Background: an optimization exercise with open tools, aiming at small area. Do not read the settings as production practice.
The RTL was checked by simulation tests, not by an equivalence proof against the original design.
Not every run is shown, and edits may drop behaviour that the tests do not exercise.
Power figures rest on the tool's default switching activity, not on a simulated workload.

===== flow/design.v =====
module Simple_Fixed_1 (
    clock,
    reset,
    op_code,
    instr_format,
    dest_reg_addr,
    src_reg_a,
    src_reg_b,
    store_reg,
    imm_value,
    enable_reg_write,
    wb_data,
    wb_reg_addr,
    wb_enable_reg_write,
    branch_is_taken,
    delayed_rt_addr,
    delayed_enable_reg_write
);
  input clock, reset;
  input [0:10] op_code;
  input [2:0] instr_format;
  input [0:6] dest_reg_addr;
  input [0:127] src_reg_a, src_reg_b, store_reg;
  input [0:17] imm_value;
  input enable_reg_write;
  input branch_is_taken;
  output logic [0:127] wb_data;
  output logic [0:6] wb_reg_addr;
  output logic wb_enable_reg_write;
  logic [3:0][0:127] delayed_rt_data;
  output logic [1:0][0:6] delayed_rt_addr;
  output logic [1:0] delayed_enable_reg_write;
  logic [6:0] i;
  localparam logic signed [31:0] max_value_32 = 32'h7FFFFFFF;
  localparam logic signed [31:0] min_value_32 = 32'h80000000;
  localparam logic signed [15:0] max_value_16 = 16'h7FFF;
  localparam logic signed [15:0] min_value_16 = 16'h8000;
  logic [0:128] temporary_variable;
  always_comb begin
    wb_data = delayed_rt_data[0];
    wb_reg_addr = delayed_rt_addr[0];
    wb_enable_reg_write = delayed_enable_reg_write[0];
  end
  always_ff @(posedge clock) begin
    if (reset == 1) begin
      delayed_rt_data[1] <= 0;
      delayed_rt_addr[1] <= 0;
      delayed_enable_reg_write[1] <= 0;
      delayed_rt_data[0] <= 0;
      delayed_rt_addr[0] <= 0;
      delayed_enable_reg_write[0] <= 0;
      temporary_variable = 0;
    end else begin
      delayed_rt_data[1] <= delayed_rt_data[0];
      delayed_rt_addr[1] <= delayed_rt_addr[0];
      delayed_enable_reg_write[1] <= delayed_enable_reg_write[0];
      if (instr_format == 0 && op_code == 0) begin
        delayed_rt_data[0] <= 0;
        delayed_rt_addr[0] <= 0;
        delayed_enable_reg_write[0] <= 0;
      end else begin
        delayed_rt_addr[0] <= dest_reg_addr;
        delayed_enable_reg_write[0] <= enable_reg_write;
        if (branch_is_taken) begin
          delayed_rt_data[0] <= 0;
          delayed_rt_addr[0] <= 0;
          delayed_enable_reg_write[0] <= 0;
        end else if (instr_format == 0) begin
          case (op_code)
            11'b00011000010: begin
              for (int i = 0; i < 16; i = i + 4) begin
                bit [31:0] a_segment;
                bit [31:0] b_segment;
                bit [32:0] sum;
                a_segment = src_reg_a[(i*32)+:32];
                b_segment = src_reg_b[(i*32)+:32];
                sum = {1'b0, a_segment} + {1'b0, b_segment};
                delayed_rt_data[0][(i*32)+:32] <= sum[31:0];
                delayed_rt_data[0][((i+1)*32)] <= (b_segment >= a_segment) ? 1'b1 : 1'b0;
              end
            end
            11'b00001000010: begin
              for (int i = 0; i < 16; i = i + 4) begin
                bit [31:0] a_segment;
                bit [31:0] b_segment;
                bit [32:0] difference;
                a_segment = src_reg_a[(i*32)+:32];
                b_segment = src_reg_b[(i*32)+:32];
                difference = {1'b0, a_segment} - {1'b0, b_segment};
                delayed_rt_data[0][(i*32)+:32] <= difference[31:0];
                delayed_rt_data[0][((i+1)*32)] <= (b_segment > a_segment) ? 1'b1 : 1'b0;
              end
            end
            11'b00011001000: begin
              for (int i = 0; i < 16; i = i + 1) begin
                int sum;
                sum = $signed(src_reg_a[(i*16)+:16]) + $signed(src_reg_b[(i*16)+:16]);
                if (sum >= max_value_16) delayed_rt_data[0][(i*16)+:16] <= max_value_16;
                else if (sum <= min_value_16) delayed_rt_data[0][(i*16)+:16] <= min_value_16;
                else delayed_rt_data[0][(i*16)+:16] <= sum;
              end
            end
            11'b00011000000: begin
              for (int i = 0; i < 32; i = i + 1) begin
                int sum;
                sum = $signed(src_reg_a[(i*32)+:32]) + $signed(src_reg_b[(i*32)+:32]);
                if (sum >= max_value_32) delayed_rt_data[0][(i*32)+:32] <= max_value_32;
                else if (sum <= min_value_32) delayed_rt_data[0][(i*32)+:32] <= min_value_32;
                else delayed_rt_data[0][(i*32)+:32] <= sum;
              end
            end
            11'b00001001000: begin
              for (int i = 0; i < 16; i = i + 1) begin
                int difference;
                difference = $signed(src_reg_b[(i*16)+:16]) - $signed(src_reg_a[(i*16)+:16]);
                if (difference >= max_value_16) delayed_rt_data[0][(i*16)+:16] <= max_value_16;
                else if (difference <= min_value_16) delayed_rt_data[0][(i*16)+:16] <= min_value_16;
                else delayed_rt_data[0][(i*16)+:16] <= difference;
              end
            end
            11'b00001000000: begin
              for (int i = 0; i < 32; i = i + 1) begin
                int difference;
                difference = $signed(src_reg_b[(i*32)+:32]) - $signed(src_reg_a[(i*32)+:32]);
                if (difference >= max_value_32) delayed_rt_data[0][(i*32)+:32] <= max_value_32;
                else if (difference <= min_value_32) delayed_rt_data[0][(i*32)+:32] <= min_value_32;
                else delayed_rt_data[0][(i*32)+:32] <= difference;
              end
            end
            11'b00011000001: begin
              delayed_rt_data[0] <= src_reg_a & src_reg_b;
            end
            11'b00001000001: begin
              delayed_rt_data[0] <= src_reg_a | src_reg_b;
            end
            11'b01001000001: begin
              delayed_rt_data[0] <= src_reg_a ^ src_reg_b;
            end
            11'b00011001001: begin
              delayed_rt_data[0] <= ~(src_reg_a & src_reg_b);
            end
            11'b01111001000: begin
              for (int i = 0; i < 16; i = i + 2) begin
                if (src_reg_a[(i*8)+:16] == src_reg_b[(i*8)+:16]) begin
                  delayed_rt_data[0][(i*8)+:16] <= 16'hFFFF;
                end else begin
                  delayed_rt_data[0][(i*8)+:16] <= 16'h0000;
                end
              end
            end
            11'b01111000000: begin
              for (int i = 0; i < 16; i = i + 4) begin
                if (src_reg_a[(i*8)+:32] == src_reg_b[(i*8)+:32]) begin
                  delayed_rt_data[0][(i*8)+:32] <= 32'hFFFFFFFF;
                end else begin
                  delayed_rt_data[0][(i*8)+:32] <= 32'h00000000;
                end
              end
            end
            11'b01001001000: begin
              for (int i = 0; i < 16; i = i + 2) begin
                if ($signed(src_reg_a[(i*8)+:16]) > $signed(src_reg_b[(i*8)+:16])) begin
                  delayed_rt_data[0][(i*8)+:16] <= 16'hFFFF;
                end else begin
                  delayed_rt_data[0][(i*8)+:16] <= 16'h0000;
                end
              end
            end
            11'b01001000000: begin
              for (int i = 0; i < 16; i = i + 4) begin
                if ($signed(src_reg_a[(i*8)+:32]) > $signed(src_reg_b[(i*8)+:32])) begin
                  delayed_rt_data[0][(i*8)+:32] <= 32'hFFFFFFFF;
                end else begin
                  delayed_rt_data[0][(i*8)+:32] <= 32'h00000000;
                end
              end
            end
            11'b01011010000: begin
              for (int i = 0; i < 16; i = i + 1) begin
                if (src_reg_a[(i*8)+:8] > src_reg_b[(i*8)+:8]) begin
                  delayed_rt_data[0][(i*8)+:8] <= 8'hFF;
                end else begin
                  delayed_rt_data[0][(i*8)+:8] <= 8'h00;
                end
              end
            end
            11'b01011001000: begin
              for (int i = 0; i < 16; i = i + 2) begin
                if (src_reg_a[(i*8)+:16] > src_reg_b[(i*8)+:16]) begin
                  delayed_rt_data[0][(i*8)+:16] <= 16'hFFFF;
                end else begin
                  delayed_rt_data[0][(i*8)+:16] <= 16'h0000;
                end
              end
            end
            11'b01011000000: begin
              for (int i = 0; i < 16; i = i + 4) begin
                if (src_reg_a[(i*8)+:32] > src_reg_b[(i*8)+:32]) begin
                  delayed_rt_data[0][(i*8)+:32] <= 32'hFFFFFFFF;
                end else begin
                  delayed_rt_data[0][(i*8)+:32] <= 32'h00000000;
                end
              end
            end
            default begin
              delayed_rt_data[0] <= 0;
              delayed_rt_addr[0] <= 0;
              delayed_enable_reg_write[0] <= 0;
            end
          endcase
        end else if (instr_format == 4) begin   
          case (op_code)
            8'b00011101: begin
              for (int i = 0; i < 16; i = i + 1) begin
                int sum;
                sum = $signed(src_reg_a[(i*16)+:16]) + $signed(imm_value[8:17]);
                if (sum >= max_value_16) begin
                  delayed_rt_data[0][(i*16)+:16] <= max_value_16;
                end else if (sum <= min_value_16) begin
                  delayed_rt_data[0][(i*16)+:16] <= min_value_16;
                end else begin
                  delayed_rt_data[0][(i*16)+:16] <= sum;
                end
              end
            end
            8'b00011100: begin
              for (int i = 0; i < 4; i = i + 1) begin
                int sum;
                sum = $signed(src_reg_a[(i*32)+:32]) + $signed(imm_value[8:17]);
                if (sum >= max_value_32) begin
                  delayed_rt_data[0][(i*32)+:32] <= max_value_32;
                end else if (sum <= min_value_32) begin
                  delayed_rt_data[0][(i*32)+:32] <= min_value_32;
                end else begin
                  delayed_rt_data[0][(i*32)+:32] <= sum;
                end
              end
            end
            8'b00001101: begin
              for (int i = 0; i < 16; i = i + 1) begin
                int difference;
                difference = $signed(imm_value[8:17]) - $signed(src_reg_a[(i*16)+:16]);
                if (difference >= max_value_16) begin
                  delayed_rt_data[0][(i*16)+:16] <= max_value_16;
                end else if (difference <= min_value_16) begin
                  delayed_rt_data[0][(i*16)+:16] <= min_value_16;
                end else begin
                  delayed_rt_data[0][(i*16)+:16] <= difference;
                end
              end
            end
            8'b00001100: begin
              for (int i = 0; i < 32; i = i + 1) begin
                int difference;
                difference = $signed(imm_value[8:17]) - $signed(src_reg_a[(i*32)+:32]);
                if (difference >= max_value_32) begin
                  delayed_rt_data[0][(i*32)+:32] <= max_value_32;
                end else if (difference <= min_value_32) begin
                  delayed_rt_data[0][(i*32)+:32] <= min_value_32;
                end else begin
                  delayed_rt_data[0][(i*32)+:32] <= difference;
                end
              end
            end
            8'b01111101: begin
              int imm_halfword;
              imm_halfword = {imm_value[8], imm_value[8:17]};
              for (int i = 0; i < 16; i = i + 2) begin
                if (src_reg_a[(i*8)+:16] == imm_halfword) begin
                  delayed_rt_data[0][(i*8)+:16] <= 16'hFFFF;
                end else begin
                  delayed_rt_data[0][(i*8)+:16] <= 16'h0000;
                end
              end
            end
            8'b01111100: begin
              int imm_word;
              imm_word = {imm_value[8], imm_value[8:17]};
              for (int i = 0; i < 16; i = i + 4) begin
                if (src_reg_a[(i*8)+:32] == imm_word) begin
                  delayed_rt_data[0][(i*8)+:32] <= 32'hFFFFFFFF;
                end else begin
                  delayed_rt_data[0][(i*8)+:32] <= 32'h00000000;
                end
              end
            end
            8'b01001101: begin
              int imm_halfword;
              imm_halfword = {imm_value[8], imm_value[8:17]};
              for (int i = 0; i < 16; i = i + 2) begin
                if ($signed(src_reg_a[(i*8)+:16]) > $signed(imm_halfword)) begin
                  delayed_rt_data[0][(i*8)+:16] <= 16'hFFFF;
                end else begin
                  delayed_rt_data[0][(i*8)+:16] <= 16'h0000;
                end
              end
            end
            8'b01001100: begin
              int imm_word;
              imm_word = {imm_value[8], imm_value[8:17]};
              for (int i = 0; i < 16; i = i + 4) begin
                if ($signed(src_reg_a[(i*8)+:32]) > $signed(imm_word)) begin
                  delayed_rt_data[0][(i*8)+:32] <= 32'hFFFFFFFF;
                end else begin
                  delayed_rt_data[0][(i*8)+:32] <= 32'h00000000;
                end
              end
            end
            8'b01011110: begin
              int imm_byte;
              imm_byte = imm_value[10:17];
              for (int i = 0; i < 16; i = i + 1) begin
                if ($unsigned(src_reg_a[(i*8)+:8]) > $unsigned(imm_byte)) begin
                  delayed_rt_data[0][(i*8)+:8] <= 8'hFF;
                end else begin
                  delayed_rt_data[0][(i*8)+:8] <= 8'h00;
                end
              end
            end
            8'b01011101: begin
              shortint imm_halfword;
              imm_halfword = {imm_value[8], imm_value[8:17]};
              for (int i = 0; i < 16; i = i + 2) begin
                if ($unsigned(src_reg_a[(i*8)+:16]) > $unsigned(imm_halfword)) begin
                  delayed_rt_data[0][(i*8)+:16] <= 16'hFFFF;
                end else begin
                  delayed_rt_data[0][(i*8)+:16] <= 16'h0000;
                end
              end
            end
            8'b01011100: begin
              bit [31:0] imm_word;
              imm_word = imm_value[8:17];
              for (int i = 0; i < 16; i = i + 4) begin
                if ($unsigned(src_reg_a[(i*8)+:32]) > $unsigned(imm_word)) begin
                  delayed_rt_data[0][(i*8)+:32] <= 32'hFFFFFFFF;
                end else begin
                  delayed_rt_data[0][(i*8)+:32] <= 32'h00000000;
                end
              end
            end
            default begin
              delayed_rt_data[0] <= 0;
              delayed_rt_addr[0] <= 0;
              delayed_enable_reg_write[0] <= 0;
              temporary_variable = 0;
            end
          endcase
        end else if (instr_format == 5) begin
          case (op_code)
            9'b010000011: begin
              bit [15:0] imm_halfword;
              imm_halfword = imm_value[2:17];
              for (int i = 0; i < 16; i = i + 2) begin
                delayed_rt_data[0][(i*8)+:16] <= imm_halfword;
              end
            end
            9'b010000010: begin
              bit [15:0] imm_halfword_upper;
              imm_halfword_upper = imm_value[2:17];
              for (int i = 0; i < 16; i = i + 4) begin
                delayed_rt_data[0][(i*8)+:32] <= {imm_halfword_upper, 16'h0000};
              end
            end
            9'b010000001: begin
              bit [15:0] imm_word;
              imm_word = imm_value[2:17];
              for (int i = 0; i < 4; i = i + 1) begin
                delayed_rt_data[0][(i*32)+:32] <= $signed(imm_word);
              end
            end
            9'b011000001: begin
              bit [15:0] imm_halfword;
              imm_halfword = imm_value[2:17];
              for (int i = 0; i < 16; i = i + 4) begin
                delayed_rt_data[0][(i*8)+:16] <= store_reg[(i*8)+:16] | imm_halfword;
                delayed_rt_data[0][((i+2)*8)+:16] <= store_reg[((i+2)*8)+:16];
              end
            end
            default begin
              delayed_rt_data[0] <= 0;
              delayed_rt_addr[0] <= 0;
              delayed_enable_reg_write[0] <= 0;
              temporary_variable = 0;
            end
          endcase
        end else if (instr_format == 6) begin
          case (op_code)
            7'b0100001: begin
              bit [17:0] imm_address;
              imm_address = imm_value[0:17];
              for (int i = 0; i < 16; i = i + 4) begin
                delayed_rt_data[0][(i*8)+:18] <= imm_address;
                delayed_rt_data[0][((i+2)*8)+:14] <= store_reg[((i+2)*8)+:14];
              end
            end
            11'b01101000000: begin
              for (int i = 0; i < 4; i = i + 1) begin
                bit signed_sum;
                signed_sum = $signed(src_reg_a[(i*32)+:32]) + $signed(src_reg_b[(i*32)+:32]) +
                    $signed(store_reg[(i*32)+:32]);
                if (signed_sum >= max_value_32) begin
                  delayed_rt_data[0][(i*32)+:32] <= max_value_32;
                end else if (signed_sum <= min_value_32) begin
                  delayed_rt_data[0][(i*32)+:32] <= min_value_32;
                end else begin
                  delayed_rt_data[0][(i*32)+:32] <= signed_sum;
                end
              end
            end
            11'b01101000001: begin
              for (int i = 0; i < 4; i = i + 1) begin
                bit signed_diff;
                signed_diff = $signed(store_reg[(i*32)+:32]) - $signed(src_reg_b[(i*32)+:32]) -
                    $signed(src_reg_a[(i*32)+:32]);
                if (signed_diff >= max_value_32) begin
                  delayed_rt_data[0][(i*32)+:32] <= max_value_32;
                end else if (signed_diff <= min_value_32) begin
                  delayed_rt_data[0][(i*32)+:32] <= min_value_32;
                end else begin
                  delayed_rt_data[0][(i*32)+:32] <= signed_diff;
                end
              end
            end
            default begin
              delayed_rt_data[0] <= 0;
              delayed_rt_addr[0] <= 0;
              delayed_enable_reg_write[0] <= 0;
              temporary_variable = 0;
            end
          endcase
        end
      end
    end
  end
endmodule

===== flow/run.sh =====
#!/bin/bash
# synth_recipe.tcl (not shown) runs the flow's synth.tcl, then flattens the netlist and writes it again
# the make line also repeats each setting of config.mk as NAME=value (left out here)
make -C /OpenROAD-flow-scripts/flow DESIGN_CONFIG=/design/flow/config.mk WORK_HOME=/design/flow/orfs CLKGATE_MAP_FILE= SYNTH_SCRIPT=/design/flow/synth_recipe.tcl finish

===== flow/config.mk =====
export PLATFORM = sky130hd
export DESIGN_NAME = Simple_Fixed_1
export DESIGN_NICKNAME = Simple_Fixed_1
export VERILOG_FILES = /design/flow/design.v
export SDC_FILE = /design/flow/constraint.sdc
export NUM_CORES = 4
export LEC_CHECK = 0
export CAP_MARGIN = 20
export CORE_MARGIN = 2
export CORE_UTILIZATION = 40
export SLEW_MARGIN = 20

===== flow/constraint.sdc =====
create_clock -name core_clock -period 8.0 [get_ports {clock}]
set_input_delay 1.6000 -clock core_clock [delete_from_list [all_inputs] [get_ports {clock}]]
set_output_delay 1.6000 -clock core_clock [all_outputs]
set_load 0.01 [all_outputs]

Fig. 1: run 1, floorplan with the power grid
Pins as bars on the die edge.
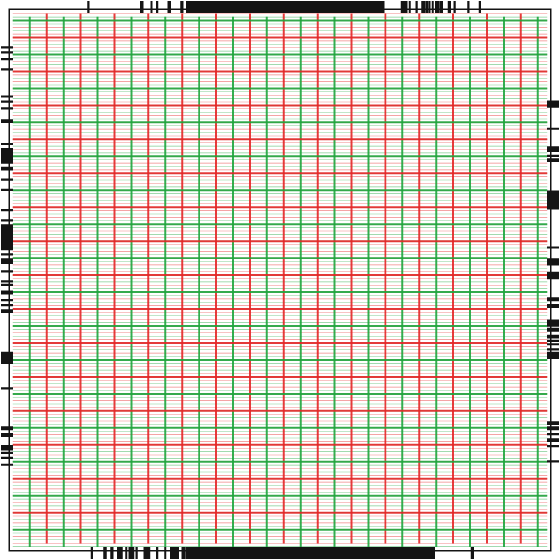
colour	net
green	VSS
red	VDD
met4 straps	31
met1 rails	158
rows	157
signal pins	579

Fig. 2: run 1, placement by cell class
Bar = 100 um. Fill, decap, tap and diode cells in grey.
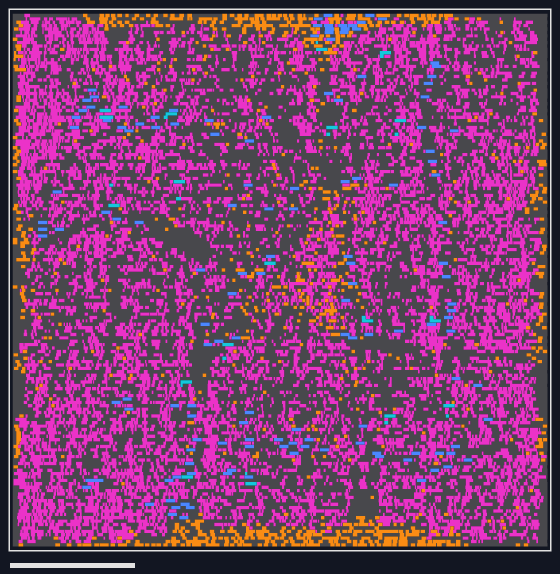
colour	class	cells	share of their area
blue	flops	144	3.6%
magenta	all other logic	10,213	84%
cyan	clock drivers and dummy loads	32	0.70%
orange	other buffers and delay cells	1,013	11%

Fig. 3: run 1, clock wires, drivers and flops
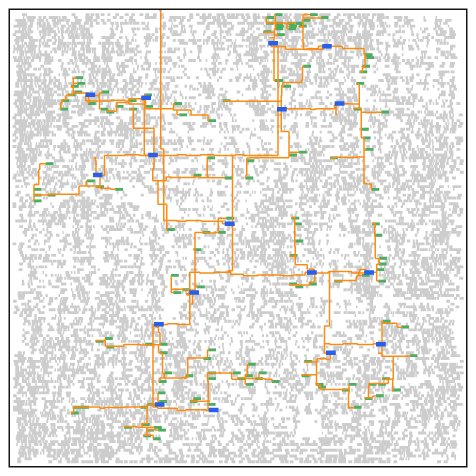
[orange] clock wires | length: 4,210 um
[green] flip-flops | count: 144
[blue] cells driving clock nets | count: 17
flops lie	all over the die
routed clock nets	18

==> results_dict.tcl, run 1 <==
set metrics [dict create \
    crit_start "src_reg_a[16]" \
    syn_avg_cell_area_sq_um 6.68 \
    synth_compound_area_share_pct 39.9 \
    end_kind "flop" \
    crit_type "in2reg" \
    setup_tns_ps 0 \
    n_fill_cell 19200 \
    drive_above_1_share_pct 7.39 \
    maxSlewViolCount 0 \
    power_density_nw_per_um2 95.8 \
    wire_per_inst_um 37.4 \
    endpoint "delayed_rt_data[121]" \
    p_sw_share_pct 59.9 \
    drc 0 \
    synth-edff-count 0 \
    rsz0062_at_grt "no" \
    p_leak_nw 33.8 \
    dpl.hpwl_mm 413 \
    clock_skew_ps 23.8 \
    cp.arrival_ps 8130 \
    yosysTopAreaCell "ha_1" \
    htreeDepth 4 \
    p_sw_mw 4.84 \
    ys_types 115 \
    min_to "delayed_enable_reg_write[1]" \
    min_period_ps 7630 \
    final_common_cell "a21oi_1" \
    synth_top_family_by_area "compound AO/OA/AOI/OAI gates" \
    dieArea_sq_um 187000 \
    fmax_ghz 0.131 \
    status "finished clean" \
    synthFlopType "dfxtp_1" \
    yosys-top-cells-count "1,065 x a21oi_1, 1,006 x ha_1, 907 x nor2_1" \
    overflow 0 \
    setup_viol 0 \
    drt-pass1-iter-count 14 \
    muxShareOfSynthArea_pct 0.752 \
    p_clk_mw 0.947 \
    fin_nets 12900 \
    grt_max_degree 108 \
    start_kind "input port" \
    track_usage_pct 52.7 \
    antenna_left 0 \
    slew_headroom_pct 9.35 \
    die_w_um 433 \
    layout.cells.non_filler 13900 \
    synth_top_area_share_pct 17.1 \
    rrSetupSlack_ps 5960 \
    r2r_start "delayed_rt_data[8]" \
    cts_hold_buf 0 \
    cts_setup_buffers 0 \
    layout_setup_ws_ps 372 \
    synth-simple-area-share_pct 26.0 \
    ir_drop_v 0.000232 \
    ys_ff_latch 144 \
    avgViaCountPerCell 7.36 \
    maxCapViolCount 0 \
    comb_power_mw 6.35 \
    cts_root_buf "clkbuf_16" \
    worstMarginPinSlew_ps 1350 \
    dieHeight_um 433 \
    hold_class "reg2reg" \
    clock-sinks 144 \
    p_comb_share_pct 78.7 \
    power-top-group "combinational cells" \
    rows 157 \
    async_reset_ff_share_pct 0 \
    ctsResizeCount 0 \
    reg2reg_depth 5 \
    place_congestion 1.14 \
]
run 1: state kept, by name (all words and copies together), names as in the netlist:
signal                    cells
delayed_rt_addr              14
delayed_rt_data             128
delayed_enable_reg_write      2
run 1: metal layers:
layer  part of all wire (%)  GRT usage, %  up-vias
met5                  0.053         0.442        -
met4                     12          49.9       38
met3                     13          18.1     2482
met2                     39          73.7     8894
met1                     36          62.1    48600
li1                       -             -    42500
run 1: cell type report:
type | count | area [sq um] | area share, %
repair buffers | 1013 | 9200 | 10.9
flip-flops and latches | 144 | 2880 | 3.42
inverters | 641 | 2410 | 2.86
diodes | 70 | 175 | 0.208
clock inverters | 13 | 133 | 0.157
clock buffers | 19 | 433 | 0.514
well taps | 2464 | 3080 | 3.66
multi-input cells | 9572 | 65900 | 78.3
run 1: worst max-delay path: stages:
cell             delay (ps)
clkdlybuf4s50_1         800
inv_1                   260
ha_1                    580
or4_1                   610
nor4_2                  620
and4_1                  480
nand2_1                 260
and3_1                  340
o311a_1                 200
nor3_2                  420
o211ai_1                420
a2111oi_0               890
a21oi_1                 310
a211o_1                 290
--- run 2 (changed files replaced; the others as in run 1) ---
==> flow/design.v <==
module Simple_Fixed_1 (
    clock,
    reset,
    op_code,
    instr_format,
    dest_reg_addr,
    src_reg_a,
    src_reg_b,
    store_reg,
    imm_value,
    enable_reg_write,
    wb_data,
    wb_reg_addr,
    wb_enable_reg_write,
    branch_is_taken,
    delayed_rt_addr,
    delayed_enable_reg_write
);
  input clock, reset;
  input [0:10] op_code;
  input [2:0] instr_format;
  input [0:6] dest_reg_addr;
  input [0:127] src_reg_a, src_reg_b, store_reg;
  input [0:17] imm_value;
  input enable_reg_write;
  input branch_is_taken;
  output logic [0:127] wb_data;
  output logic [0:6] wb_reg_addr;
  output logic wb_enable_reg_write;
  output logic [1:0][0:6] delayed_rt_addr;
  output logic [1:0] delayed_enable_reg_write;
  wire f0 = instr_format == 3'd0;
  wire f4 = instr_format == 3'd4;
  wire f5 = instr_format == 3'd5;
  wire f6 = instr_format == 3'd6;
  wire fo = instr_format == 3'd1 || instr_format == 3'd2 || instr_format == 3'd3 ||
            instr_format == 3'd7;
  wire [10:0] o = op_code;
  wire d_cg    = f0 && o == 11'b00011000010;
  wire d_bg    = f0 && o == 11'b00001000010;
  wire d_ah    = f0 && o == 11'b00011001000;
  wire d_a     = f0 && o == 11'b00011000000;
  wire d_sfh   = f0 && o == 11'b00001001000;
  wire d_sf    = f0 && o == 11'b00001000000;
  wire d_and   = f0 && o == 11'b00011000001;
  wire d_or    = f0 && o == 11'b00001000001;
  wire d_xor   = f0 && o == 11'b01001000001;
  wire d_nand  = f0 && o == 11'b00011001001;
  wire d_ceqh  = f0 && o == 11'b01111001000;
  wire d_ceq   = f0 && o == 11'b01111000000;
  wire d_cgth  = f0 && o == 11'b01001001000;
  wire d_cgt   = f0 && o == 11'b01001000000;
  wire d_clgtb = f0 && o == 11'b01011010000;
  wire d_clgth = f0 && o == 11'b01011001000;
  wire d_clgt  = f0 && o == 11'b01011000000;
  wire d_ahi    = f4 && o == 11'b00000011101;
  wire d_ai     = f4 && o == 11'b00000011100;
  wire d_sfhi   = f4 && o == 11'b00000001101;
  wire d_sfi    = f4 && o == 11'b00000001100;
  wire d_ceqhi  = f4 && o == 11'b00001111101;
  wire d_ceqi   = f4 && o == 11'b00001111100;
  wire d_cgthi  = f4 && o == 11'b00001001101;
  wire d_cgti   = f4 && o == 11'b00001001100;
  wire d_clgtbi = f4 && o == 11'b00001011110;
  wire d_clgthi = f4 && o == 11'b00001011101;
  wire d_clgti  = f4 && o == 11'b00001011100;
  wire d_ilh  = f5 && o == 11'b00010000011;
  wire d_ilhu = f5 && o == 11'b00010000010;
  wire d_il   = f5 && o == 11'b00010000001;
  wire d_iohl = f5 && o == 11'b00011000001;
  wire d_ila  = f6 && o == 11'b00000100001;
  wire d_x    = f6 && (o == 11'b01101000000 || o == 11'b01101000001);
  wire go = !reset && !branch_is_taken;
  wire c_any = d_ceqh | d_ceq | d_cgth | d_cgt | d_clgtb | d_clgth | d_clgt |
               d_ceqhi | d_ceqi | d_cgthi | d_cgti | d_clgtbi | d_clgthi | d_clgti;
  wire a_hsat = d_ah | d_sfh | d_ahi | d_sfhi;
  wire a_word = d_a | d_sf | d_ai | d_sfi;
  wire lop = d_and | d_or | d_xor | d_nand;
  wire kop = d_ilh | d_ilhu | d_il | d_iohl | d_ila | d_x;
  wire listed = c_any | a_hsat | a_word | lop | kop | d_cg | d_bg;
  wire wr = go && listed;           
  wire keep_all = go && fo;         
  wire s_hsat = go & a_hsat;
  wire s_word = go & a_word;
  wire s_w0   = go & (a_word | d_cg | d_bg);
  wire s_cmp  = go & c_any;
  wire s_and  = go & d_and;
  wire s_or   = go & d_or;
  wire s_xor  = go & d_xor;
  wire s_nand = go & d_nand;
  wire s_cg   = go & d_cg;
  wire s_bg   = go & d_bg;
  wire s_ila  = go & d_ila;
  wire imm_form = instr_format[2];
  wire [0:10] op = op_code;
  wire inv_a  = imm_form ? (op[4] | ~op[6]) : (~op[10] & (op[1] | (~op[3] & ~op[9])));
  wire cin    = imm_form ? (op[4] | ~op[6]) : (op[1] | ~op[3]);
  wire inv_b0 = ~op[3] & op[9];                      
  wire seg8   = imm_form ? op[9] : op[6];
  wire seg16  = imm_form ? (op[9] | op[10]) : (op[6] | op[7]);
  wire k_eq   = imm_form ? op[5] : op[2];
  wire k_ugt  = imm_form ? (op[6] & ~op[5]) : (op[3] & ~op[2]);
  wire [9:0] i10 = imm_value[8:17];
  wire [10:0] u11 = {imm_value[8], i10};
  wire [15:0] i16 = imm_value[2:17];
  wire [7:0] i8 = imm_value[10:17];
  wire f4cmp = op[4];
  logic [31:0] yimm;
  always_comb begin
    if (!f4cmp) yimm = seg16 ? {2{{6{i10[9]}}, i10}} : {{22{i10[9]}}, i10};
    else if (seg8) yimm = {4{i8}};
    else if (seg16) yimm = {2{5'b0, u11}};
    else if (k_ugt) yimm = {22'b0, i10};
    else yimm = {21'b0, u11};
  end
  logic [31:0] kimm, kc;
  always_comb begin
    kimm = 32'h0;
    kc = 32'h0;
    if (d_ilh) kimm = {2{i16}};
    if (d_ilhu) kimm = {i16, 16'h0};
    if (d_il) kimm = {{16{i16[15]}}, i16};
    if (d_iohl) begin
      kimm = {i16, 16'h0};
      kc = 32'hFFFFFFFF;
    end
    if (d_ila) begin
      kimm = {imm_value[0:15], 16'h0};
      kc = 32'h0000FFFC;
    end
    if (d_x) kimm = 32'h80000000;
    if (!go) begin
      kimm = 32'h0;
      kc = 32'h0;
    end
  end
  logic [0:127] rnext;
  wire cg_ge = src_reg_b[0:31] >= src_reg_a[0:31];
  wire bg_gt;
  genvar k, j;
  generate
    for (k = 0; k < 4; k++) begin : g_word
      wire [31:0] a = src_reg_a[32*k +: 32];
      wire [31:0] b = src_reg_b[32*k +: 32];
      wire [31:0] c = store_reg[32*k +: 32];
      wire [31:0] r = wb_data[32*k +: 32];
      wire [31:0] x = a ^ {32{inv_a}};
      wire [31:0] bb = (k == 0) ? (b ^ {32{inv_b0}}) : b;
      wire [31:0] y = imm_form ? yimm : bb;
      wire [31:0] s;
      wire [3:0] co;
      wire [31:0] p, g;
      fx_add32 u_add (.x(x), .y(y), .cin(cin), .seg8(seg8), .seg16(seg16), .s(s), .co(co),
                      .p(p), .g(g));
      wire [3:0] eqb;
      for (j = 0; j < 4; j++) begin : g_eq
        assign eqb[j] = &p[8*j +: 8];
      end
      wire [1:0] eqh = {eqb[3] & eqb[2], eqb[1] & eqb[0]};
      wire eqw = &eqb;
      wire [1:0] ugth = {~co[3], ~co[1]};
      wire ugtw = ~co[3];
      wire [1:0] sgth = {ugth[1] ^ a[31] ^ y[31], ugth[0] ^ a[15] ^ y[15]};
      wire sgtw = ugtw ^ a[31] ^ y[31];
      logic [3:0] m;
      always_comb begin
        for (int q = 0; q < 4; q++) begin
          if (seg8) m[q] = ~co[q];
          else if (seg16) m[q] = k_eq ? eqh[q/2] : k_ugt ? ugth[q/2] : sgth[q/2];
          else m[q] = k_eq ? eqw : k_ugt ? ugtw : sgtw;
        end
      end
      wire [1:0] ovf;
      assign ovf[0] = (x[15] == y[15]) & (s[15] != x[15]);
      assign ovf[1] = (x[31] == y[31]) & (s[31] != x[31]);
      wire [3:0] ovs, ovv, ovm;
      for (j = 0; j < 4; j++) begin : g_ov
        assign ovs[j] = s_cmp | (s_hsat & ovf[j/2]);
        assign ovv[j] = s_cmp ? m[j] : s[16*(j/2)+15];
        assign ovm[j] = s_cmp ? m[j] : ~s[16*(j/2)+15];
      end
      wire sw = (k == 0) ? s_w0 : s_word;
      wire s_en = sw | s_hsat | s_cmp;
      wire [31:0] t;
      for (j = 0; j < 32; j++) begin : g_t
        if (j % 16 == 15) begin : msb
          assign t[j] = ovs[j/8] ? ovm[j/8] : s[j];
        end else begin : oth
          assign t[j] = ovs[j/8] ? ovv[j/8] : s[j];
        end
      end
      wire l_g = s_and | s_or;
      wire l_p = s_or | s_xor | s_nand;
      wire [31:0] lg = (g & {32{l_g}}) | (p & {32{l_p}}) | (~p & ~g & {32{s_nand}});
      wire [31:0] res = ({32{s_en}} & t) | lg | kimm | (kc & c);
      wire [31:0] kp;
      if (k == 0) begin : g_kp0
        assign kp = {{30{keep_all}}, {2{keep_all | s_ila}}};
        assign bg_gt = ~co[3];
      end else begin : g_kpn
        wire kw = keep_all | s_cg | s_bg;
        assign kp = {(k == 1) ? keep_all : kw, {29{kw}}, {2{kw | s_ila}}};
      end
      wire [31:0] nx;
      if (k == 1) begin : g_r32
        assign nx = {res[31] | (s_cg & cg_ge) | (s_bg & bg_gt), res[30:0]};
      end else begin : g_rn
        assign nx = res;
      end
      assign rnext[32*k +: 32] = (kp & r) | nx;
    end
  endgenerate
  always_ff @(posedge clock) begin
    wb_data <= rnext;
    if (reset) begin
      delayed_rt_addr[1] <= 0;
      delayed_enable_reg_write[1] <= 0;
    end else begin
      delayed_rt_addr[1] <= wb_reg_addr;
      delayed_enable_reg_write[1] <= wb_enable_reg_write;
    end
    wb_reg_addr <= (wr | keep_all) ? dest_reg_addr : 7'd0;
    wb_enable_reg_write <= (wr | keep_all) & enable_reg_write;
  end
  assign delayed_rt_addr[0] = wb_reg_addr;
  assign delayed_enable_reg_write[0] = wb_enable_reg_write;
endmodule
module fx_add32 (input [31:0] x, input [31:0] y, input cin, input seg8, input seg16,
                 output [31:0] s, output [3:0] co, output [31:0] p, output [31:0] g);
  assign p = x ^ y;
  assign g = x & y;
  wire [8:0] cg;    
  wire [7:0] G, P;
  wire [31:0] c;
  assign cg[0] = cin;
  genvar q, i;
  for (q = 0; q < 8; q++) begin : grp
    wire [3:0] pp = p[4*q +: 4];
    wire [3:0] gg = g[4*q +: 4];
    assign G[q] = gg[3] | pp[3] & (gg[2] | pp[2] & (gg[1] | pp[1] & gg[0]));
    assign P[q] = &pp;
    wire ci = (q == 2 || q == 6) ? (seg8 ? cin : cg[q]) : (q == 4) ? (seg16 ? cin : cg[q]) : cg[q];
    assign c[4*q] = ci;
    assign c[4*q+1] = gg[0] | pp[0] & ci;
    assign c[4*q+2] = gg[1] | pp[1] & c[4*q+1];
    assign c[4*q+3] = gg[2] | pp[2] & c[4*q+2];
    assign cg[q+1] = G[q] | P[q] & ci;
  end
  assign s = p ^ c;
  assign co = {cg[8], cg[6], cg[4], cg[2]};
endmodule
==> flow/config.mk <==
export PLATFORM = sky130hd
export DESIGN_NAME = Simple_Fixed_1
export DESIGN_NICKNAME = Simple_Fixed_1
export VERILOG_FILES = /design/flow/design.v
export SDC_FILE = /design/flow/constraint.sdc
export NUM_CORES = 4
export LEC_CHECK = 0
export CAP_MARGIN = 20
export CORE_MARGIN = 2
export CORE_UTILIZATION = 50
export SLEW_MARGIN = 20
Fig. 4: run 2, placement by cell class
Bar = 50 um. Fill, decap, tap and diode cells in grey.
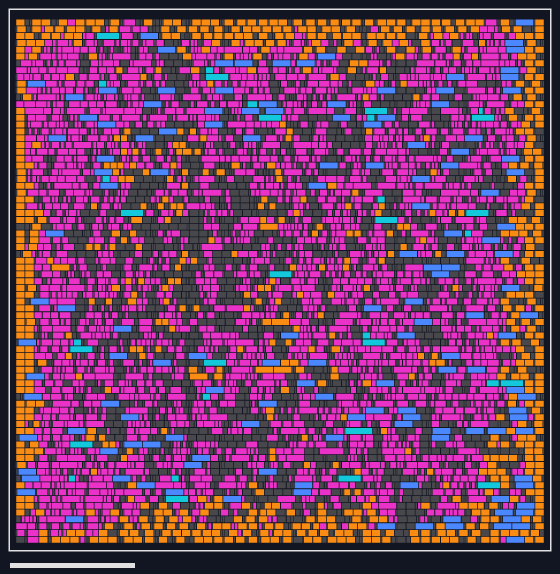
colour	class	cells	share of their area
blue	flops	144	9.8%
orange	other buffers and delay cells	756	24%
cyan	clock drivers and dummy loads	32	2.0%
magenta	all other logic	2,589	64%
# rows: 77
sequential cell area share: 9.51%
CORE AREA: 44,200 sq um

Fig. 5: run 2, clock wires, drivers and flops
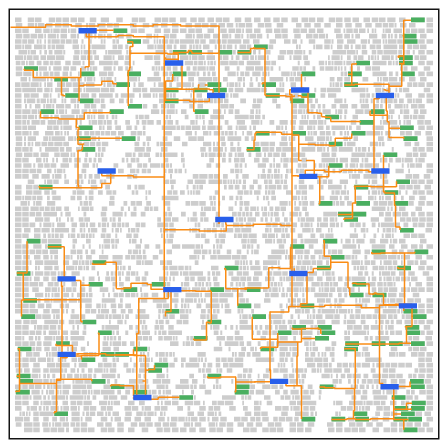
[blue] cells driving clock nets | count: 17
[orange] clock wires | length: 3,130 um
[green] flip-flops | count: 144
flops lie	all over the die
routed clock nets	18
clk latency of the worst-skew pair: 520 ps
Worst Skew: 1.16 ps
clock power share: 23.7%
Power Clock: 0.880 mW

==> run 2 against run 1 <==
Net effect:
- still clean
- setup slack worse by 8.2 ps
- non-clock buffer count down 257
- maximum frequency down 0.11%
- clock skew down 23 ps
- clock-buffer cell count down 1
- routed wire length down 79%
- critical path depth up 10
- sequential share of layout area up 6.1 points
- clock power down 7.1%
- largest power group unchanged
==> results_dict.tcl, run 2 <==
set metrics [dict create \
    path_cells "clkdlybuf4s50_1 -> buf_4 -> nor3_1 -> a21oi_2 -> a21o_1 -> nor2_2 -> buf_4 -> nor2_1 -> ha_1 -> and4_1 -> nand2_1 -> a311oi_1 -> o31ai_1 -> a21o_1 -> nand3_1 -> a31oi_1 -> fa_1 -> fa_1 -> fa_1 -> xnor2_1 -> nor3_1 -> nor2_1 -> and2_1 -> o21ai_0" \
    diodes 11 \
    layout_setup_ws_ps 364 \
    cts_root_buf "clkbuf_16" \
    largest_reg_flops 128 \
    ys_types 101 \
    hold_viol 0 \
    async_reset_ff_share_pct 0 \
    regMostFlops "wb_data" \
    clock_area_share_pct 1.91 \
    die_w_um 216 \
    layout.cells.non_filler 4124 \
    path_delay_family "simple AND/OR/NAND/NOR gates" \
    drt-pass1-iter-count 9 \
    avgViaCountPerCell 6.55 \
    synthFlopType "dfxtp_1" \
    p_sw_mw 1.62 \
    dieArea_sq_um 46600 \
    maxCapViolCount 0 \
    multi_input_area_sq_um 17700 \
    cts_hold_buf 0 \
    yosysTopAreaCell "ha_1" \
    ctsResizeCount 0 \
    antenna_left 0 \
    slew_headroom_pct 15.8 \
    cpPeakStageDelay_ps 750 \
    crit_type "in2reg" \
    drive_above_1_share_pct 7.61 \
    grt_max_degree 93 \
    inv_count 324 \
    wl_met3_mm 14.6 \
    multi_input_area_share_pct 58.3 \
    cts_setup_buffers 0 \
    final_common_cell "clkdlybuf4s50_1" \
    overflow 0 \
    end_kind "flop" \
    ir_drop_v 0.000135 \
    register_area_sq_um 2880 \
    yosys-top-cells-count "323 x inv_1, 288 x ha_1, 242 x nand2_1" \
    taps 592 \
    status "finished clean" \
    drc 0 \
    cts_tree "yes" \
    power-top-group "combinational cells" \
    hold_class "reg2reg" \
    m1WireLength_mm 40.5 \
    critical_path.n_buffers_inverters 3 \
    critical-path-slowest-cell "nor2_1" \
    largestClassByArea "multi-input combinational cells" \
    critical_path.most_common_cell "fa_1" \
    start_kind "input port" \
    nonClkBufAreaFrac_pct 23.7 \
    multi_input_cells 2265 \
    dieHeight_um 216 \
    nClkBuffers 18 \
    sequential_cell_total 144 \
    htreeDepth 4 \
    dr_wl_met2_mm 48.5 \
    n_fill_cell 3675 \
    n_all_buffers 756 \
    p_comb_share_pct 56.9 \
    rsz0062_at_grt "no" \
    synth-edff-count 0 \
    top_regs "wb_data: 128 flops, delayed_rt_addr: 7 flops, wb_reg_addr: 7 flops" \
    fmax_ghz 0.131 \
]
Fig. 6: run 2, metal layers overlaid
Two of the layers only.
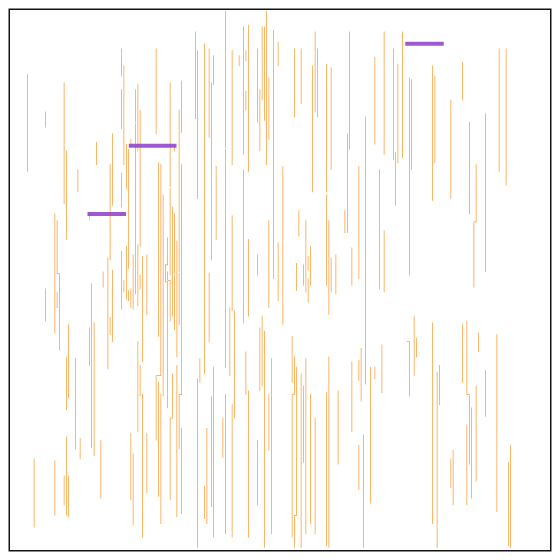
colour	layer	wire length
purple	met5	45.1 um
orange	met4	7,500 um
WL/cell: 26.9 um
via count: 27,000
Global Route Usage Sum: 46.1%

-- run 2: through the flow --
step                      power, mW  util [%]  setup TNS [ps]  cell area [sq um]
after floorplan                1.97         -               0              22400
after global placement         2.70      67.1            -377              29700
after detailed placement       2.77      67.1           -4250              29700
after CTS                      3.65      68.4               0              30300
after global routing           3.91      68.5               0              30300
final                          3.71      68.5               0              30300
-- run 2: logic make-up after synthesis --
family	Yosys count	synth area share, %
AO/OA/AOI/OAI	841	27.3
XOR/XNOR	202	7.89
adder cells (fa/ha/maj)	384	24.6
buffers and inverters	490	8.74
flip-flops	144	12.9
multiplexers	11	0.530
AND/OR/NAND/NOR	827	18.1
-- run 2: metal layers --
metal  vias up  GRT usage [%]
met5         -              0
met4         6           28.4
met3       446           11.6
met2      2232           71.6
met1     12800           57.2
li1      11600              -
-- run 2: worst paths after layout --
path / startpoint / endpoint / slack [ps] / depth (start not counted)
max: op_code[6] / wb_data[74] / 360 / 24
min reg2reg: wb_reg_addr[0] / delayed_rt_addr[13] / 490 / 1
max reg2reg: wb_data[32] / wb_data[32] / 6380 / 6
min: wb_reg_addr[0] / delayed_rt_addr[13] / 490 / 1
==> run 2 -> run 3 <==
==> flow/flow/run.sh (new file) <==
#!/bin/bash
# Standard layout, except that the port buffers are the smallest buffer cell
# (sky130_fd_sc_hd__buf_1) instead of the cell buffer_ports picks by default.
set -euo pipefail
export BUFFER_PORTS_ARGS="-buffer_cell sky130_fd_sc_hd__buf_1"
bash standard.sh > standard.log 2>&1
==> flow/standard.sh (new file) <==
#!/bin/bash
# synth_recipe.tcl (not shown) runs the flow's synth.tcl, then flattens the netlist and writes it again
# the make line also repeats each setting of config.mk as NAME=value (left out here)
make -C /OpenROAD-flow-scripts/flow DESIGN_CONFIG=/design/flow/config.mk WORK_HOME=/design/flow/orfs CLKGATE_MAP_FILE= SYNTH_SCRIPT=/design/flow/synth_recipe.tcl "${@:-finish}"
--- a/flow/config.mk
+++ b/flow/config.mk
@@ -7,5 +7,5 @@
 export LEC_CHECK = 0
 export CAP_MARGIN = 20
 export CORE_MARGIN = 2
-export CORE_UTILIZATION = 50
+export CORE_UTILIZATION = 55
 export SLEW_MARGIN = 20
removed: flow/run.sh
Fig. 7: run 3, floorplan with the power grid
Pins as bars on the die edge.
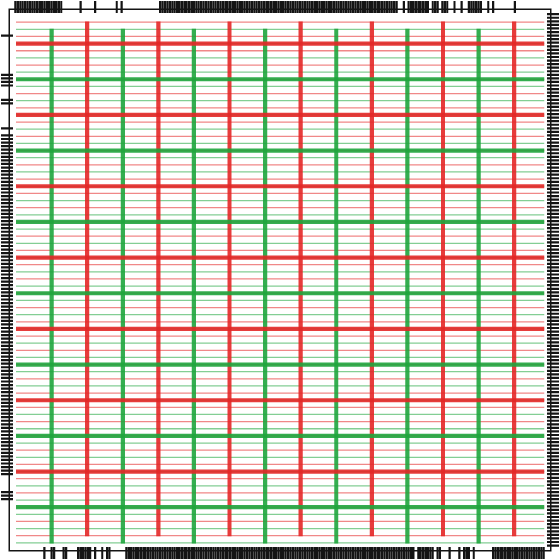
colour	net
red	VDD
green	VSS
met4 straps	14
met5 straps	14
die width: 206 um
CORE AREA: 40,000 sq um

Fig. 8: run 3, final layout
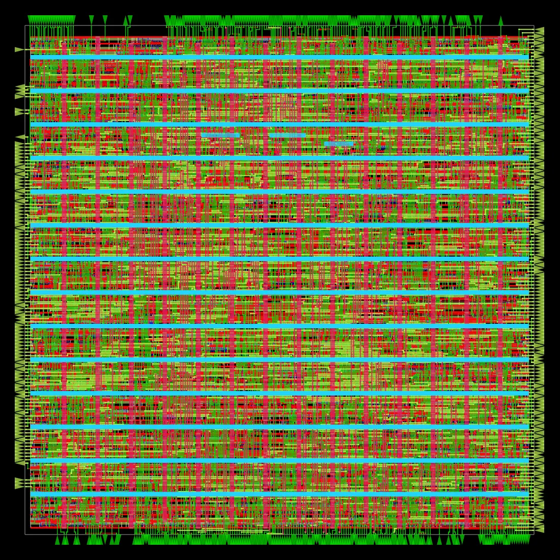
I/O pin count: 579
Die H: 206 um
Finished Layout Cells: 3,988

==> run 3 against run 2 <==
Net effect:
- utilization down 3.6 points
- critical path depth is 3 lower
- cell area down 14%
- clock skew up 5.6 ps
- cell count fell by 3.3%
- die area down 8.9%
==> results_dict.tcl, run 3 <==
set metrics [dict create \
    p_leak_nw 11.8 \
    cpPeakStageDelay_ps 600 \
    synth_top_area_share_pct 16.1 \
    path_delay_family "adder cells" \
    avgViaCountPerCell 6.59 \
    multi_input_area_share_pct 67.9 \
    clock-sinks 144 \
    clock_skew_ps 6.78 \
    layout_setup_ws_ps 711 \
    slew_headroom_pct 20.1 \
    htreeDepth 4 \
    wire_per_inst_um 25.8 \
    vias 26300 \
    ctsResizeCount 0 \
    cp.arrival_ps 7720 \
    hold_depth 1 \
    cts_setup_buffers 0 \
    muxShareOfSynthArea_pct 0.530 \
    power_density_nw_per_um2 133 \
    diodes 20 \
    globalRouteMet3Util_pct 14.5 \
    drive_above_1_share_pct 5.49 \
    n_fill_cell 3579 \
    register_area_sq_um 2880 \
    setup_tns_ps 0 \
    grt_max_degree 75 \
    maxCapViolCount 0 \
    rrSetupSlack_ps 6360 \
    grt_use_met2_pct 70.8 \
    placedInstanceArea_sq_um 25300 \
    finalInstanceArea_sq_um 26000 \
    setup_viol 0 \
    overflow 0 \
    ys_ff_latch 144 \
    synth-simple-area-share_pct 18.1 \
    reg2reg_depth 6 \
    sh_seq_area_pct 11.1 \
    power_mw 3.46 \
    status "finished clean" \
    critical_path.most_common_cell "fa_1" \
    rsz0062_at_grt "no" \
    largestClassByArea "multi-input combinational cells" \
    maxSlewViolCount 0 \
    multi_input_cells 2265 \
    dieArea_sq_um 42400 \
    reg2reg_to "wb_data[32]" \
    insertion_delay_ps 520 \
    multi_input_area_sq_um 17700 \
]
Fig. 9: run 3, placement by cell class
Bar = 50 um. Fill, decap, tap and diode cells in grey.
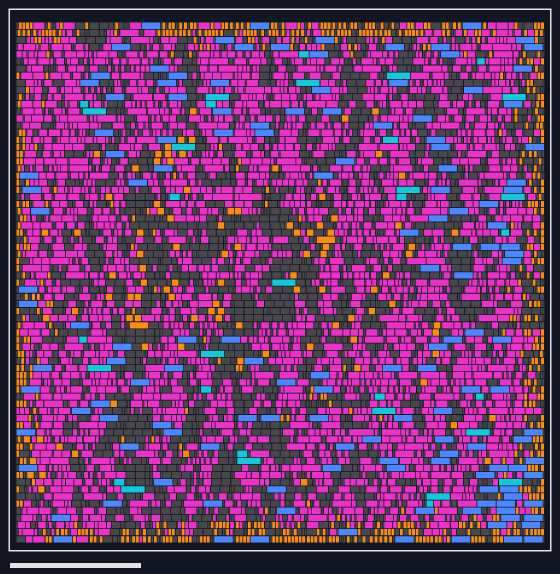
colour	class	cells	share of their area
orange	other buffers and delay cells	678	12%
blue	flops	144	11%
magenta	all other logic	2,589	75%
cyan	clock drivers and dummy loads	32	2.3%

run 3: routing by layer:
| metal | wire (um) | share of wire (%) | up-vias |
|---|---|---|---|
| met2 | 44000 | 43 | 2059 |
| met5 | 36 | 0.035 | - |
| met3 | 14100 | 14 | 470 |
| li1 | - | - | 11400 |
| met4 | 7530 | 7.3 | 6 |
| met1 | 37300 | 36 | 12300 |
run 3: report_power, final:
group          total (mW)  switching (mW)  internal, mW
Combinational        1.86            1.14         0.727
Clock               0.878           0.458         0.420
Sequential          0.720         0.00139         0.718
run 3: how the worst max path moves through the flow:
stage / from / end / slack (ps) / cells past startpoint
6_report: instr_format[2] / wb_data[72] / 710 / 21
5_1_grt: instr_format[2] / wb_data[72] / 350 / 21
4_1_cts: instr_format[2] / wb_data[72] / 840 / 21
3_5_place_dp: instr_format[2] / wb_data[72] / 340 / 21
3_3_place_gp: instr_format[2] / wb_data[65] / 350 / 21
2_1_floorplan: instr_format[2] / wb_data[104] / 520 / 24
run 3: worst reg2reg max path, delay by kind of cell (launching register included):
kind / cells / cell delay [ps]
AOI/OAI and AO/OA: 5 / 1140
DFF: 1 / 330
and+or+nand+nor: 1 / 60
## Run 4: files that changed since run 3, shown whole
==> flow/design.v <==
module Simple_Fixed_1 (
    clock,
    reset,
    op_code,
    instr_format,
    dest_reg_addr,
    src_reg_a,
    src_reg_b,
    store_reg,
    imm_value,
    enable_reg_write,
    wb_data,
    wb_reg_addr,
    wb_enable_reg_write,
    branch_is_taken,
    delayed_rt_addr,
    delayed_enable_reg_write
);
  input clock, reset;
  input [0:10] op_code;
  input [2:0] instr_format;
  input [0:6] dest_reg_addr;
  input [0:127] src_reg_a, src_reg_b, store_reg;
  input [0:17] imm_value;
  input enable_reg_write;
  input branch_is_taken;
  output logic [0:127] wb_data;
  output logic [0:6] wb_reg_addr;
  output logic wb_enable_reg_write;
  output logic [1:0][0:6] delayed_rt_addr;
  output logic [1:0] delayed_enable_reg_write;
  wire f0 = instr_format == 3'd0;
  wire f4 = instr_format == 3'd4;
  wire f5 = instr_format == 3'd5;
  wire f6 = instr_format == 3'd6;
  wire fo = instr_format == 3'd1 || instr_format == 3'd2 || instr_format == 3'd3 ||
            instr_format == 3'd7;
  wire [10:0] o = op_code;
  wire d_cg    = f0 && o == 11'b00011000010;
  wire d_bg    = f0 && o == 11'b00001000010;
  wire d_ah    = f0 && o == 11'b00011001000;
  wire d_a     = f0 && o == 11'b00011000000;
  wire d_sfh   = f0 && o == 11'b00001001000;
  wire d_sf    = f0 && o == 11'b00001000000;
  wire d_and   = f0 && o == 11'b00011000001;
  wire d_or    = f0 && o == 11'b00001000001;
  wire d_xor   = f0 && o == 11'b01001000001;
  wire d_nand  = f0 && o == 11'b00011001001;
  wire d_ceqh  = f0 && o == 11'b01111001000;
  wire d_ceq   = f0 && o == 11'b01111000000;
  wire d_cgth  = f0 && o == 11'b01001001000;
  wire d_cgt   = f0 && o == 11'b01001000000;
  wire d_clgtb = f0 && o == 11'b01011010000;
  wire d_clgth = f0 && o == 11'b01011001000;
  wire d_clgt  = f0 && o == 11'b01011000000;
  wire d_ahi    = f4 && o == 11'b00000011101;
  wire d_ai     = f4 && o == 11'b00000011100;
  wire d_sfhi   = f4 && o == 11'b00000001101;
  wire d_sfi    = f4 && o == 11'b00000001100;
  wire d_ceqhi  = f4 && o == 11'b00001111101;
  wire d_ceqi   = f4 && o == 11'b00001111100;
  wire d_cgthi  = f4 && o == 11'b00001001101;
  wire d_cgti   = f4 && o == 11'b00001001100;
  wire d_clgtbi = f4 && o == 11'b00001011110;
  wire d_clgthi = f4 && o == 11'b00001011101;
  wire d_clgti  = f4 && o == 11'b00001011100;
  wire d_ilh  = f5 && o == 11'b00010000011;
  wire d_ilhu = f5 && o == 11'b00010000010;
  wire d_il   = f5 && o == 11'b00010000001;
  wire d_iohl = f5 && o == 11'b00011000001;
  wire d_ila  = f6 && o == 11'b00000100001;
  wire d_x    = f6 && (o == 11'b01101000000 || o == 11'b01101000001);
  wire go = !reset && !branch_is_taken;
  wire c_any = d_ceqh | d_ceq | d_cgth | d_cgt | d_clgtb | d_clgth | d_clgt |
               d_ceqhi | d_ceqi | d_cgthi | d_cgti | d_clgtbi | d_clgthi | d_clgti;
  wire a_hsat = d_ah | d_sfh | d_ahi | d_sfhi;
  wire a_word = d_a | d_sf | d_ai | d_sfi;
  wire lop = d_and | d_or | d_xor | d_nand;
  wire kop = d_ilh | d_ilhu | d_il | d_iohl | d_ila | d_x;
  wire listed = c_any | a_hsat | a_word | lop | kop | d_cg | d_bg;
  wire wr = go && listed;           
  wire keep_all = go && fo;         
  wire s_hsat = go & a_hsat;
  wire s_cmp  = go & c_any;
  wire s_en0  = go & (a_hsat | a_word | c_any | d_cg | d_bg);
  wire s_en   = go & (a_hsat | a_word | c_any);
  wire s_and  = go & d_and;
  wire s_or   = go & d_or;
  wire s_xor  = go & d_xor;
  wire s_nand = go & d_nand;
  wire s_cg   = go & d_cg;
  wire s_bg   = go & d_bg;
  wire s_ila  = go & d_ila;
  wire l_g = s_and | s_or;                     
  wire l_t = s_or | s_xor | s_nand;            
  wire l_n = s_nand;                           
  wire imm_form = instr_format[2];
  wire [0:10] op = op_code;
  wire inv_a  = imm_form ? (op[4] | ~op[6]) : (~op[10] & (op[1] | (~op[3] & ~op[9])));
  wire cin    = imm_form ? (op[4] | ~op[6]) : (op[1] | ~op[3]);
  wire inv_b0 = ~op[3] & op[9];                      
  wire seg8   = imm_form ? op[9] : op[6];
  wire seg16  = imm_form ? (op[9] | op[10]) : (op[6] | op[7]);
  wire k_eq   = imm_form ? op[5] : op[2];
  wire k_ugt  = imm_form ? (op[6] & ~op[5]) : (op[3] & ~op[2]);
  wire [9:0] i10 = imm_value[8:17];
  wire [10:0] u11 = {imm_value[8], i10};
  wire [15:0] i16 = imm_value[2:17];
  wire [7:0] i8 = imm_value[10:17];
  wire f4cmp = op[4];
  logic [31:0] yimm;
  always_comb begin
    if (!f4cmp) yimm = seg16 ? {2{{6{i10[9]}}, i10}} : {{22{i10[9]}}, i10};
    else if (seg8) yimm = {4{i8}};
    else if (seg16) yimm = {2{5'b0, u11}};
    else if (k_ugt) yimm = {22'b0, i10};
    else yimm = {21'b0, u11};
  end
  logic [31:0] kimm, kc;
  always_comb begin
    kimm = 32'h0;
    kc = 32'h0;
    if (d_ilh) kimm = {2{i16}};
    if (d_ilhu) kimm = {i16, 16'h0};
    if (d_il) kimm = {{16{i16[15]}}, i16};
    if (d_iohl) begin
      kimm = {i16, 16'h0};
      kc = 32'hFFFFFFFF;
    end
    if (d_ila) begin
      kimm = {imm_value[0:15], 16'h0};
      kc = 32'h0000FFFC;
    end
    if (d_x) kimm = 32'h80000000;
    if (!go) begin
      kimm = 32'h0;
      kc = 32'h0;
    end
  end
  wire kw = keep_all | s_cg | s_bg;            
  wire [31:0] kp0 = {{30{keep_all}}, {2{keep_all | s_ila}}};
  wire [31:0] kpn = {{30{kw}}, {2{kw | s_ila}}};
  wire [31:0] kp1 = {keep_all, {29{kw}}, {2{kw | s_ila}}};
  logic [0:127] rnext;
  wire cg_ge, bg_gt, r32;
  fx_ge32 u_ge (.a(src_reg_a[0:31]), .b(src_reg_b[0:31]), .ge(cg_ge));
  genvar k;
  generate
    for (k = 0; k < 4; k++) begin : g_word
      wire [3:0] co;
      wire [31:0] d;
      fx_word #(.W0(k == 0)) u_w (
          .a(src_reg_a[32*k +: 32]), .b(src_reg_b[32*k +: 32]), .c(store_reg[32*k +: 32]),
          .r(wb_data[32*k +: 32]), .inv_a(inv_a), .inv_b(inv_b0), .ub(~imm_form),
          .yi(imm_form ? yimm : 32'h0), .cin(cin), .seg8(seg8), .seg16(seg16), .k_eq(k_eq), .k_ugt(k_ugt),
          .s_hsat(s_hsat), .s_cmp(s_cmp), .s_en((k == 0) ? s_en0 : s_en), .l_g(l_g),
          .l_t(l_t), .l_n(l_n), .kimm(kimm), .kc(kc),
          .kp((k == 0) ? kp0 : (k == 1) ? kp1 : kpn), .co(co), .d(d));
      if (k == 1) begin : g_r32
        assign rnext[32] = d[31] | (s_cg & cg_ge) | (s_bg & bg_gt);
        assign rnext[33:63] = d[30:0];
      end else begin : g_rn
        assign rnext[32*k +: 32] = d;
      end
      if (k == 0) begin : g_bg
        assign bg_gt = ~co[3];
      end
    end
  endgenerate
  always_ff @(posedge clock) begin
    wb_data <= rnext;
    if (reset) begin
      delayed_rt_addr[1] <= 0;
      delayed_enable_reg_write[1] <= 0;
    end else begin
      delayed_rt_addr[1] <= wb_reg_addr;
      delayed_enable_reg_write[1] <= wb_enable_reg_write;
    end
    wb_reg_addr <= (wr | keep_all) ? dest_reg_addr : 7'd0;
    wb_enable_reg_write <= (wr | keep_all) & enable_reg_write;
  end
  assign delayed_rt_addr[0] = wb_reg_addr;
  assign delayed_enable_reg_write[0] = wb_enable_reg_write;
endmodule
module fx_word #(
    parameter bit W0 = 0
) (
    input [31:0] a, b, c, r,
    input inv_a, inv_b, ub,
    input [31:0] yi,
    input cin, seg8, seg16, k_eq, k_ugt,
    input s_hsat, s_cmp, s_en, l_g, l_t, l_n,
    input [31:0] kimm, kc, kp,
    output [3:0] co,
    output [31:0] d
);
  genvar i, q;
  wire [31:0] x, y, bb;
  for (i = 0; i < 32; i++) begin : g_xy
    c_xor2 u_x (.a(a[i]), .b(inv_a), .y(x[i]));
    if (W0) begin : w0
      c_xor2 u_b (.a(b[i]), .b(inv_b), .y(bb[i]));
    end else begin : wn
      assign bb[i] = b[i];
    end
    c_a21o u_y (.a1(bb[i]), .a2(ub), .b1(yi[i]), .x(y[i]));
  end
  wire [31:0] s, p, g;
  wire [8:0] cb;       
  wire [7:0] bp;       
  assign cb[0] = cin;
  wire nseg8 = ~seg8, nseg16 = ~seg16;
  wire cs8 = seg8 & cin, cs16 = seg16 & cin;
  for (q = 0; q < 8; q++) begin : g_blk
    wire ci;
    if (q == 2 || q == 6) begin : s8
      c_a21o u_ci (.a1(cb[q]), .a2(nseg8), .b1(cs8), .x(ci));
    end else if (q == 4) begin : s16
      c_a21o u_ci (.a1(cb[q]), .a2(nseg16), .b1(cs16), .x(ci));
    end else begin : ns
      assign ci = cb[q];
    end
    fx_blk4 u_b (.x(x[4*q +: 4]), .y(y[4*q +: 4]), .ci(ci), .s(s[4*q +: 4]), .p(p[4*q +: 4]),
                 .g(g[4*q +: 4]), .bp(bp[q]), .co(cb[q+1]));
  end
  assign co = {cb[8], cb[6], cb[4], cb[2]};
  wire [3:0] eqb = {bp[7] & bp[6], bp[5] & bp[4], bp[3] & bp[2], bp[1] & bp[0]};
  wire [1:0] eqh = {eqb[3] & eqb[2], eqb[1] & eqb[0]};
  wire eqw = &eqb;
  wire [1:0] ugth = {~co[3], ~co[1]};
  wire ugtw = ~co[3];
  wire [1:0] sgth = {ugth[1] ^ a[31] ^ y[31], ugth[0] ^ a[15] ^ y[15]};
  wire sgtw = ugtw ^ a[31] ^ y[31];
  logic [3:0] m;
  always_comb begin
    for (int j = 0; j < 4; j++) begin
      if (seg8) m[j] = ~co[j];
      else if (seg16) m[j] = k_eq ? eqh[j/2] : k_ugt ? ugth[j/2] : sgth[j/2];
      else m[j] = k_eq ? eqw : k_ugt ? ugtw : sgtw;
    end
  end
  wire [1:0] ovf;
  assign ovf[0] = (x[15] == y[15]) & (s[15] != x[15]);
  assign ovf[1] = (x[31] == y[31]) & (s[31] != x[31]);
  wire [3:0] fq, fp, fpm;
  for (q = 0; q < 4; q++) begin : g_ov
    wire sat = s_hsat & ovf[q/2];
    assign fq[q] = s_en & ~s_cmp & ~sat;
    assign fp[q] = (s_cmp & m[q]) | (sat & s[16*(q/2)+15]);
    assign fpm[q] = (s_cmp & m[q]) | (sat & ~s[16*(q/2)+15]);
  end
  for (i = 0; i < 32; i++) begin : g_o
    fx_out u_o (.s(s[i]), .p(p[i]), .g(g[i]), .c(c[i]), .r(r[i]), .fq(fq[i/8]),
                .fp((i % 16 == 15) ? fpm[i/8] : fp[i/8]), .l_g(l_g), .l_t(l_t), .l_n(l_n),
                .kimm(kimm[i]), .kc(kc[i]), .kp(kp[i]), .d(d[i]));
  end
endmodule
module fx_blk4 (input [3:0] x, y, input ci, output [3:0] s, p, g, output bp, co);
  wire c1, c2, c3, g1, g2, g3;
  genvar j;
  for (j = 0; j < 4; j++) begin : g_h
    c_ha u_h (.a(x[j]), .b(y[j]), .s(p[j]), .co(g[j]));
  end
  c_a21o u_c1 (.a1(p[0]), .a2(ci), .b1(g[0]), .x(c1));
  c_a21o u_c2 (.a1(p[1]), .a2(c1), .b1(g[1]), .x(c2));
  c_a21o u_c3 (.a1(p[2]), .a2(c2), .b1(g[2]), .x(c3));
  c_a21o u_g1 (.a1(p[1]), .a2(g[0]), .b1(g[1]), .x(g1));
  c_a21o u_g2 (.a1(p[2]), .a2(g1), .b1(g[2]), .x(g2));
  c_a21o u_g3 (.a1(p[3]), .a2(g2), .b1(g[3]), .x(g3));
  c_and4 u_p (.a(p[0]), .b(p[1]), .c(p[2]), .d(p[3]), .x(bp));
  c_a21o u_co (.a1(bp), .a2(ci), .b1(g3), .x(co));
  c_xor2 u_s0 (.a(p[0]), .b(ci), .y(s[0]));
  c_xor2 u_s1 (.a(p[1]), .b(c1), .y(s[1]));
  c_xor2 u_s2 (.a(p[2]), .b(c2), .y(s[2]));
  c_xor2 u_s3 (.a(p[3]), .b(c3), .y(s[3]));
endmodule
module fx_out (input s, p, g, c, r, fq, fp, l_g, l_t, l_n, kimm, kc, kp, output d);
  wire n1, n2, n3, z;
  c_a222oi u_1 (.a1(fq), .a2(s), .b1(kc), .b2(c), .c1(kp), .c2(r), .y(n1));
  c_nor2 u_z (.a(p), .b(g), .y(z));
  c_a222oi u_2 (.a1(g), .a2(l_g), .b1(p), .b2(l_t), .c1(z), .c2(l_n), .y(n2));
  c_nor2 u_3 (.a(fp), .b(kimm), .y(n3));
  c_nand3 u_d (.a(n1), .b(n2), .c(n3), .y(d));
endmodule
module fx_ge32 (input [31:0] a, b, output ge);
  assign ge = b >= a;
endmodule
module c_xor2 (input a, b, output y);
  assign y = a ^ b;
endmodule
module c_a21o (input a1, a2, b1, output x);
  assign x = (a1 & a2) | b1;
endmodule
module c_ha (input a, b, output s, co);
  assign s = a ^ b;
  assign co = a & b;
endmodule
module c_and4 (input a, b, c, d, output x);
  assign x = a & b & c & d;
endmodule
module c_nor2 (input a, b, output y);
  assign y = ~(a | b);
endmodule
module c_nand3 (input a, b, c, output y);
  assign y = ~(a & b & c);
endmodule
module c_a222oi (input a1, a2, b1, b2, c1, c2, output y);
  assign y = ~((a1 & a2) | (b1 & b2) | (c1 & c2));
endmodule
==> flow/config.mk <==
export PLATFORM = sky130hd
export DESIGN_NAME = Simple_Fixed_1
export DESIGN_NICKNAME = Simple_Fixed_1
export VERILOG_FILES = /design/flow/design.v
export SDC_FILE = /design/flow/constraint.sdc
export NUM_CORES = 4
export LEC_CHECK = 0
export CAP_MARGIN = 20
export CORE_MARGIN = 2
export CORE_UTILIZATION = 55
export SLEW_MARGIN = 20
export SYNTH_HIERARCHICAL = 1
Fig. 10: run 4, final layout
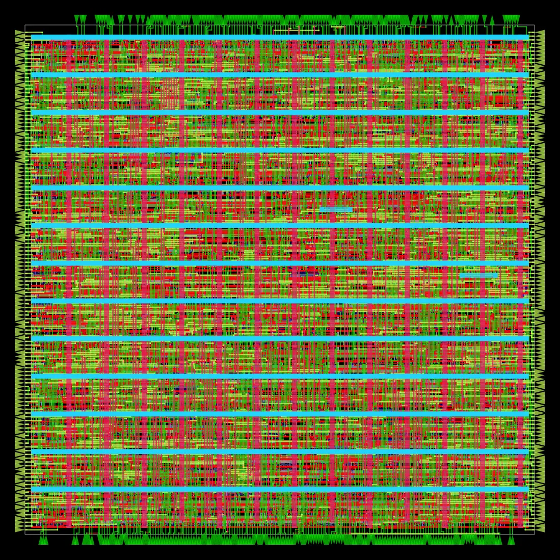
die width: 184 um
fin area: 21,600 sq um
# rows: 65

Fig. 11: run 4, clock wires, drivers and flops
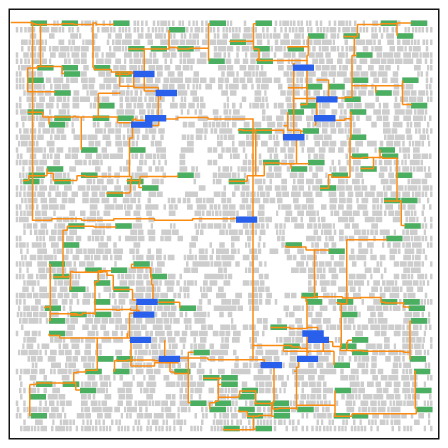
[orange] clock wires | length: 2,560 um
[green] flip-flops | count: 144
[blue] cells driving clock nets | count: 17
routed clock nets	18
flops lie	all over the die
clock power share: 26.4%
Worst Skew: 1.92 ps
clk latency of the worst-skew pair: 440 ps
Power Clock: 0.853 mW

==> run 4 against run 3 <==
Net effect:
- still clean on timing, DRC and antenna
- flip-flop and latch count is the same
- non-clock buffer count shrank 41
- clock power decreased by 2.8%
- synthesized cell count shrank 25%
- cell area decreased by 17%
- clock skew shrank 4.9 ps
==> results_dict.tcl, run 4 <==
set metrics [dict create \
    ys_types 71 \
    sh_seq_area_pct 13.4 \
    grt_max_degree 77 \
    vias 22600 \
    regMostFlops "wb_data" \
    reg2reg_to "wb_data[32]" \
    synth_top_family_by_area "compound AO/OA/AOI/OAI gates" \
    p_sw_share_pct 42.6 \
    syn_avg_cell_area_sq_um 8.24 \
    placedInstanceArea_sq_um 20900 \
    reg2reg_depth 3 \
    place_congestion 1.03 \
    min_period_ps 7820 \
    finalCoreUtilization_pct 68.0 \
    synth_compound_area_share_pct 36.4 \
    yosysTopAreaCell "dfxtp_1" \
    synth_top_area_share_pct 16.2 \
    maxCapViolCount 0 \
    yosys.area_share.xor_xnor_pct 14.8 \
    inv_count 50 \
    top_regs "wb_data: 128 flops, delayed_rt_addr: 7 flops, wb_reg_addr: 7 flops" \
    htreeDepth 4 \
    io_pins 579 \
    diodes 7 \
    yosys-top-cells-count "369 x a21o_1, 313 x nor2_1, 293 x xor2_1" \
    wire_per_inst_um 26.0 \
    nonClkBufAreaFrac_pct 12.3 \
    avgViaCountPerCell 7.05 \
    dieArea_sq_um 33800 \
    p_sw_mw 1.38 \
    taps 402 \
    holdCritStartpoint "wb_reg_addr[2]" \
    drt-pass1-iter-count 15 \
    worstMarginPinSlew_ps 1200 \
    crit_start "op_code[1]" \
    overflow 0 \
    endpoint "wb_data[64]" \
    fmax_ghz 0.128 \
    multi_input_cells 1937 \
    ys_ff_latch 144 \
    ir_drop_v 0.000158 \
    power-top-group "combinational cells" \
    synth-edff-count 0 \
    n_all_buffers 637 \
    synthFlopType "dfxtp_1" \
    start_kind "input port" \
    async_reset_ff_share_pct 0 \
    setup_tns_ps 0 \
    min_to "delayed_rt_addr[11]" \
    antenna_left 0 \
    comb_power_mw 1.66 \
    sequential_cell_total 144 \
    register_area_sq_um 2880 \
    p_leak_nw 10.8 \
    status "finished clean" \
    largest_reg_flops 128 \
    power_density_nw_per_um2 150 \
    hold_viol 0 \
    largestClassByArea "multi-input combinational cells" \
    multi_input_area_sq_um 14800 \
    synth-simple-area-share_pct 19.2 \
    r2r_start "wb_data[32]" \
]
Fig. 12: run 4, floorplan with the power grid
Pins as bars on the die edge.
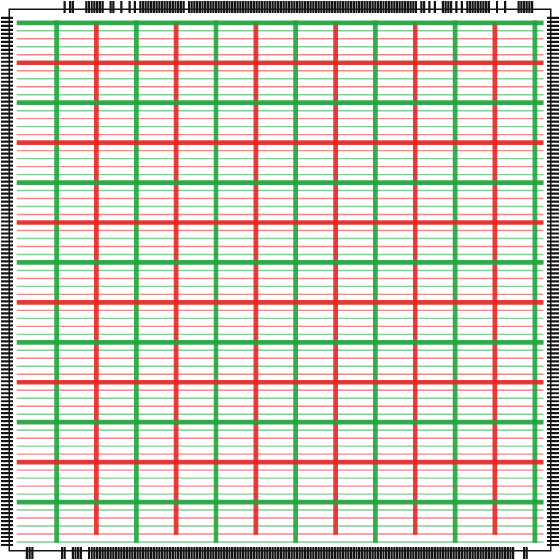
colour	net
green	VSS
red	VDD
signal pins	579
met5 straps	13
rows	65
met1 rails	66
met4 straps	13

[run 4: critical path: stages]
cell,delay (ps)
buf_1,260
o21bai_1,190
a21oi_2,90
a31oi_4,350
buf_4,350
xor2_1,200
ha_1,300
and4_1,240
a21o_1,250
a21o_1,220
a21o_1,230
a21o_1,220
a21o_1,230
a21o_1,270
a21o_1,220
a21o_1,210
a21o_1,240
a21o_1,210
a21o_1,190
a21o_1,180
a21o_1,190
xor2_2,250
o21ai_1,120
a21oi_2,880
a222oi_1,300
nand3_1,190
[run 4: routing by layer]
metal	GRT usage [%]	up-vias	wire, um	part of all wire (%)
met5	0	-	22	0.026
met4	35.3	4	7090	8.5
met3	11.6	426	10800	13
met2	73.0	1908	36100	43
met1	56.7	10400	29400	35
li1	-	9879	-	-
[run 4: per-module statistics from Yosys, one instance, submodules excluded, excerpt]
module / flops+latches / cell area [sq um] / cells inside / copies in the design
c_and4: 0 / 8.76 / 1 / 32
fx_ge32: 0 / 807 / 111 / 1
c_xor2: 0 / 8.76 / 1 / 288
c_nor2: 0 / 3.75 / 1 / 256
c_a21o: 0 / 7.51 / 1 / 364
c_ha: 0 / 12.5 / 1 / 128
c_nand3: 0 / 5.00 / 1 / 128
==> run 4 -> run 5 <==
--- a/flow/design.v
+++ b/flow/design.v
@@ -143,19 +143,20 @@
   wire [31:0] kp1 = {keep_all, {29{kw}}, {2{kw | s_ila}}};
   logic [0:127] rnext;
   wire cg_ge, bg_gt, r32;
-  fx_ge32 u_ge (.a(src_reg_a[0:31]), .b(src_reg_b[0:31]), .ge(cg_ge));
+  wire [31:0] p0;
+  fx_ge32 u_ge (.p(p0), .a(src_reg_a[0:31]), .b(src_reg_b[0:31]), .ge(cg_ge));
   genvar k;
   generate
     for (k = 0; k < 4; k++) begin : g_word
       wire [3:0] co;
-      wire [31:0] d;
+      wire [31:0] d, pw;
       fx_word #(.W0(k == 0)) u_w (
           .a(src_reg_a[32*k +: 32]), .b(src_reg_b[32*k +: 32]), .c(store_reg[32*k +: 32]),
           .r(wb_data[32*k +: 32]), .inv_a(inv_a), .inv_b(inv_b0), .ub(~imm_form),
           .yi(imm_form ? yimm : 32'h0), .cin(cin), .seg8(seg8), .seg16(seg16), .k_eq(k_eq), .k_ugt(k_ugt),
           .s_hsat(s_hsat), .s_cmp(s_cmp), .s_en((k == 0) ? s_en0 : s_en), .l_g(l_g),
-          .l_t(l_t), .l_n(l_n), .kimm(kimm), .kc(kc),
-          .kp((k == 0) ? kp0 : (k == 1) ? kp1 : kpn), .co(co), .d(d));
+          .l_t(l_t), .l_n(l_n), .nkimm(~kimm), .kc(kc),
+          .kp((k == 0) ? kp0 : (k == 1) ? kp1 : kpn), .co(co), .d(d), .p(pw));
       if (k == 1) begin : g_r32
         assign rnext[32] = d[31] | (s_cg & cg_ge) | (s_bg & bg_gt);
         assign rnext[33:63] = d[30:0];
@@ -164,6 +165,7 @@
       end
       if (k == 0) begin : g_bg
         assign bg_gt = ~co[3];
+        assign p0 = pw;
       end
     end
   endgenerate
@@ -190,9 +192,10 @@
     input [31:0] yi,
     input cin, seg8, seg16, k_eq, k_ugt,
     input s_hsat, s_cmp, s_en, l_g, l_t, l_n,
-    input [31:0] kimm, kc, kp,
+    input [31:0] nkimm, kc, kp,
     output [3:0] co,
-    output [31:0] d
+    output [31:0] d,
+    output [31:0] p
 );
   genvar i, q;
   wire [31:0] x, y, bb;
@@ -205,7 +208,7 @@
     end
     c_a21o u_y (.a1(bb[i]), .a2(ub), .b1(yi[i]), .x(y[i]));
   end
-  wire [31:0] s, p, g;
+  wire [31:0] s, g;
   wire [8:0] cb;       
   wire [7:0] bp;       
   assign cb[0] = cin;
@@ -251,8 +254,8 @@
   end
   for (i = 0; i < 32; i++) begin : g_o
     fx_out u_o (.s(s[i]), .p(p[i]), .g(g[i]), .c(c[i]), .r(r[i]), .fq(fq[i/8]),
-                .fp((i % 16 == 15) ? fpm[i/8] : fp[i/8]), .l_g(l_g), .l_t(l_t), .l_n(l_n),
-                .kimm(kimm[i]), .kc(kc[i]), .kp(kp[i]), .d(d[i]));
+                .nfp((i % 16 == 15) ? ~fpm[i/8] : ~fp[i/8]), .l_g(l_g), .l_t(l_t), .l_n(l_n),
+                .nkimm(nkimm[i]), .kc(kc[i]), .kp(kp[i]), .d(d[i]));
   end
 endmodule
 module fx_blk4 (input [3:0] x, y, input ci, output [3:0] s, p, g, output bp, co);
@@ -274,16 +277,37 @@
   c_xor2 u_s2 (.a(p[2]), .b(c2), .y(s[2]));
   c_xor2 u_s3 (.a(p[3]), .b(c3), .y(s[3]));
 endmodule
-module fx_out (input s, p, g, c, r, fq, fp, l_g, l_t, l_n, kimm, kc, kp, output d);
-  wire n1, n2, n3, z;
+module fx_out (input s, p, g, c, r, fq, nfp, l_g, l_t, l_n, nkimm, kc, kp, output d);
+  wire n1, n2, z;
   c_a222oi u_1 (.a1(fq), .a2(s), .b1(kc), .b2(c), .c1(kp), .c2(r), .y(n1));
   c_nor2 u_z (.a(p), .b(g), .y(z));
   c_a222oi u_2 (.a1(g), .a2(l_g), .b1(p), .b2(l_t), .c1(z), .c2(l_n), .y(n2));
-  c_nor2 u_3 (.a(fp), .b(kimm), .y(n3));
-  c_nand3 u_d (.a(n1), .b(n2), .c(n3), .y(d));
+  c_nand4 u_d (.a(n1), .b(n2), .c(nfp), .d(nkimm), .y(d));
 endmodule
-module fx_ge32 (input [31:0] a, b, output ge);
-  assign ge = b >= a;
+module fx_ge32 (input [31:0] p, a, b, output ge);
+  wire [3:0] gg, ee;
+  genvar q, j;
+  for (q = 0; q < 4; q++) begin : g_grp
+    wire [8:1] c;    
+    wire e0, e1;
+    c_nand2 u_c1 (.a(p[8*q]), .b(b[8*q]), .y(c[1]));
+    for (j = 1; j < 8; j++) begin : g_m
+      if (j % 2 == 1) begin : od
+        c_mux2i u_m (.s(p[8*q+j]), .a1(a[8*q+j]), .a0(c[j]), .y(c[j+1]));
+      end else begin : ev
+        c_mux2i u_m (.s(p[8*q+j]), .a1(b[8*q+j]), .a0(c[j]), .y(c[j+1]));
+      end
+    end
+    assign gg[q] = c[8];
+    c_nor4 u_e0 (.a(p[8*q]), .b(p[8*q+1]), .c(p[8*q+2]), .d(p[8*q+3]), .y(e0));
+    c_nor4 u_e1 (.a(p[8*q+4]), .b(p[8*q+5]), .c(p[8*q+6]), .d(p[8*q+7]), .y(e1));
+    c_and2 u_e (.a(e0), .b(e1), .x(ee[q]));
+  end
+  wire t0, t1, t2;
+  c_or2 u_t0 (.a(gg[0]), .b(ee[0]), .x(t0));
+  c_a21o u_t1 (.a1(ee[1]), .a2(t0), .b1(gg[1]), .x(t1));
+  c_a21o u_t2 (.a1(ee[2]), .a2(t1), .b1(gg[2]), .x(t2));
+  c_a21o u_t3 (.a1(ee[3]), .a2(t2), .b1(gg[3]), .x(ge));
 endmodule
 module c_xor2 (input a, b, output y);
   assign y = a ^ b;
@@ -307,3 +331,24 @@
 module c_a222oi (input a1, a2, b1, b2, c1, c2, output y);
   assign y = ~((a1 & a2) | (b1 & b2) | (c1 & c2));
 endmodule
+module c_and2 (input a, b, output x);
+  assign x = a & b;
+endmodule
+module c_or2 (input a, b, output x);
+  assign x = a | b;
+endmodule
+module c_mux2 (input s, a1, a0, output x);
+  assign x = s ? a1 : a0;
+endmodule
+module c_nor4 (input a, b, c, d, output y);
+  assign y = ~(a | b | c | d);
+endmodule
+module c_nand4 (input a, b, c, d, output y);
+  assign y = ~(a & b & c & d);
+endmodule
+module c_nand2 (input a, b, output y);
+  assign y = ~(a & b);
+endmodule
+module c_mux2i (input s, a1, a0, output y);
+  assign y = ~(s ? a1 : a0);
+endmodule
Fig. 13: run 5, placement by cell class
Bar = 50 um. Fill, decap, tap and diode cells in grey.
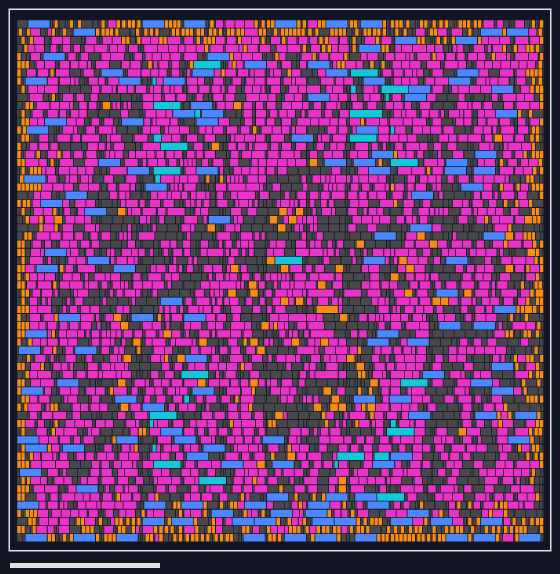
colour	class	cells	share of their area
magenta	all other logic	1,797	70%
blue	flops	144	14%
cyan	clock drivers and dummy loads	31	2.6%
orange	other buffers and delay cells	650	13%
CORE AREA: 30,600 sq um
# rows: 64
sequential cell area share: 13.8%
final core utilization: 68.1%
fin area: 20,800 sq um

Fig. 14: run 5, clock wires, drivers and flops
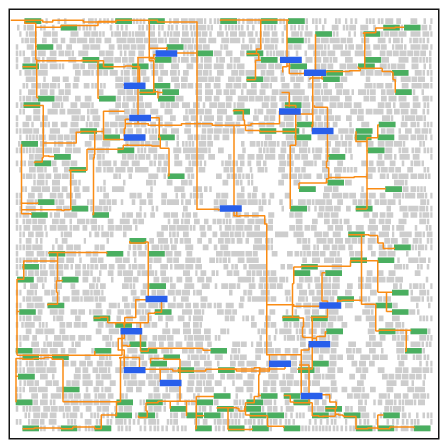
[green] flip-flops | count: 144
[blue] cells driving clock nets | count: 17
[orange] clock wires | length: 2,710 um
routed clock nets	18
flops lie	all over the die

==> run 5 against run 4 <==
Net effect:
- sequential share of layout area increased by 0.48 points
- register-to-register slack hardly changed
- combinational power up 4%
- power rose by 0.56%
- critical path depth rose by 3
- die area down 4.1%
- first-iteration DRC count decreased by 5.6%
- highest routed layer unchanged
==> results_dict.tcl, run 5 <==
set metrics [dict create \
    status "finished clean" \
    register_area_sq_um 2880 \
    place_congestion 1.01 \
    worstMarginPinSlew_ps 1090 \
    synth-simple-area-share_pct 17.6 \
    maxUsedRoutingLayer "met5" \
    avgViaCountPerCell 7.29 \
    async_reset_ff_share_pct 0 \
    critical-path-slowest-cell "o21a_4" \
    dr_wl_met2_mm 35.7 \
    critical_path.n_buffers_inverters 4 \
    fin_nets 3165 \
    drc 0 \
    r2r_start "wb_data[32]" \
    die_w_um 180 \
    power_density_nw_per_um2 156 \
    cts_tree "yes" \
    muxShareOfSynthArea_pct 2.02 \
    insertion_delay_ps 450 \
    drt-pass1-iter-count 13 \
    syn2layout_area_growth_pct 22.2 \
    cts_hold_buf 0 \
    multi_input_area_sq_um 14100 \
    synth_top_family_by_area "compound AO/OA/AOI/OAI gates" \
    reg2reg_depth 3 \
    use_met1_pct 58.7 \
    antenna_left 0 \
    syn_avg_cell_area_sq_um 8.64 \
    min_period_ps 7590 \
    clock-sinks 144 \
    cp.arrival_ps 7880 \
    synth_compound_area_share_pct 37.0 \
    slew_headroom_pct 26.8 \
    crit_type "in2reg" \
    m1WireLength_mm 29.4 \
    dieHeight_um 180 \
    end_kind "flop" \
    setup_tns_ps 0 \
    htreeDepth 4 \
    path_max_fanout 21 \
    critical_path.most_common_cell "a21o_1" \
    overflow 0 \
    maxCapViolCount 0 \
    ir_drop_v 0.000160 \
    yosys.area_share.xor_xnor_pct 15.5 \
    wire_per_inst_um 27.2 \
    post_synth_fa_ha_maj_area_fraction_pct 9.39 \
    rrSetupSlack_ps 6940 \
    dieArea_sq_um 32400 \
    setup_viol 0 \
    fmax_ghz 0.132 \
    hold_viol 0 \
    min_to "delayed_rt_addr[8]" \
    io_pins 579 \
    path_delay_family "compound AO/OA/AOI/OAI gates" \
    path_clk_slew_ps 60 \
    clock_skew_ps 2.05 \
    ys_ff_latch 144 \
    top_regs "wb_data: 128 flops, delayed_rt_addr: 7 flops, wb_reg_addr: 7 flops" \
    hold_depth 1 \
    maxSlewViolCount 0 \
    crit_start "op_code[1]" \
    ys_types 65 \
    largest_reg_flops 128 \
    drive_above_1_share_pct 6.29 \
    hold_class "reg2reg" \
    grt_use_met2_pct 73.2 \
    cts_root_buf "clkbuf_16" \
    start_kind "input port" \
    holdCritStartpoint "wb_reg_addr[5]" \
    vias 22100 \
    placedInstanceArea_sq_um 20300 \
    rsz0062_at_grt "no" \
    globalRouteMet3Util_pct 12.6 \
    final_common_cell "buf_1" \
    yosysTopAreaCell "dfxtp_1" \
    track_usage_pct 47.6 \
    p_leak_nw 10.3 \
    grt_max_degree 73 \
    synth-edff-count 0 \
    wl_met3_mm 11.7 \
    regMostFlops "wb_data" \
    n_fill_cell 2700 \
    reg2reg_to "wb_data[32]" \
    cpPeakStageDelay_ps 430 \
    synth_top_area_share_pct 16.9 \
    yosys-top-cells-count "368 x a21o_1, 293 x xor2_1, 256 x a222oi_1" \
]
Fig. 15: run 5, floorplan with the power grid
Pins as bars on the die edge.
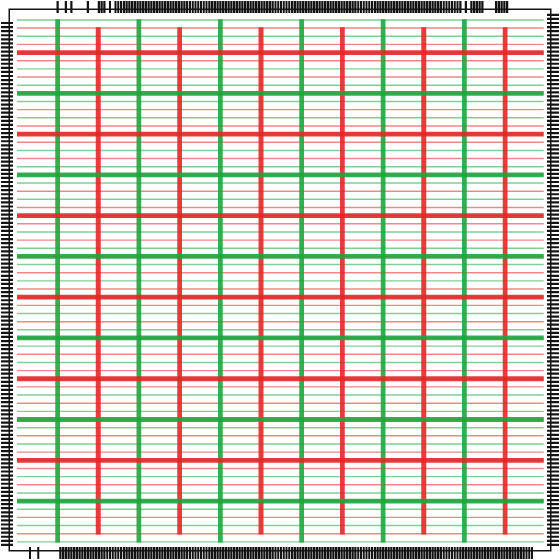
colour	net
red	VDD
green	VSS
signal pins	579
met1 rails	65
met4 straps	12
rows	64
met5 straps	12

run 5: worst max-delay path by stage:
stage	to	slack [ps]	cells past startpoint
floorplan	wb_data[32]	-90	30
global placement	wb_data[78]	150	27
detailed placement	wb_data[77]	-10	27
CTS	wb_data[77]	410	27
global route	wb_data[41]	110	29
finish	wb_data[41]	410	29
run 5: power breakdown:
part	switching, mW	internal [mW]
Clock	0.366	0.432
Sequential	0.00162	0.719
Combinational	1.04	0.692
run 5: through the flow:
stage          hold WS (ps)  worst slack [ps]  power (mW)  instances
2_1_floorplan           504             -93.9        1.96       1975
3_3_place_gp            462               147        2.36       2987
3_5_place_dp            471             -9.86        2.39       2987
4_1_cts                 480               408        3.18       3018
5_1_grt                 494               108        3.40       3026
6_report                479               410        3.25       3031
run 5: repair_timing:
action,4_1_cts,5_1_grt
resized for setup,0,1
setup buffers,0,0
setup endpoints to repair,0,6
run 5: cell type report:
type / instances / share of cell area [%]
repair buffers: 650 / 13.1
diodes: 13 / 0.156
clock inverters: 7 / 0.300
clock buffers: 24 / 2.22
flip-flops and latches: 144 / 13.8
inverters: 26 / 0.480
multi-input cells: 1771 / 67.6
well taps: 396 / 2.38
==> run 5 -> run 6 <==
==> flow/flow/run.sh (replaced) <==
#!/bin/bash
# Standard layout with two changes to how it is made:
#  - the port buffers are the smallest buffer cell (sky130_fd_sc_hd__buf_1) instead of the
#    cell buffer_ports picks by default;
#  - clock tree synthesis uses clkbuf_8 buffers and inserts no dummy loads.
# make's output goes to standard.log; each tool's full log is under orfs/logs/.
set -euo pipefail
export BUFFER_PORTS_ARGS="-buffer_cell sky130_fd_sc_hd__buf_1"
export CTS_ARGS="-sink_clustering_enable -repair_clock_nets -buf_list sky130_fd_sc_hd__clkbuf_8 -dont_use_dummy_load"
bash standard.sh > standard.log 2>&1
Fig. 16: run 6, metal layers overlaid
Two of the layers only.
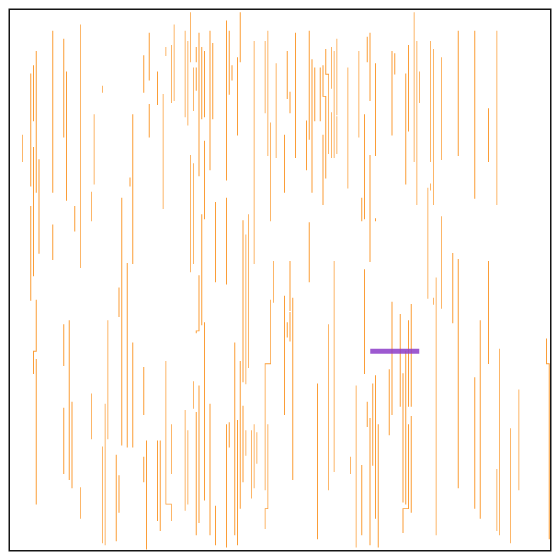
colour	layer	wire length
purple	met5	14.7 um
orange	met4	5,730 um

Fig. 17: run 6, clock wires, drivers and flops
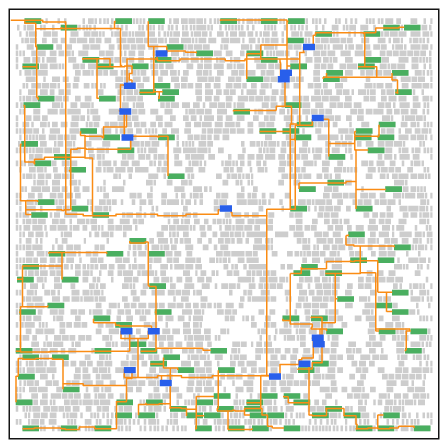
[blue] cells driving clock nets | count: 17
[green] flip-flops | count: 144
[orange] clock wires | length: 2,580 um
routed clock nets	18
flops lie	all over the die
clock power share: 16.8%
clk latency of the worst-skew pair: 490 ps
Power Clock: 0.495 mW
Worst Skew: 1.78 ps

==> run 6 against run 5 <==
Net effect:
- via count is 0.13% lower
- area after synthesis stayed put
- synthesized cell count stayed put
- cell area is 1.4% lower
- critical path depth stayed put
- power is 9.4% lower
- clock skew hardly changed
- cell count is 0.43% lower
- die area stayed put
- critical endpoint unchanged
- largest cell class unchanged
- highest routed layer unchanged
==> results_dict.tcl, run 6 <==
set metrics [dict create \
    rsz0062_at_grt "no" \
    drive_above_1_share_pct 6.02 \
    post_synth_fa_ha_maj_area_fraction_pct 9.39 \
    crit_type "in2reg" \
    reg2reg_depth 3 \
    grt_pass1_vias 20500 \
    clockBufferDepth 2 \
    finalCritPeriodShare_pct 94.5 \
    layout.cells.non_filler 3018 \
    synth_top_family_by_area "compound AO/OA/AOI/OAI gates" \
    cp.depth 29 \
    min_period_ps 7560 \
    hold_viol 0 \
    critical_path.most_common_cell "a21o_1" \
    cts_setup_buffers 0 \
    ys_types 65 \
    syn_inst 1975 \
    rows 64 \
    p_sw_share_pct 45.8 \
    cts_tree "yes" \
    hold_depth 1 \
    critical_path.n_buffers_inverters 4 \
    ys_ff_latch 144 \
    start_kind "input port" \
    clock-sinks 144 \
    worstMarginPinSlew_ps 1130 \
    rrSetupSlack_ps 6940 \
    fmax_ghz 0.132 \
    synth_top_area_share_pct 16.9 \
    syn2layout_area_growth_pct 20.5 \
    grt_max_degree 73 \
    final_common_cell "buf_1" \
    htreeDepth 4 \
    slew_headroom_pct 23.9 \
    status "finished clean" \
    dpl.hpwl_mm 60.7 \
    synth-simple-area-share_pct 17.6 \
    ir_drop_v 0.0000979 \
    top_regs "wb_data: 128 flops, delayed_rt_addr: 7 flops, wb_reg_addr: 7 flops" \
    vias 22100 \
    path_delay_family "compound AO/OA/AOI/OAI gates" \
    path_clk_slew_ps 80 \
    p_sw_mw 1.35 \
    cts_hold_buf 0 \
    dieArea_sq_um 32400 \
    grt_pass1_wl_mm 120 \
    register_area_sq_um 2880 \
    synth_compound_area_share_pct 37.0 \
    dieHeight_um 180 \
    drc 0 \
    track_usage_pct 47.5 \
    synth-edff-count 0 \
    seq_power_share_pct 24.4 \
    setup_tns_ps 0 \
    path_max_fanout 21 \
    largest_reg_flops 128 \
    globalRouteMet3Util_pct 12.0 \
    synthFlopType "dfxtp_1" \
    avgViaCountPerCell 7.32 \
    maxCapViolCount 0 \
    synth_area_sq_um 17100 \
    power_mw 2.95 \
    cp.arrival_ps 7890 \
    syn_avg_cell_area_sq_um 8.64 \
    cpPeakStageDelay_ps 430 \
    placed_cells 2987 \
    n_fill_cell 2744 \
    finalInstanceArea_sq_um 20500 \
    power_density_nw_per_um2 143 \
    end_kind "flop" \
    die_w_um 180 \
    cts_root_buf "clkbuf_8" \
    layout_setup_ws_ps 439 \
    multi_input_area_sq_um 14100 \
    busiest_layer "met2" \
    yosys.area_share.xor_xnor_pct 15.5 \
    p_comb_share_pct 58.8 \
    overflow 0 \
    critical-path-slowest-cell "o21a_4" \
    coreArea_sq_um 30600 \
    antenna_left 0 \
    maxSlewViolCount 0 \
    placedInstanceArea_sq_um 20300 \
    wire_per_inst_um 27.3 \
    place_congestion 1.01 \
    yosys-top-cells-count "368 x a21o_1, 293 x xor2_1, 256 x a222oi_1" \
    regMostFlops "wb_data" \
    fin_hold_ws_ps 482 \
    p_int_mw 1.60 \
    fin_nets 3165 \
    ctsResizeCount 0 \
    setup_viol 0 \
    drt-pass1-iter-count 14 \
    finalCoreUtilization_pct 67.2 \
    async_reset_ff_share_pct 0 \
    place_ws_ps -9.86 \
    p_leak_nw 10.1 \
    use_met1_pct 58.7 \
    muxShareOfSynthArea_pct 2.02 \
    hold_class "reg2reg" \
    synth.most_common_cell "a21o_1" \
    yosysTopAreaCell "dfxtp_1" \
    grt_antenna_before_repair 8 \
    grt_use_met2_pct 73.3 \
    io_pins 579 \
]
Fig. 18: run 6, placement by cell class
Bar = 50 um. Fill, decap, tap and diode cells in grey.
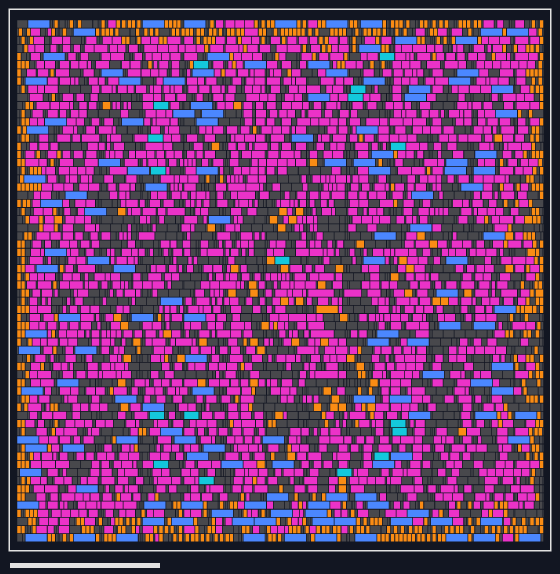
colour	class	cells	share of their area
orange	other buffers and delay cells	650	14%
blue	flops	144	14%
cyan	cells driving clock nets	17	1.2%
magenta	all other logic	1,797	71%

-- run 6: metal layers --
| layer | up-vias | wire, um |
|---|---|---|
| li1 | 9454 | - |
| met1 | 10300 | 29900 |
| met2 | 1948 | 35600 |
| met3 | 390 | 11200 |
| met4 | 2 | 5730 |
| met5 | - | 14 |
-- run 6: power groups by stage --
stage	Clock [mW]	Combinational, mW	Sequential, mW
floorplan	0	1.22	0.738
global placement	0	1.63	0.737
detailed placement	0	1.66	0.737
CTS	0.495	1.67	0.720
global route	0.515	1.85	0.721
finish	0.495	1.73	0.720
-- run 6: cell type report --
| class | instances | area share, % |
|---|---|---|
| antenna | 14 | 0.170 |
| clock buffer | 17 | 1.14 |
| inverter | 26 | 0.487 |
| multi-input combinational | 1771 | 68.5 |
| sequential | 144 | 14.0 |
| tap | 396 | 2.41 |
| timing repair buffer | 650 | 13.2 |
-- run 6: worst paths after layout --
kind                       start                   to
setup / recovery      op_code[1]          wb_data[41]
hold / removal    wb_reg_addr[1]  delayed_rt_addr[12]
setup reg to reg     wb_data[32]          wb_data[32]
hold reg to reg   wb_reg_addr[1]  delayed_rt_addr[12]
==> run 6 -> run 7 <==
--- a/flow/design.v
+++ b/flow/design.v
@@ -103,6 +103,13 @@
   wire seg16  = imm_form ? (op[9] | op[10]) : (op[6] | op[7]);
   wire k_eq   = imm_form ? op[5] : op[2];
   wire k_ugt  = imm_form ? (op[6] & ~op[5]) : (op[3] & ~op[2]);
+  wire c_b  = s_cmp & seg8;
+  wire c_h  = s_cmp & ~seg8 & seg16;
+  wire c_w  = s_cmp & ~seg16;
+  wire c_he = c_h & k_eq, c_hu = c_h & ~k_eq & k_ugt, c_hs = c_h & ~k_eq & ~k_ugt;
+  wire c_we = c_w & k_eq, c_wu = c_w & ~k_eq & k_ugt, c_ws = c_w & ~k_eq & ~k_ugt;
+  wire fq0 = s_en & ~s_cmp;
+  wire fq00 = s_en0 & ~s_cmp;
   wire [9:0] i10 = imm_value[8:17];
   wire [10:0] u11 = {imm_value[8], i10};
   wire [15:0] i16 = imm_value[2:17];
@@ -153,8 +160,9 @@
       fx_word #(.W0(k == 0)) u_w (
           .a(src_reg_a[32*k +: 32]), .b(src_reg_b[32*k +: 32]), .c(store_reg[32*k +: 32]),
           .r(wb_data[32*k +: 32]), .inv_a(inv_a), .inv_b(inv_b0), .ub(~imm_form),
-          .yi(imm_form ? yimm : 32'h0), .cin(cin), .seg8(seg8), .seg16(seg16), .k_eq(k_eq), .k_ugt(k_ugt),
-          .s_hsat(s_hsat), .s_cmp(s_cmp), .s_en((k == 0) ? s_en0 : s_en), .l_g(l_g),
+          .yi(imm_form ? yimm : 32'h0), .cin(cin), .seg8(seg8), .seg16(seg16), .nc_b(~c_b),
+          .c_he(c_he), .c_hu(c_hu), .c_hs(c_hs), .c_we(c_we), .c_wu(c_wu), .c_ws(c_ws),
+          .s_hsat(s_hsat), .fq0((k == 0) ? fq00 : fq0), .l_g(l_g),
           .l_t(l_t), .l_n(l_n), .nkimm(~kimm), .kc(kc),
           .kp((k == 0) ? kp0 : (k == 1) ? kp1 : kpn), .co(co), .d(d), .p(pw));
       if (k == 1) begin : g_r32
@@ -190,8 +198,9 @@
     input [31:0] a, b, c, r,
     input inv_a, inv_b, ub,
     input [31:0] yi,
-    input cin, seg8, seg16, k_eq, k_ugt,
-    input s_hsat, s_cmp, s_en, l_g, l_t, l_n,
+    input cin, seg8, seg16,
+    input nc_b, c_he, c_hu, c_hs, c_we, c_wu, c_ws,
+    input s_hsat, fq0, l_g, l_t, l_n,
     input [31:0] nkimm, kc, kp,
     output [3:0] co,
     output [31:0] d,
@@ -227,34 +236,42 @@
                  .g(g[4*q +: 4]), .bp(bp[q]), .co(cb[q+1]));
   end
   assign co = {cb[8], cb[6], cb[4], cb[2]};
-  wire [3:0] eqb = {bp[7] & bp[6], bp[5] & bp[4], bp[3] & bp[2], bp[1] & bp[0]};
-  wire [1:0] eqh = {eqb[3] & eqb[2], eqb[1] & eqb[0]};
-  wire eqw = &eqb;
-  wire [1:0] ugth = {~co[3], ~co[1]};
-  wire ugtw = ~co[3];
-  wire [1:0] sgth = {ugth[1] ^ a[31] ^ y[31], ugth[0] ^ a[15] ^ y[15]};
-  wire sgtw = ugtw ^ a[31] ^ y[31];
-  logic [3:0] m;
-  always_comb begin
-    for (int j = 0; j < 4; j++) begin
-      if (seg8) m[j] = ~co[j];
-      else if (seg16) m[j] = k_eq ? eqh[j/2] : k_ugt ? ugth[j/2] : sgth[j/2];
-      else m[j] = k_eq ? eqw : k_ugt ? ugtw : sgtw;
-    end
+  wire [1:0] eqh, sgt, nsat, t, ns;
+  wire eqw;
+  wire [3:0] nco;
+  wire [1:0] nh;
+  wire nw;
+  for (q = 0; q < 4; q++) begin : g_nco
+    c_inv u_n (.a(co[q]), .y(nco[q]));
+  end
+  for (q = 0; q < 2; q++) begin : g_h
+    c_and4 u_eq (.a(bp[4*q]), .b(bp[4*q+1]), .c(bp[4*q+2]), .d(bp[4*q+3]), .x(eqh[q]));
+    c_xor2 u_sg (.a(co[2*q+1]), .b(p[16*q+15]), .y(sgt[q]));
+    c_a222oi u_h (.a1(c_he), .a2(eqh[q]), .b1(c_hs), .b2(sgt[q]), .c1(c_hu), .c2(nco[2*q+1]),
+                  .y(nh[q]));
+    c_xor2 u_t (.a(s[16*q+15]), .b(x[16*q+15]), .y(t[q]));
+    c_nand3b u_sat (.a_n(p[16*q+15]), .b(t[q]), .c(s_hsat), .y(nsat[q]));
+    c_and2 u_fq (.a(nsat[q]), .b(fq0), .x(fq[2*q]));
+    assign fq[2*q+1] = fq[2*q];
+    c_inv u_ns (.a(s[16*q+15]), .y(ns[q]));
   end
-  wire [1:0] ovf;
-  assign ovf[0] = (x[15] == y[15]) & (s[15] != x[15]);
-  assign ovf[1] = (x[31] == y[31]) & (s[31] != x[31]);
-  wire [3:0] fq, fp, fpm;
-  for (q = 0; q < 4; q++) begin : g_ov
-    wire sat = s_hsat & ovf[q/2];
-    assign fq[q] = s_en & ~s_cmp & ~sat;
-    assign fp[q] = (s_cmp & m[q]) | (sat & s[16*(q/2)+15]);
-    assign fpm[q] = (s_cmp & m[q]) | (sat & ~s[16*(q/2)+15]);
+  c_and2 u_eqw (.a(eqh[0]), .b(eqh[1]), .x(eqw));
+  c_a222oi u_w (.a1(c_we), .a2(eqw), .b1(c_ws), .b2(sgt[1]), .c1(c_wu), .c2(nco[3]), .y(nw));
+  wire [3:0] fq, nfp, nfpm;
+  for (q = 0; q < 4; q++) begin : g_f
+    wire u, um;
+    c_o22a u_u (.a1(nc_b), .a2(co[q]), .b1(nsat[q/2]), .b2(ns[q/2]), .x(u));
+    c_and3 u_f (.a(u), .b(nh[q/2]), .c(nw), .x(nfp[q]));
+    if (q % 2 == 1) begin : m
+      c_o22a u_um (.a1(nc_b), .a2(co[q]), .b1(nsat[q/2]), .b2(s[16*(q/2)+15]), .x(um));
+      c_and3 u_fm (.a(um), .b(nh[q/2]), .c(nw), .x(nfpm[q]));
+    end else begin : nm
+      assign nfpm[q] = nfp[q];
+    end
   end
   for (i = 0; i < 32; i++) begin : g_o
     fx_out u_o (.s(s[i]), .p(p[i]), .g(g[i]), .c(c[i]), .r(r[i]), .fq(fq[i/8]),
-                .nfp((i % 16 == 15) ? ~fpm[i/8] : ~fp[i/8]), .l_g(l_g), .l_t(l_t), .l_n(l_n),
+                .nfp((i % 16 == 15) ? nfpm[i/8] : nfp[i/8]), .l_g(l_g), .l_t(l_t), .l_n(l_n),
                 .nkimm(nkimm[i]), .kc(kc[i]), .kp(kp[i]), .d(d[i]));
   end
 endmodule
@@ -299,9 +316,9 @@
       end
     end
     assign gg[q] = c[8];
-    c_nor4 u_e0 (.a(p[8*q]), .b(p[8*q+1]), .c(p[8*q+2]), .d(p[8*q+3]), .y(e0));
-    c_nor4 u_e1 (.a(p[8*q+4]), .b(p[8*q+5]), .c(p[8*q+6]), .d(p[8*q+7]), .y(e1));
-    c_and2 u_e (.a(e0), .b(e1), .x(ee[q]));
+    c_or4 u_e0 (.a(p[8*q]), .b(p[8*q+1]), .c(p[8*q+2]), .d(p[8*q+3]), .x(e0));
+    c_or4 u_e1 (.a(p[8*q+4]), .b(p[8*q+5]), .c(p[8*q+6]), .d(p[8*q+7]), .x(e1));
+    c_nor2 u_e (.a(e0), .b(e1), .y(ee[q]));
   end
   wire t0, t1, t2;
   c_or2 u_t0 (.a(gg[0]), .b(ee[0]), .x(t0));
@@ -352,3 +369,27 @@
 module c_mux2i (input s, a1, a0, output y);
   assign y = ~(s ? a1 : a0);
 endmodule
+module c_inv (input a, output y);
+  assign y = ~a;
+endmodule
+module c_and3 (input a, b, c, output x);
+  assign x = a & b & c;
+endmodule
+module c_and3b (input a_n, b, c, output x);
+  assign x = ~a_n & b & c;
+endmodule
+module c_nor2b (input a, b_n, output y);
+  assign y = ~(a | ~b_n);
+endmodule
+module c_a22oi (input a1, a2, b1, b2, output y);
+  assign y = ~((a1 & a2) | (b1 & b2));
+endmodule
+module c_nand3b (input a_n, b, c, output y);
+  assign y = ~(~a_n & b & c);
+endmodule
+module c_o22a (input a1, a2, b1, b2, output x);
+  assign x = (a1 | a2) & (b1 | b2);
+endmodule
+module c_or4 (input a, b, c, d, output x);
+  assign x = a | b | c | d;
+endmodule
==> flow/flow/run.sh (replaced) <==
#!/bin/bash
# Standard layout, except that the port buffers are the smallest buffer cell
# (sky130_fd_sc_hd__buf_1) instead of the cell buffer_ports picks by default.
set -euo pipefail
export BUFFER_PORTS_ARGS="-buffer_cell sky130_fd_sc_hd__buf_1"
bash standard.sh > standard.log 2>&1
Fig. 19: run 7, floorplan with the power grid
Pins as bars on the die edge.
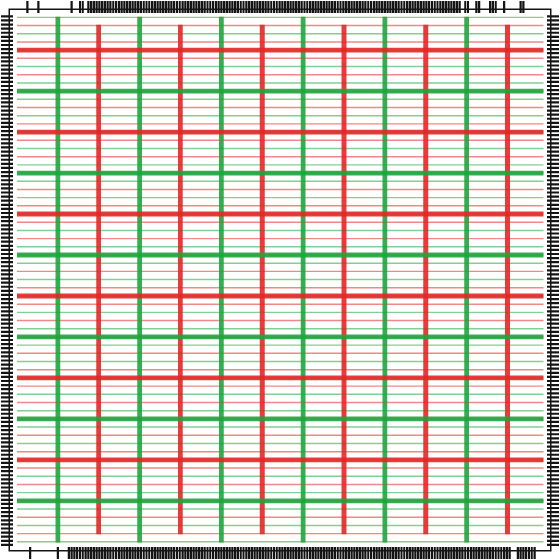
colour	net
green	VSS
red	VDD
signal pins	579
rows	64

Fig. 20: run 7, clock wires, drivers and flops
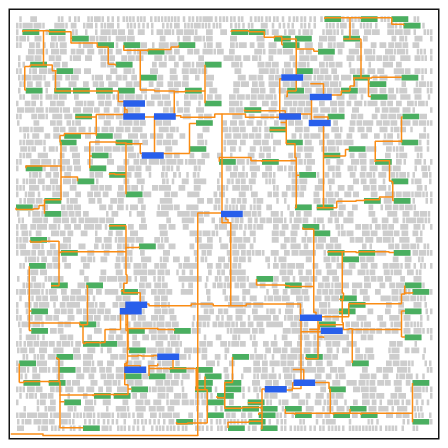
[orange] clock wires | length: 2,510 um
[green] flip-flops | count: 144
[blue] cells driving clock nets | count: 17
flops lie	all over the die
routed clock nets	18
Worst Skew: 2.43 ps
clk latency of the worst-skew pair: 440 ps
Power Clock: 0.875 mW
clock power share: 26.6%

==> run 7 against run 6 <==
Net effect:
- highest routed layer unchanged
- clock-buffer cell count up 4
- cell area rose by 0.41%
- sequential power hardly changed
- global-route usage decreased by 0.27 points
- clock skew rose by 0.66 ps
- first-iteration DRC count increased by 0.50%
- area after synthesis is 0.98% lower
- via count down 2.4%
- synthesized cell count down 3.2%
- worst hold slack improved by 0.63 ps
- routed wire length fell by 1.9%
==> results_dict.tcl, run 7 <==
set metrics [dict create \
    grt_max_degree 90 \
    place_ws_ps 124 \
    setup_tns_ps 0 \
    worstMarginPinSlew_ps 1270 \
    power_density_nw_per_um2 160 \
    async_reset_ff_share_pct 0 \
    n_all_buffers 642 \
    die_w_um 179 \
    p_comb_share_pct 51.5 \
    syn_avg_cell_area_sq_um 8.84 \
    rsz0062_at_grt "no" \
    cts_root_buf "clkbuf_16" \
    dr_wl_met2_mm 36.1 \
    critical_path.n_buffers_inverters 3 \
    synthFlopType "dfxtp_1" \
    antenna_left 0 \
    m1WireLength_mm 27.7 \
    placedInstanceArea_sq_um 20000 \
    placed_cells 2922 \
    dpl.hpwl_mm 58.8 \
    nonClkBufAreaFrac_pct 13.0 \
    vias 21600 \
    crit_start "op_code[4]" \
    comb_power_mw 1.70 \
    ir_drop_v 0.000159 \
    maxSlewViolCount 0 \
    status "finished clean" \
    endpoint "wb_data[78]" \
    cp.depth 28 \
    synth.most_common_cell "a21o_1" \
    path_clk_slew_ps 70 \
    synth_area_sq_um 16900 \
    rows 64 \
    yosys-top-cells-count "367 x a21o_1, 304 x xor2_1, 268 x a222oi_1" \
    slew_headroom_pct 14.9 \
    largestClassByArea "multi-input combinational cells" \
    sequential_cell_total 144 \
    p_sw_mw 1.37 \
    cpPeakStageDelay_ps 360 \
    regMostFlops "wb_data" \
    clock-sinks 144 \
    ys_types 67 \
    avgViaCountPerCell 7.28 \
    min_period_ps 7600 \
    fin_hold_ws_ps 482 \
    nClkBuffers 21 \
    syn_inst 1911 \
    end_kind "flop" \
    multi_input_cells 1701 \
    globalRouteMet3Util_pct 12.4 \
    overflow 0 \
    power-top-group "combinational cells" \
    sh_seq_area_pct 14.0 \
    syn2layout_area_growth_pct 22.2 \
    min_to "delayed_rt_addr[10]" \
    multi_input_area_sq_um 13800 \
    hold_class "reg2reg" \
    seq_power_share_pct 21.9 \
    track_usage_pct 47.2 \
    inv_count 39 \
    maxCapViolCount 0 \
    critical-path-slowest-cell "a222oi_1" \
    drive_above_1_share_pct 5.83 \
    synth_top_area_share_pct 17.1 \
    coreArea_sq_um 30400 \
    maxUsedRoutingLayer "met5" \
    multi_input_area_share_pct 66.9 \
    busiest_layer "met2" \
    fin_nets 3100 \
    htreeDepth 4 \
    wire_per_inst_um 27.3 \
    clock_area_share_pct 2.93 \
    n_fill_cell 2754 \
    final_common_cell "buf_1" \
    drt-pass1-iter-count 15 \
    drc 0 \
    cts_tree "yes" \
    fmax_ghz 0.132 \
    grt_antenna_before_repair 5 \
]
Fig. 21: run 7, final layout
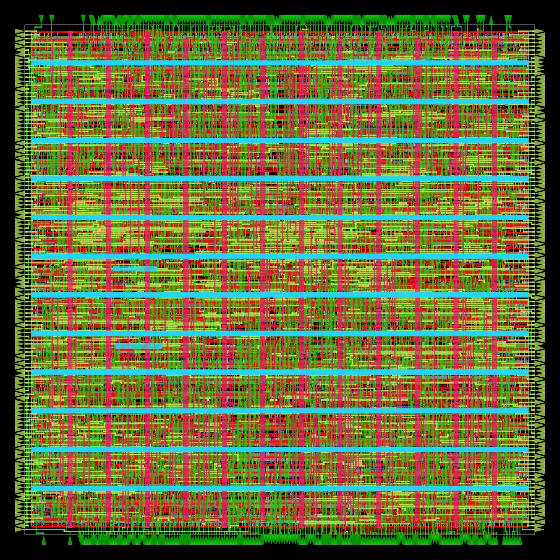
die area: 32,100 sq um
Die H: 179 um
DRT Wirelength: 80.8 mm
Finished Layout Cells: 2,960
fin area: 20,600 sq um

[run 7: cell count changes after synthesis, sizes merged, moves of 12 or more]
cell	change
nor2	-33
o22a	+26
and3	+24
o21ai	-23
nand2	-19
inv	+13
a222oi	+12
a311oi	-12
[run 7: per-module statistics from Yosys, one instance, submodules excluded, a selection]
| module | cells inside | area (sq um) | flip-flops and latches | copies in the design |
|---|---|---|---|---|
| c_or2 | 1 | 6.26 | 0 | 1 |
| Simple_Fixed_1 | 403 | 4550 | 144 | 1 |
| c_and3 | 1 | 6.26 | 0 | 24 |
| c_a21o | 1 | 7.51 | 0 | 367 |
| c_and4 | 1 | 8.76 | 0 | 40 |
| c_a222oi | 1 | 10.0 | 0 | 268 |
| c_or4 | 1 | 7.51 | 0 | 8 |
[run 7: logic make-up (layout without fill, tap and decap cells)]
kind of cell	Yosys count	in the layout	synth area share (%)
XOR/XNOR	304	304	15.8
AO/OA/AOI/OAI	733	733	37.1
AND/OR/NAND/NOR	504	504	16.7
adder cells (fa/ha/maj)	129	129	9.54
multiplexers	31	31	1.85
other	0	7	0
flip-flops	144	144	17.1
buffers and inverters	66	712	1.98
==> run 7 -> run 8 <==
==> flow/flow/run.sh (replaced) <==
#!/bin/bash
# Standard layout with three changes to how it is made:
#  - the port buffers are the smallest buffer cell (sky130_fd_sc_hd__buf_1) instead of the
#    cell buffer_ports picks by default;
#  - clock tree synthesis uses clkbuf_8 buffers and inserts no dummy loads;
#  - floorplan removes synthesis buffers instead of sizing for timing before placement
#    (REMOVE_ABC_BUFFERS); timing is repaired after placement and clock tree synthesis.
# make's output goes to standard.log; each tool's full log is under orfs/logs/.
set -euo pipefail
export BUFFER_PORTS_ARGS="-buffer_cell sky130_fd_sc_hd__buf_1"
export CTS_ARGS="-sink_clustering_enable -repair_clock_nets -buf_list sky130_fd_sc_hd__clkbuf_8 -dont_use_dummy_load"
export REMOVE_ABC_BUFFERS=1
bash standard.sh > standard.log 2>&1
Fig. 22: run 8, placement by cell class
Bar = 50 um. Fill, decap, tap and diode cells in grey.
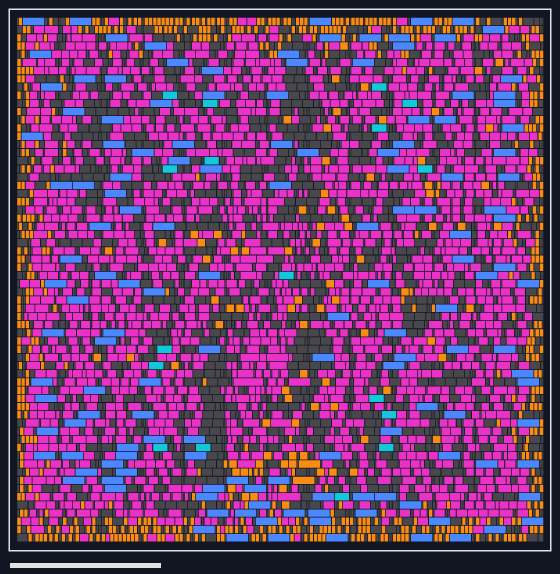
colour	class	cells	share of their area
orange	other buffers and delay cells	663	14%
blue	flops	144	15%
cyan	cells driving clock nets	17	1.2%
magenta	all other logic	1,740	70%
final core utilization: 66.9%
sequential cell area share: 14.2%

Fig. 23: run 8, floorplan with the power grid
Pins as bars on the die edge.
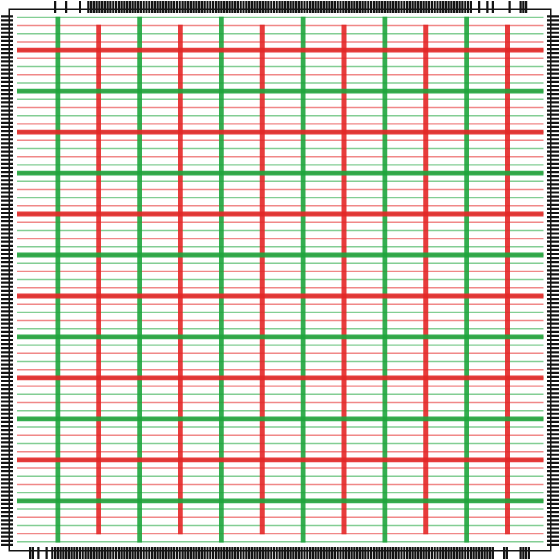
colour	net
red	VDD
green	VSS
met1 rails	65
met5 straps	12
Peak VDD IR: 0.000109 V
die width: 179 um
CORE AREA: 30,400 sq um

==> run 8 against run 7 <==
Net effect:
- largest cell class unchanged
- synthesized cell count unchanged
- global-route usage is 0.99 points higher
- clock skew grew 5.7 ps
==> results_dict.tcl, run 8 <==
set metrics [dict create \
    placedInstanceArea_sq_um 20100 \
    vias 21700 \
    clockBufferDepth 2 \
    worstMarginPinSlew_ps 1130 \
    reg2reg_to "wb_data[32]" \
    power_mw 2.96 \
    setup_tns_ps 0 \
    p_comb_share_pct 59.2 \
    synth.most_common_cell "a21o_1" \
    crit_type "in2reg" \
    rrSetupSlack_ps 7000 \
    power_density_nw_per_um2 145 \
    p_sw_mw 1.33 \
    htreeDepth 4 \
    critical_path.most_common_cell "a21o_1" \
    placed_cells 2943 \
    async_reset_ff_share_pct 0 \
    syn2layout_area_growth_pct 20.6 \
    hold_viol 0 \
    drc 0 \
    largest_reg_flops 128 \
    p_sw_share_pct 45.1 \
    syn_avg_cell_area_sq_um 8.84 \
    rsz0062_at_grt "no" \
    post_synth_fa_ha_maj_area_fraction_pct 9.54 \
    grt_antenna_before_repair 3 \
    min_period_ps 7830 \
    final_common_cell "buf_1" \
    cpPeakStageDelay_ps 550 \
    io_pins 579 \
    multi_input_area_sq_um 13800 \
    status "finished clean" \
    n_fill_cell 2700 \
    clock-sinks 144 \
    muxShareOfSynthArea_pct 1.85 \
    hold_class "reg2reg" \
    seq_power_share_pct 24.4 \
    drt-pass1-iter-count 13 \
    synthFlopType "dfxtp_1" \
    synth_top_area_share_pct 17.1 \
    grt_pass1_wl_mm 117 \
    maxSlewViolCount 0 \
    p_int_mw 1.62 \
    r2r_start "wb_data[32]" \
    fin_nets 3121 \
    ys_ff_latch 144 \
    cts_tree "yes" \
    maxCapViolCount 0 \
    yosys.area_share.xor_xnor_pct 15.8 \
    avgViaCountPerCell 7.32 \
    cts_root_buf "clkbuf_8" \
    dpl.hpwl_mm 60.0 \
    fmax_ghz 0.128 \
    ys_types 67 \
    synth-simple-area-share_pct 16.7 \
    synth_area_sq_um 16900 \
    yosysTopAreaCell "dfxtp_1" \
    holdCritStartpoint "wb_reg_addr[4]" \
    syn_inst 1911 \
    regMostFlops "wb_data" \
    path_delay_family "compound AO/OA/AOI/OAI gates" \
    path_max_fanout 27 \
    top_regs "wb_data: 128 flops, delayed_rt_addr: 7 flops, wb_reg_addr: 7 flops" \
    track_usage_pct 48.2 \
    synth_compound_area_share_pct 37.1 \
    critical-path-slowest-cell "and2_1" \
    cp.depth 28 \
    register_area_sq_um 2880 \
    clock_power_share_pct 16.4 \
    clock_skew_ps 8.15 \
    grt_max_degree 90 \
    reg2reg_depth 3 \
    drive_above_1_share_pct 5.89 \
    setup_viol 0 \
    rows 64 \
    drt_wl_total_mm 81.8 \
    overflow 0 \
    synth_top_family_by_area "compound AO/OA/AOI/OAI gates" \
    fin_hold_ws_ps 508 \
    hold_depth 1 \
    insertion_delay_ps 490 \
    wire_per_inst_um 27.6 \
    critical_path.n_buffers_inverters 4 \
    layout_setup_ws_ps 173 \
    place_congestion 1.06 \
    cp.arrival_ps 8180 \
    path_clk_slew_ps 90 \
    end_kind "flop" \
    synth-edff-count 0 \
]
Fig. 24: run 8, final layout
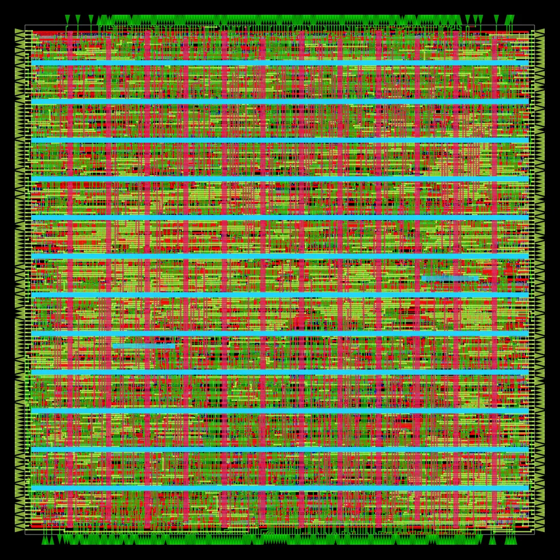
Finished Layout Cells: 2,961
fin area: 20,400 sq um

==> run 8: cell counts after synthesis <==
Identical to the previous run, type by type.
==> run 8: final cells by class <==
cell class	count	share of cell area (%)
Timing Repair Buffer	663	13.9
Sequential cell	144	14.2
Clock buffer	17	1.15
Tap cell	396	2.43
Multi-Input combinational cell	1701	67.6
Inverter	39	0.731
Antenna cell	1	0.0123
==> run 8: how the worst max path moves through the flow <==
stage / slack [ps] / end
global route: 10 / wb_data[108]
floorplan: -8460 / wb_data[32]
global placement: 210 / wb_data[77]
finish: 170 / wb_data[101]
detailed placement: -100 / wb_data[101]
CTS: 390 / wb_data[104]
==> run 8: timing repair <==
action / in CTS / in global routing
buffers inserted: 0 / 0
setup endpoints to repair: 0 / 15
resized for setup: 0 / 3
==> run 8: power by group through the flow <==
stage	logic, mW	registers, mW	clock network (mW)
detailed placement	1.67	0.737	0
finish	1.75	0.721	0.485
global route	1.87	0.721	0.502
floorplan	1.17	0.738	0
CTS	1.68	0.721	0.483
global placement	1.64	0.737	0
==> run 8: layer usage <==
metal  global-route usage, %  share of wire, %
met4                    31.5               7.6
met3                    15.2                14
met5                       0             0.046
met1                    56.3                34
met2                    75.8                44
==> run 9: too many edits to list; what changed since run 8 <==
flow/design.v: 395 -> 427 lines; modules unchanged: 26
  Simple_Fixed_1: edited, 194 -> 217 lines
  c_a22o: new, 3 lines
  c_a221o: new, 3 lines
  c_a221oi: new, 3 lines
==> module c_a22o as of run 9 <==
module c_a22o (input a1, a2, b1, b2, output x);
  assign x = (a1 & a2) | (b1 & b2);
endmodule
==> module c_a221o as of run 9 <==
module c_a221o (input a1, a2, b1, b2, c1, output x);
  assign x = (a1 & a2) | (b1 & b2) | c1;
endmodule
==> module c_a221oi as of run 9 <==
module c_a221oi (input a1, a2, b1, b2, c1, output y);
  assign y = ~((a1 & a2) | (b1 & b2) | c1);
endmodule
==> flow/flow/run.sh (replaced) <==
#!/bin/bash
# Standard layout with two changes to how it is made:
#  - the port buffers are the smallest buffer cell (sky130_fd_sc_hd__buf_1) instead of the
#    cell buffer_ports picks by default;
#  - clock tree synthesis uses clkbuf_8 buffers and inserts no dummy loads.
# make's output goes to standard.log; each tool's full log is under orfs/logs/.
set -euo pipefail
export BUFFER_PORTS_ARGS="-buffer_cell sky130_fd_sc_hd__buf_1"
export CTS_ARGS="-sink_clustering_enable -repair_clock_nets -buf_list sky130_fd_sc_hd__clkbuf_8 -dont_use_dummy_load"
bash standard.sh > standard.log 2>&1
Fig. 25: run 9, floorplan with the power grid
Pins as bars on the die edge.
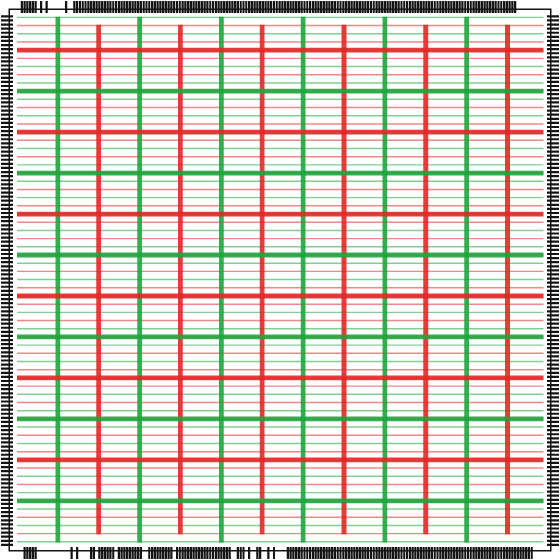
colour	net
red	VDD
green	VSS
signal pins	579
met4 straps	12
die width: 179 um
Peak VDD IR: 0.0000921 V

Fig. 26: run 9, final layout
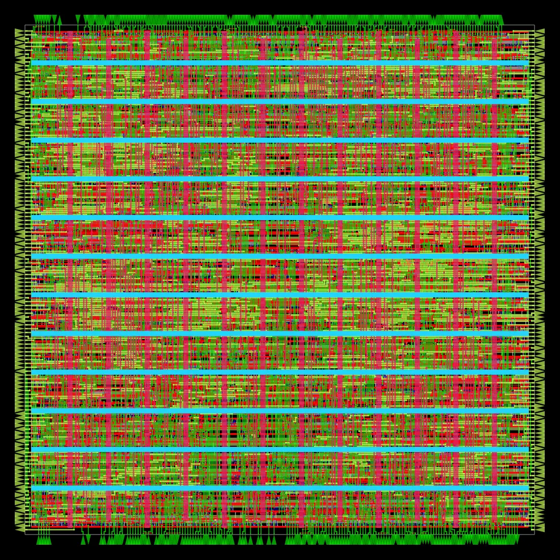
die area: 32,100 sq um
Finished Layout Cells: 2,940
Die H: 179 um
DRT Wirelength: 82.4 mm

==> run 9 against run 8 <==
Net effect:
- routed wire length rose by 0.73%
- flip-flop and latch count unchanged
- sequential share of layout area unchanged
- power rose by 0.79%
- area after synthesis is essentially flat
- non-clock buffer count fell by 12
- clock skew up 13 ps
- via count about the same
- maximum frequency up 1.4%
- critical path depth up 4
- combinational power barely moved
- setup slack better by 100 ps
==> results_dict.tcl, run 9 <==
set metrics [dict create \
    drc 0 \
    maxSlewViolCount 0 \
    syn_inst 1893 \
    ctsResizeCount 0 \
    track_usage_pct 48.5 \
    regMostFlops "wb_data" \
    seq_power_share_pct 24.2 \
    yosys-top-cells-count "388 x a21o_1, 304 x xor2_1, 284 x a222oi_1" \
    status "finished clean" \
    clock_power_share_pct 16.5 \
    hold_class "reg2reg" \
    use_met1_pct 56.9 \
    top_regs "wb_data: 128 flops, delayed_rt_addr: 7 flops, wb_reg_addr: 7 flops" \
    layout_setup_ws_ps 278 \
    clock_skew_ps 21.3 \
    grt_pass1_vias 19700 \
    min_period_ps 7720 \
    clock-sinks 144 \
    syn_avg_cell_area_sq_um 8.92 \
    finalCoreUtilization_pct 66.9 \
    fin_hold_ws_ps 465 \
    cpPeakStageDelay_ps 370 \
    placed_cells 2918 \
    ys_ff_latch 144 \
    holdCritStartpoint "wb_enable_reg_write" \
    drive_above_1_share_pct 5.67 \
    muxShareOfSynthArea_pct 1.84 \
    rows 64 \
    rsz0062_at_grt "no" \
    globalRouteMet3Util_pct 13.0 \
    coreArea_sq_um 30400 \
    grt_use_met2_pct 74.1 \
    yosys.area_share.xor_xnor_pct 15.8 \
    cts_root_buf "clkbuf_8" \
    io_pins 579 \
    synthFlopType "dfxtp_1" \
    async_reset_ff_share_pct 0 \
    path_max_fanout 19 \
    grt_max_degree 83 \
    synth_top_family_by_area "compound AO/OA/AOI/OAI gates" \
    fmax_ghz 0.129 \
    cts_tree "yes" \
    power-top-group "combinational cells" \
    htreeDepth 4 \
    place_ws_ps -12.7 \
    p_sw_share_pct 45.9 \
    cts_setup_buffers 0 \
    place_congestion 1.03 \
    busiest_layer "met2" \
    m1WireLength_mm 28.1 \
    p_sw_mw 1.37 \
    synth.most_common_cell "a21o_1" \
    dpl.hpwl_mm 61.8 \
    worstMarginPinSlew_ps 1270 \
    clockBufferDepth 2 \
    post_synth_fa_ha_maj_area_fraction_pct 9.48 \
    r2r_start "wb_data[32]" \
    setup_tns_ps 0 \
    start_kind "input port" \
    crit_type "in2reg" \
    largest_reg_flops 128 \
    wl_met3_mm 11.1 \
    critical_path.most_common_cell "a21o_1" \
    final_common_cell "buf_1" \
    fin_nets 3098 \
    drt-pass1-iter-count 17 \
    power_density_nw_per_um2 146 \
    wire_per_inst_um 28.0 \
    finalInstanceArea_sq_um 20400 \
]
Fig. 27: run 9, placement by cell class
Bar = 50 um. Fill, decap, tap and diode cells in grey.
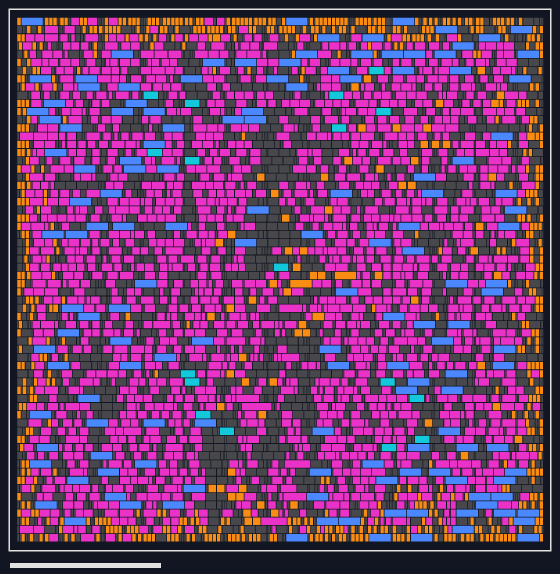
colour	class	cells	share of their area
orange	other buffers and delay cells	651	14%
cyan	cells driving clock nets	17	1.2%
magenta	all other logic	1,729	71%
blue	flops	144	15%

-- run 9: cell type report --
class / count / area, sq um / share of cell area, %
multi-input cells: 1698 / 13900 / 68.2
flip-flops and latches: 144 / 2880 / 14.2
repair buffers: 651 / 2740 / 13.5
well taps: 396 / 495 / 2.43
clock buffers: 17 / 234 / 1.15
inverters: 31 / 119 / 0.584
diodes: 3 / 7.51 / 0.0369
-- run 9: critical path, delay by kind of cell --
family                     cells  cell delay [ps]
adders and majority gates      1              260
xor gates and xnor gates       3              630
AOI/OAI and AO/OA             18             3870
buffers and inverters          3              520
and+or+nand+nor                7             1180
-- run 9: modules after synthesis (local to each module, per instance), excerpt --
| module | area, sq um | cells |
|---|---|---|
| c_a21o | 7.51 | 1 |
| c_and2 | 6.26 | 1 |
| c_a22o | 8.76 | 1 |
| c_a222oi | 10.0 | 1 |
| c_ha | 12.5 | 1 |
| c_mux2i | 10.0 | 1 |
| c_o22a | 8.76 | 1 |
| c_or4 | 7.51 | 1 |
| c_or2 | 6.26 | 1 |
| c_nor2 | 3.75 | 1 |
| c_nand4 | 6.26 | 1 |
| Simple_Fixed_1 | 4090 | 321 |
| c_and4 | 8.76 | 1 |
| c_and3 | 6.26 | 1 |

==> gallery <==
Metal layers overlaid.
Two of the layers only.
panel A
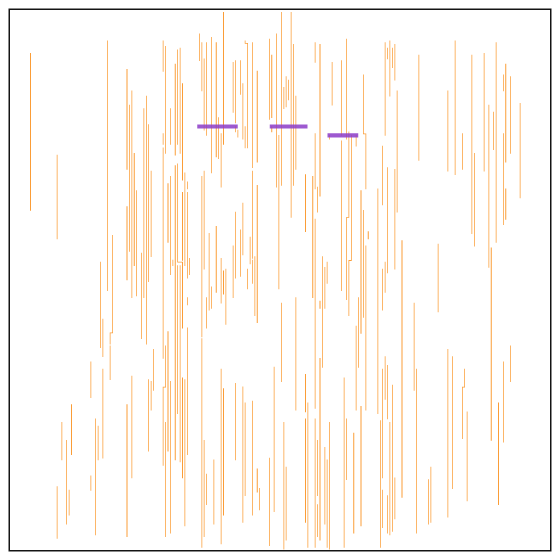
panel B
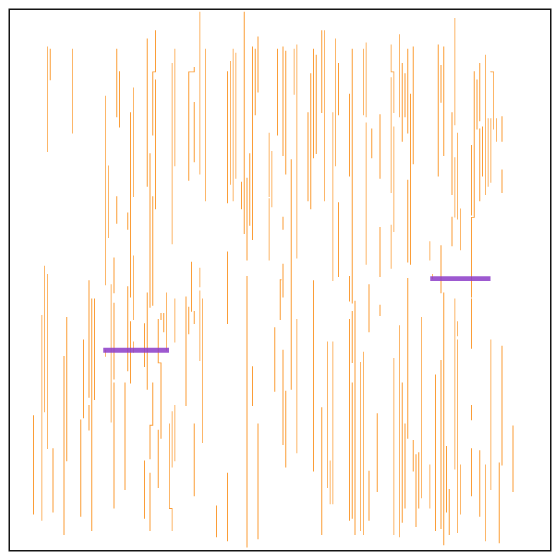
panel C
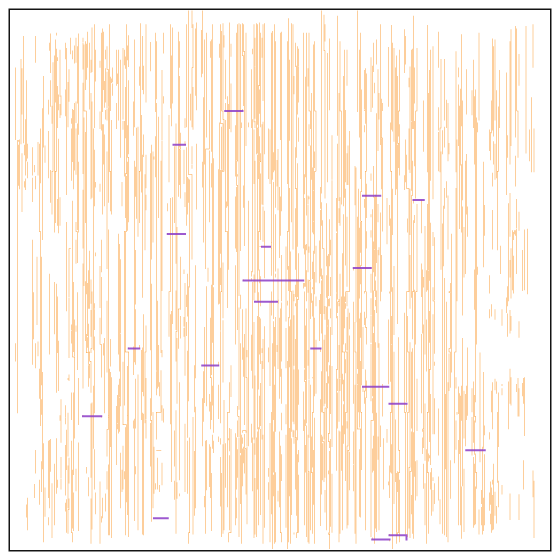
panel D
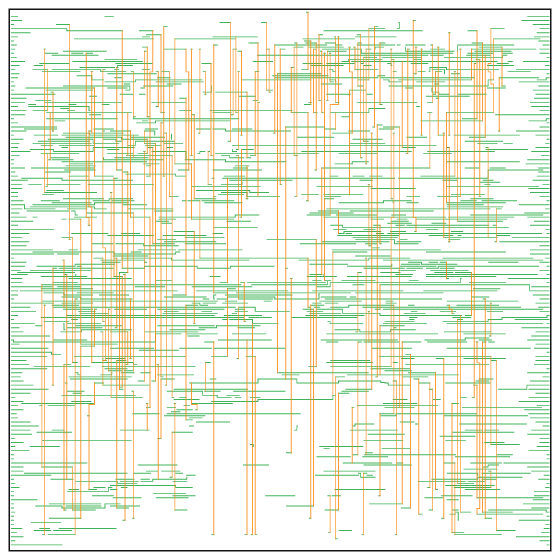
panel E
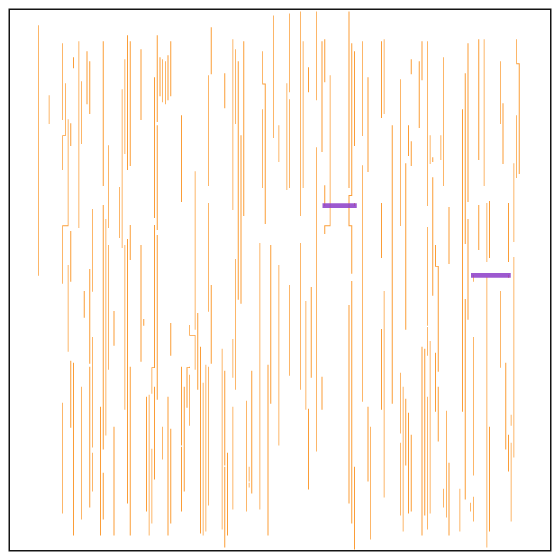
panel F
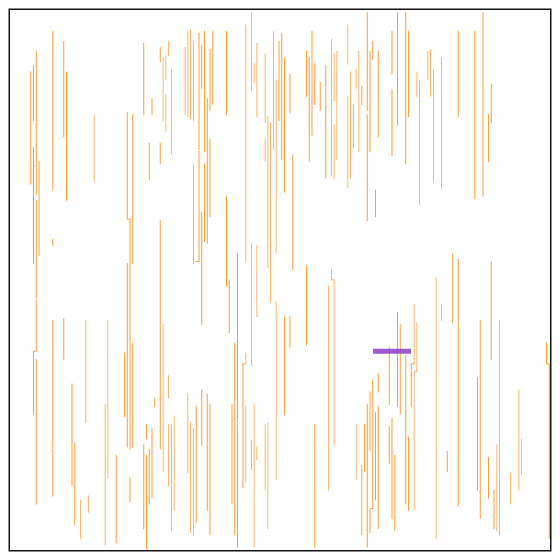
panel B: run 8
panel E: run 4
panel A: run 3
panel C: run 1
panel F: run 5
panel D: run 9
Of these, most wire: panel C


## Gallery

Final layout.
picture 1
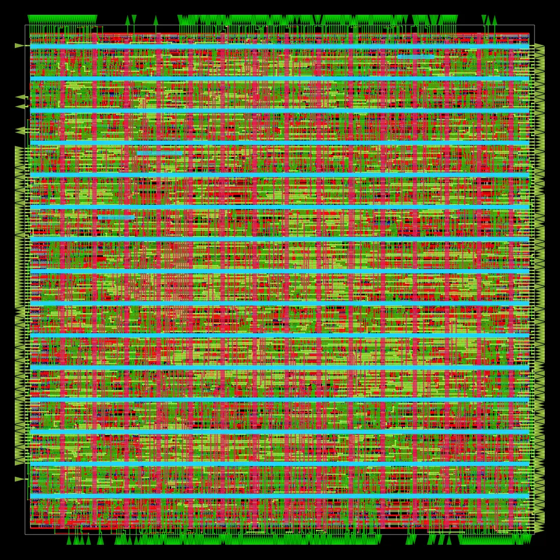
picture 2
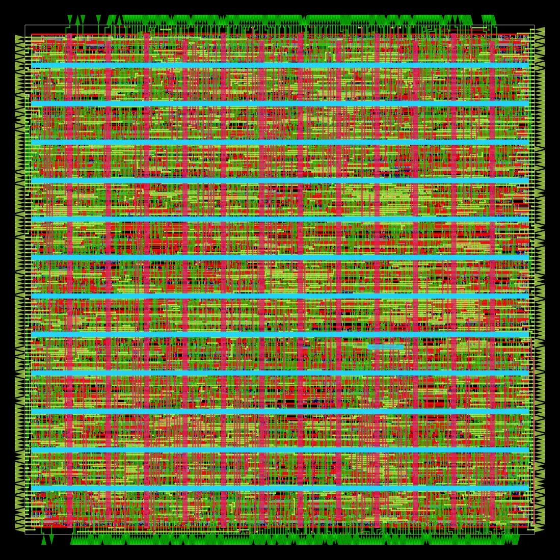
picture 3
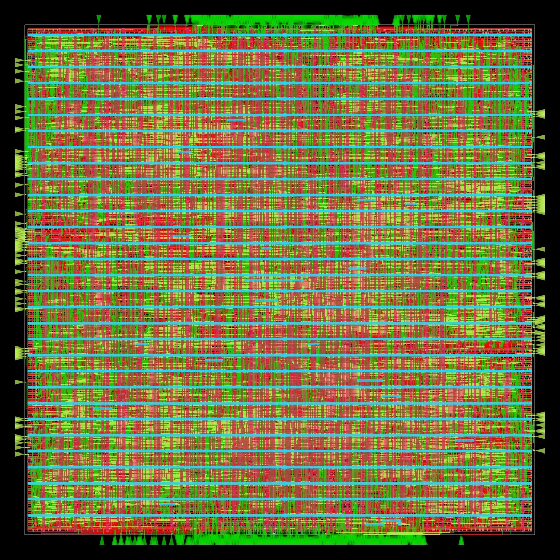
For run 2, see picture 1.
For run 5, see picture 2.
For run 1, see picture 3.
Of these, smallest die: picture 2
Of these, largest die: picture 3

## what the ideal ports hide
Ports are ideal in the flow. The routed layouts listed here were re-timed in OpenROAD. Step 1 assumes that a clkbuf_16 drives the clock port and a buf_2 every other input. Step 2 moves the port delays by t, midway between the first and last clock arrival at a register: inputs arrive t later, outputs are due t later. That takes back most of the time a late clock gives input paths. a / b / c = ideal / step 1 / step 2; a / b = the first two.
run	t, ns	setup slack, ns	hold slack, ns
run 1	0.667	0.372 / 0.411 / -0.256	0.481 / 0.481 / 0.481
run 2	0.579	0.364 / 0.376 / -0.204	0.493 / 0.493 / 0.493
run 3	0.575	0.711 / 0.704 / 0.129	0.488 / 0.488 / 0.488
run 4	0.501	0.176 / 0.212 / -0.289	0.484 / 0.484 / 0.484
run 5	0.509	0.410 / 0.433 / -0.076	0.479 / 0.479 / 0.479
run 6	0.548	0.439 / 0.462 / -0.086	0.482 / 0.482 / 0.482
run 7	0.499	0.397 / 0.361 / -0.138	0.482 / 0.482 / 0.482
run 8	0.538	0.173 / 0.195 / -0.342	0.508 / 0.508 / 0.508
run 9	0.524	0.278 / 0.307 / -0.216	0.465 / 0.465 / 0.465
With both steps, setup timing fails in 8 of these runs, where it was met with ideal ports. For run 1, which loses most, drivers alone change the setup slack by +0.039 ns; drivers and shift together by -0.628 ns.
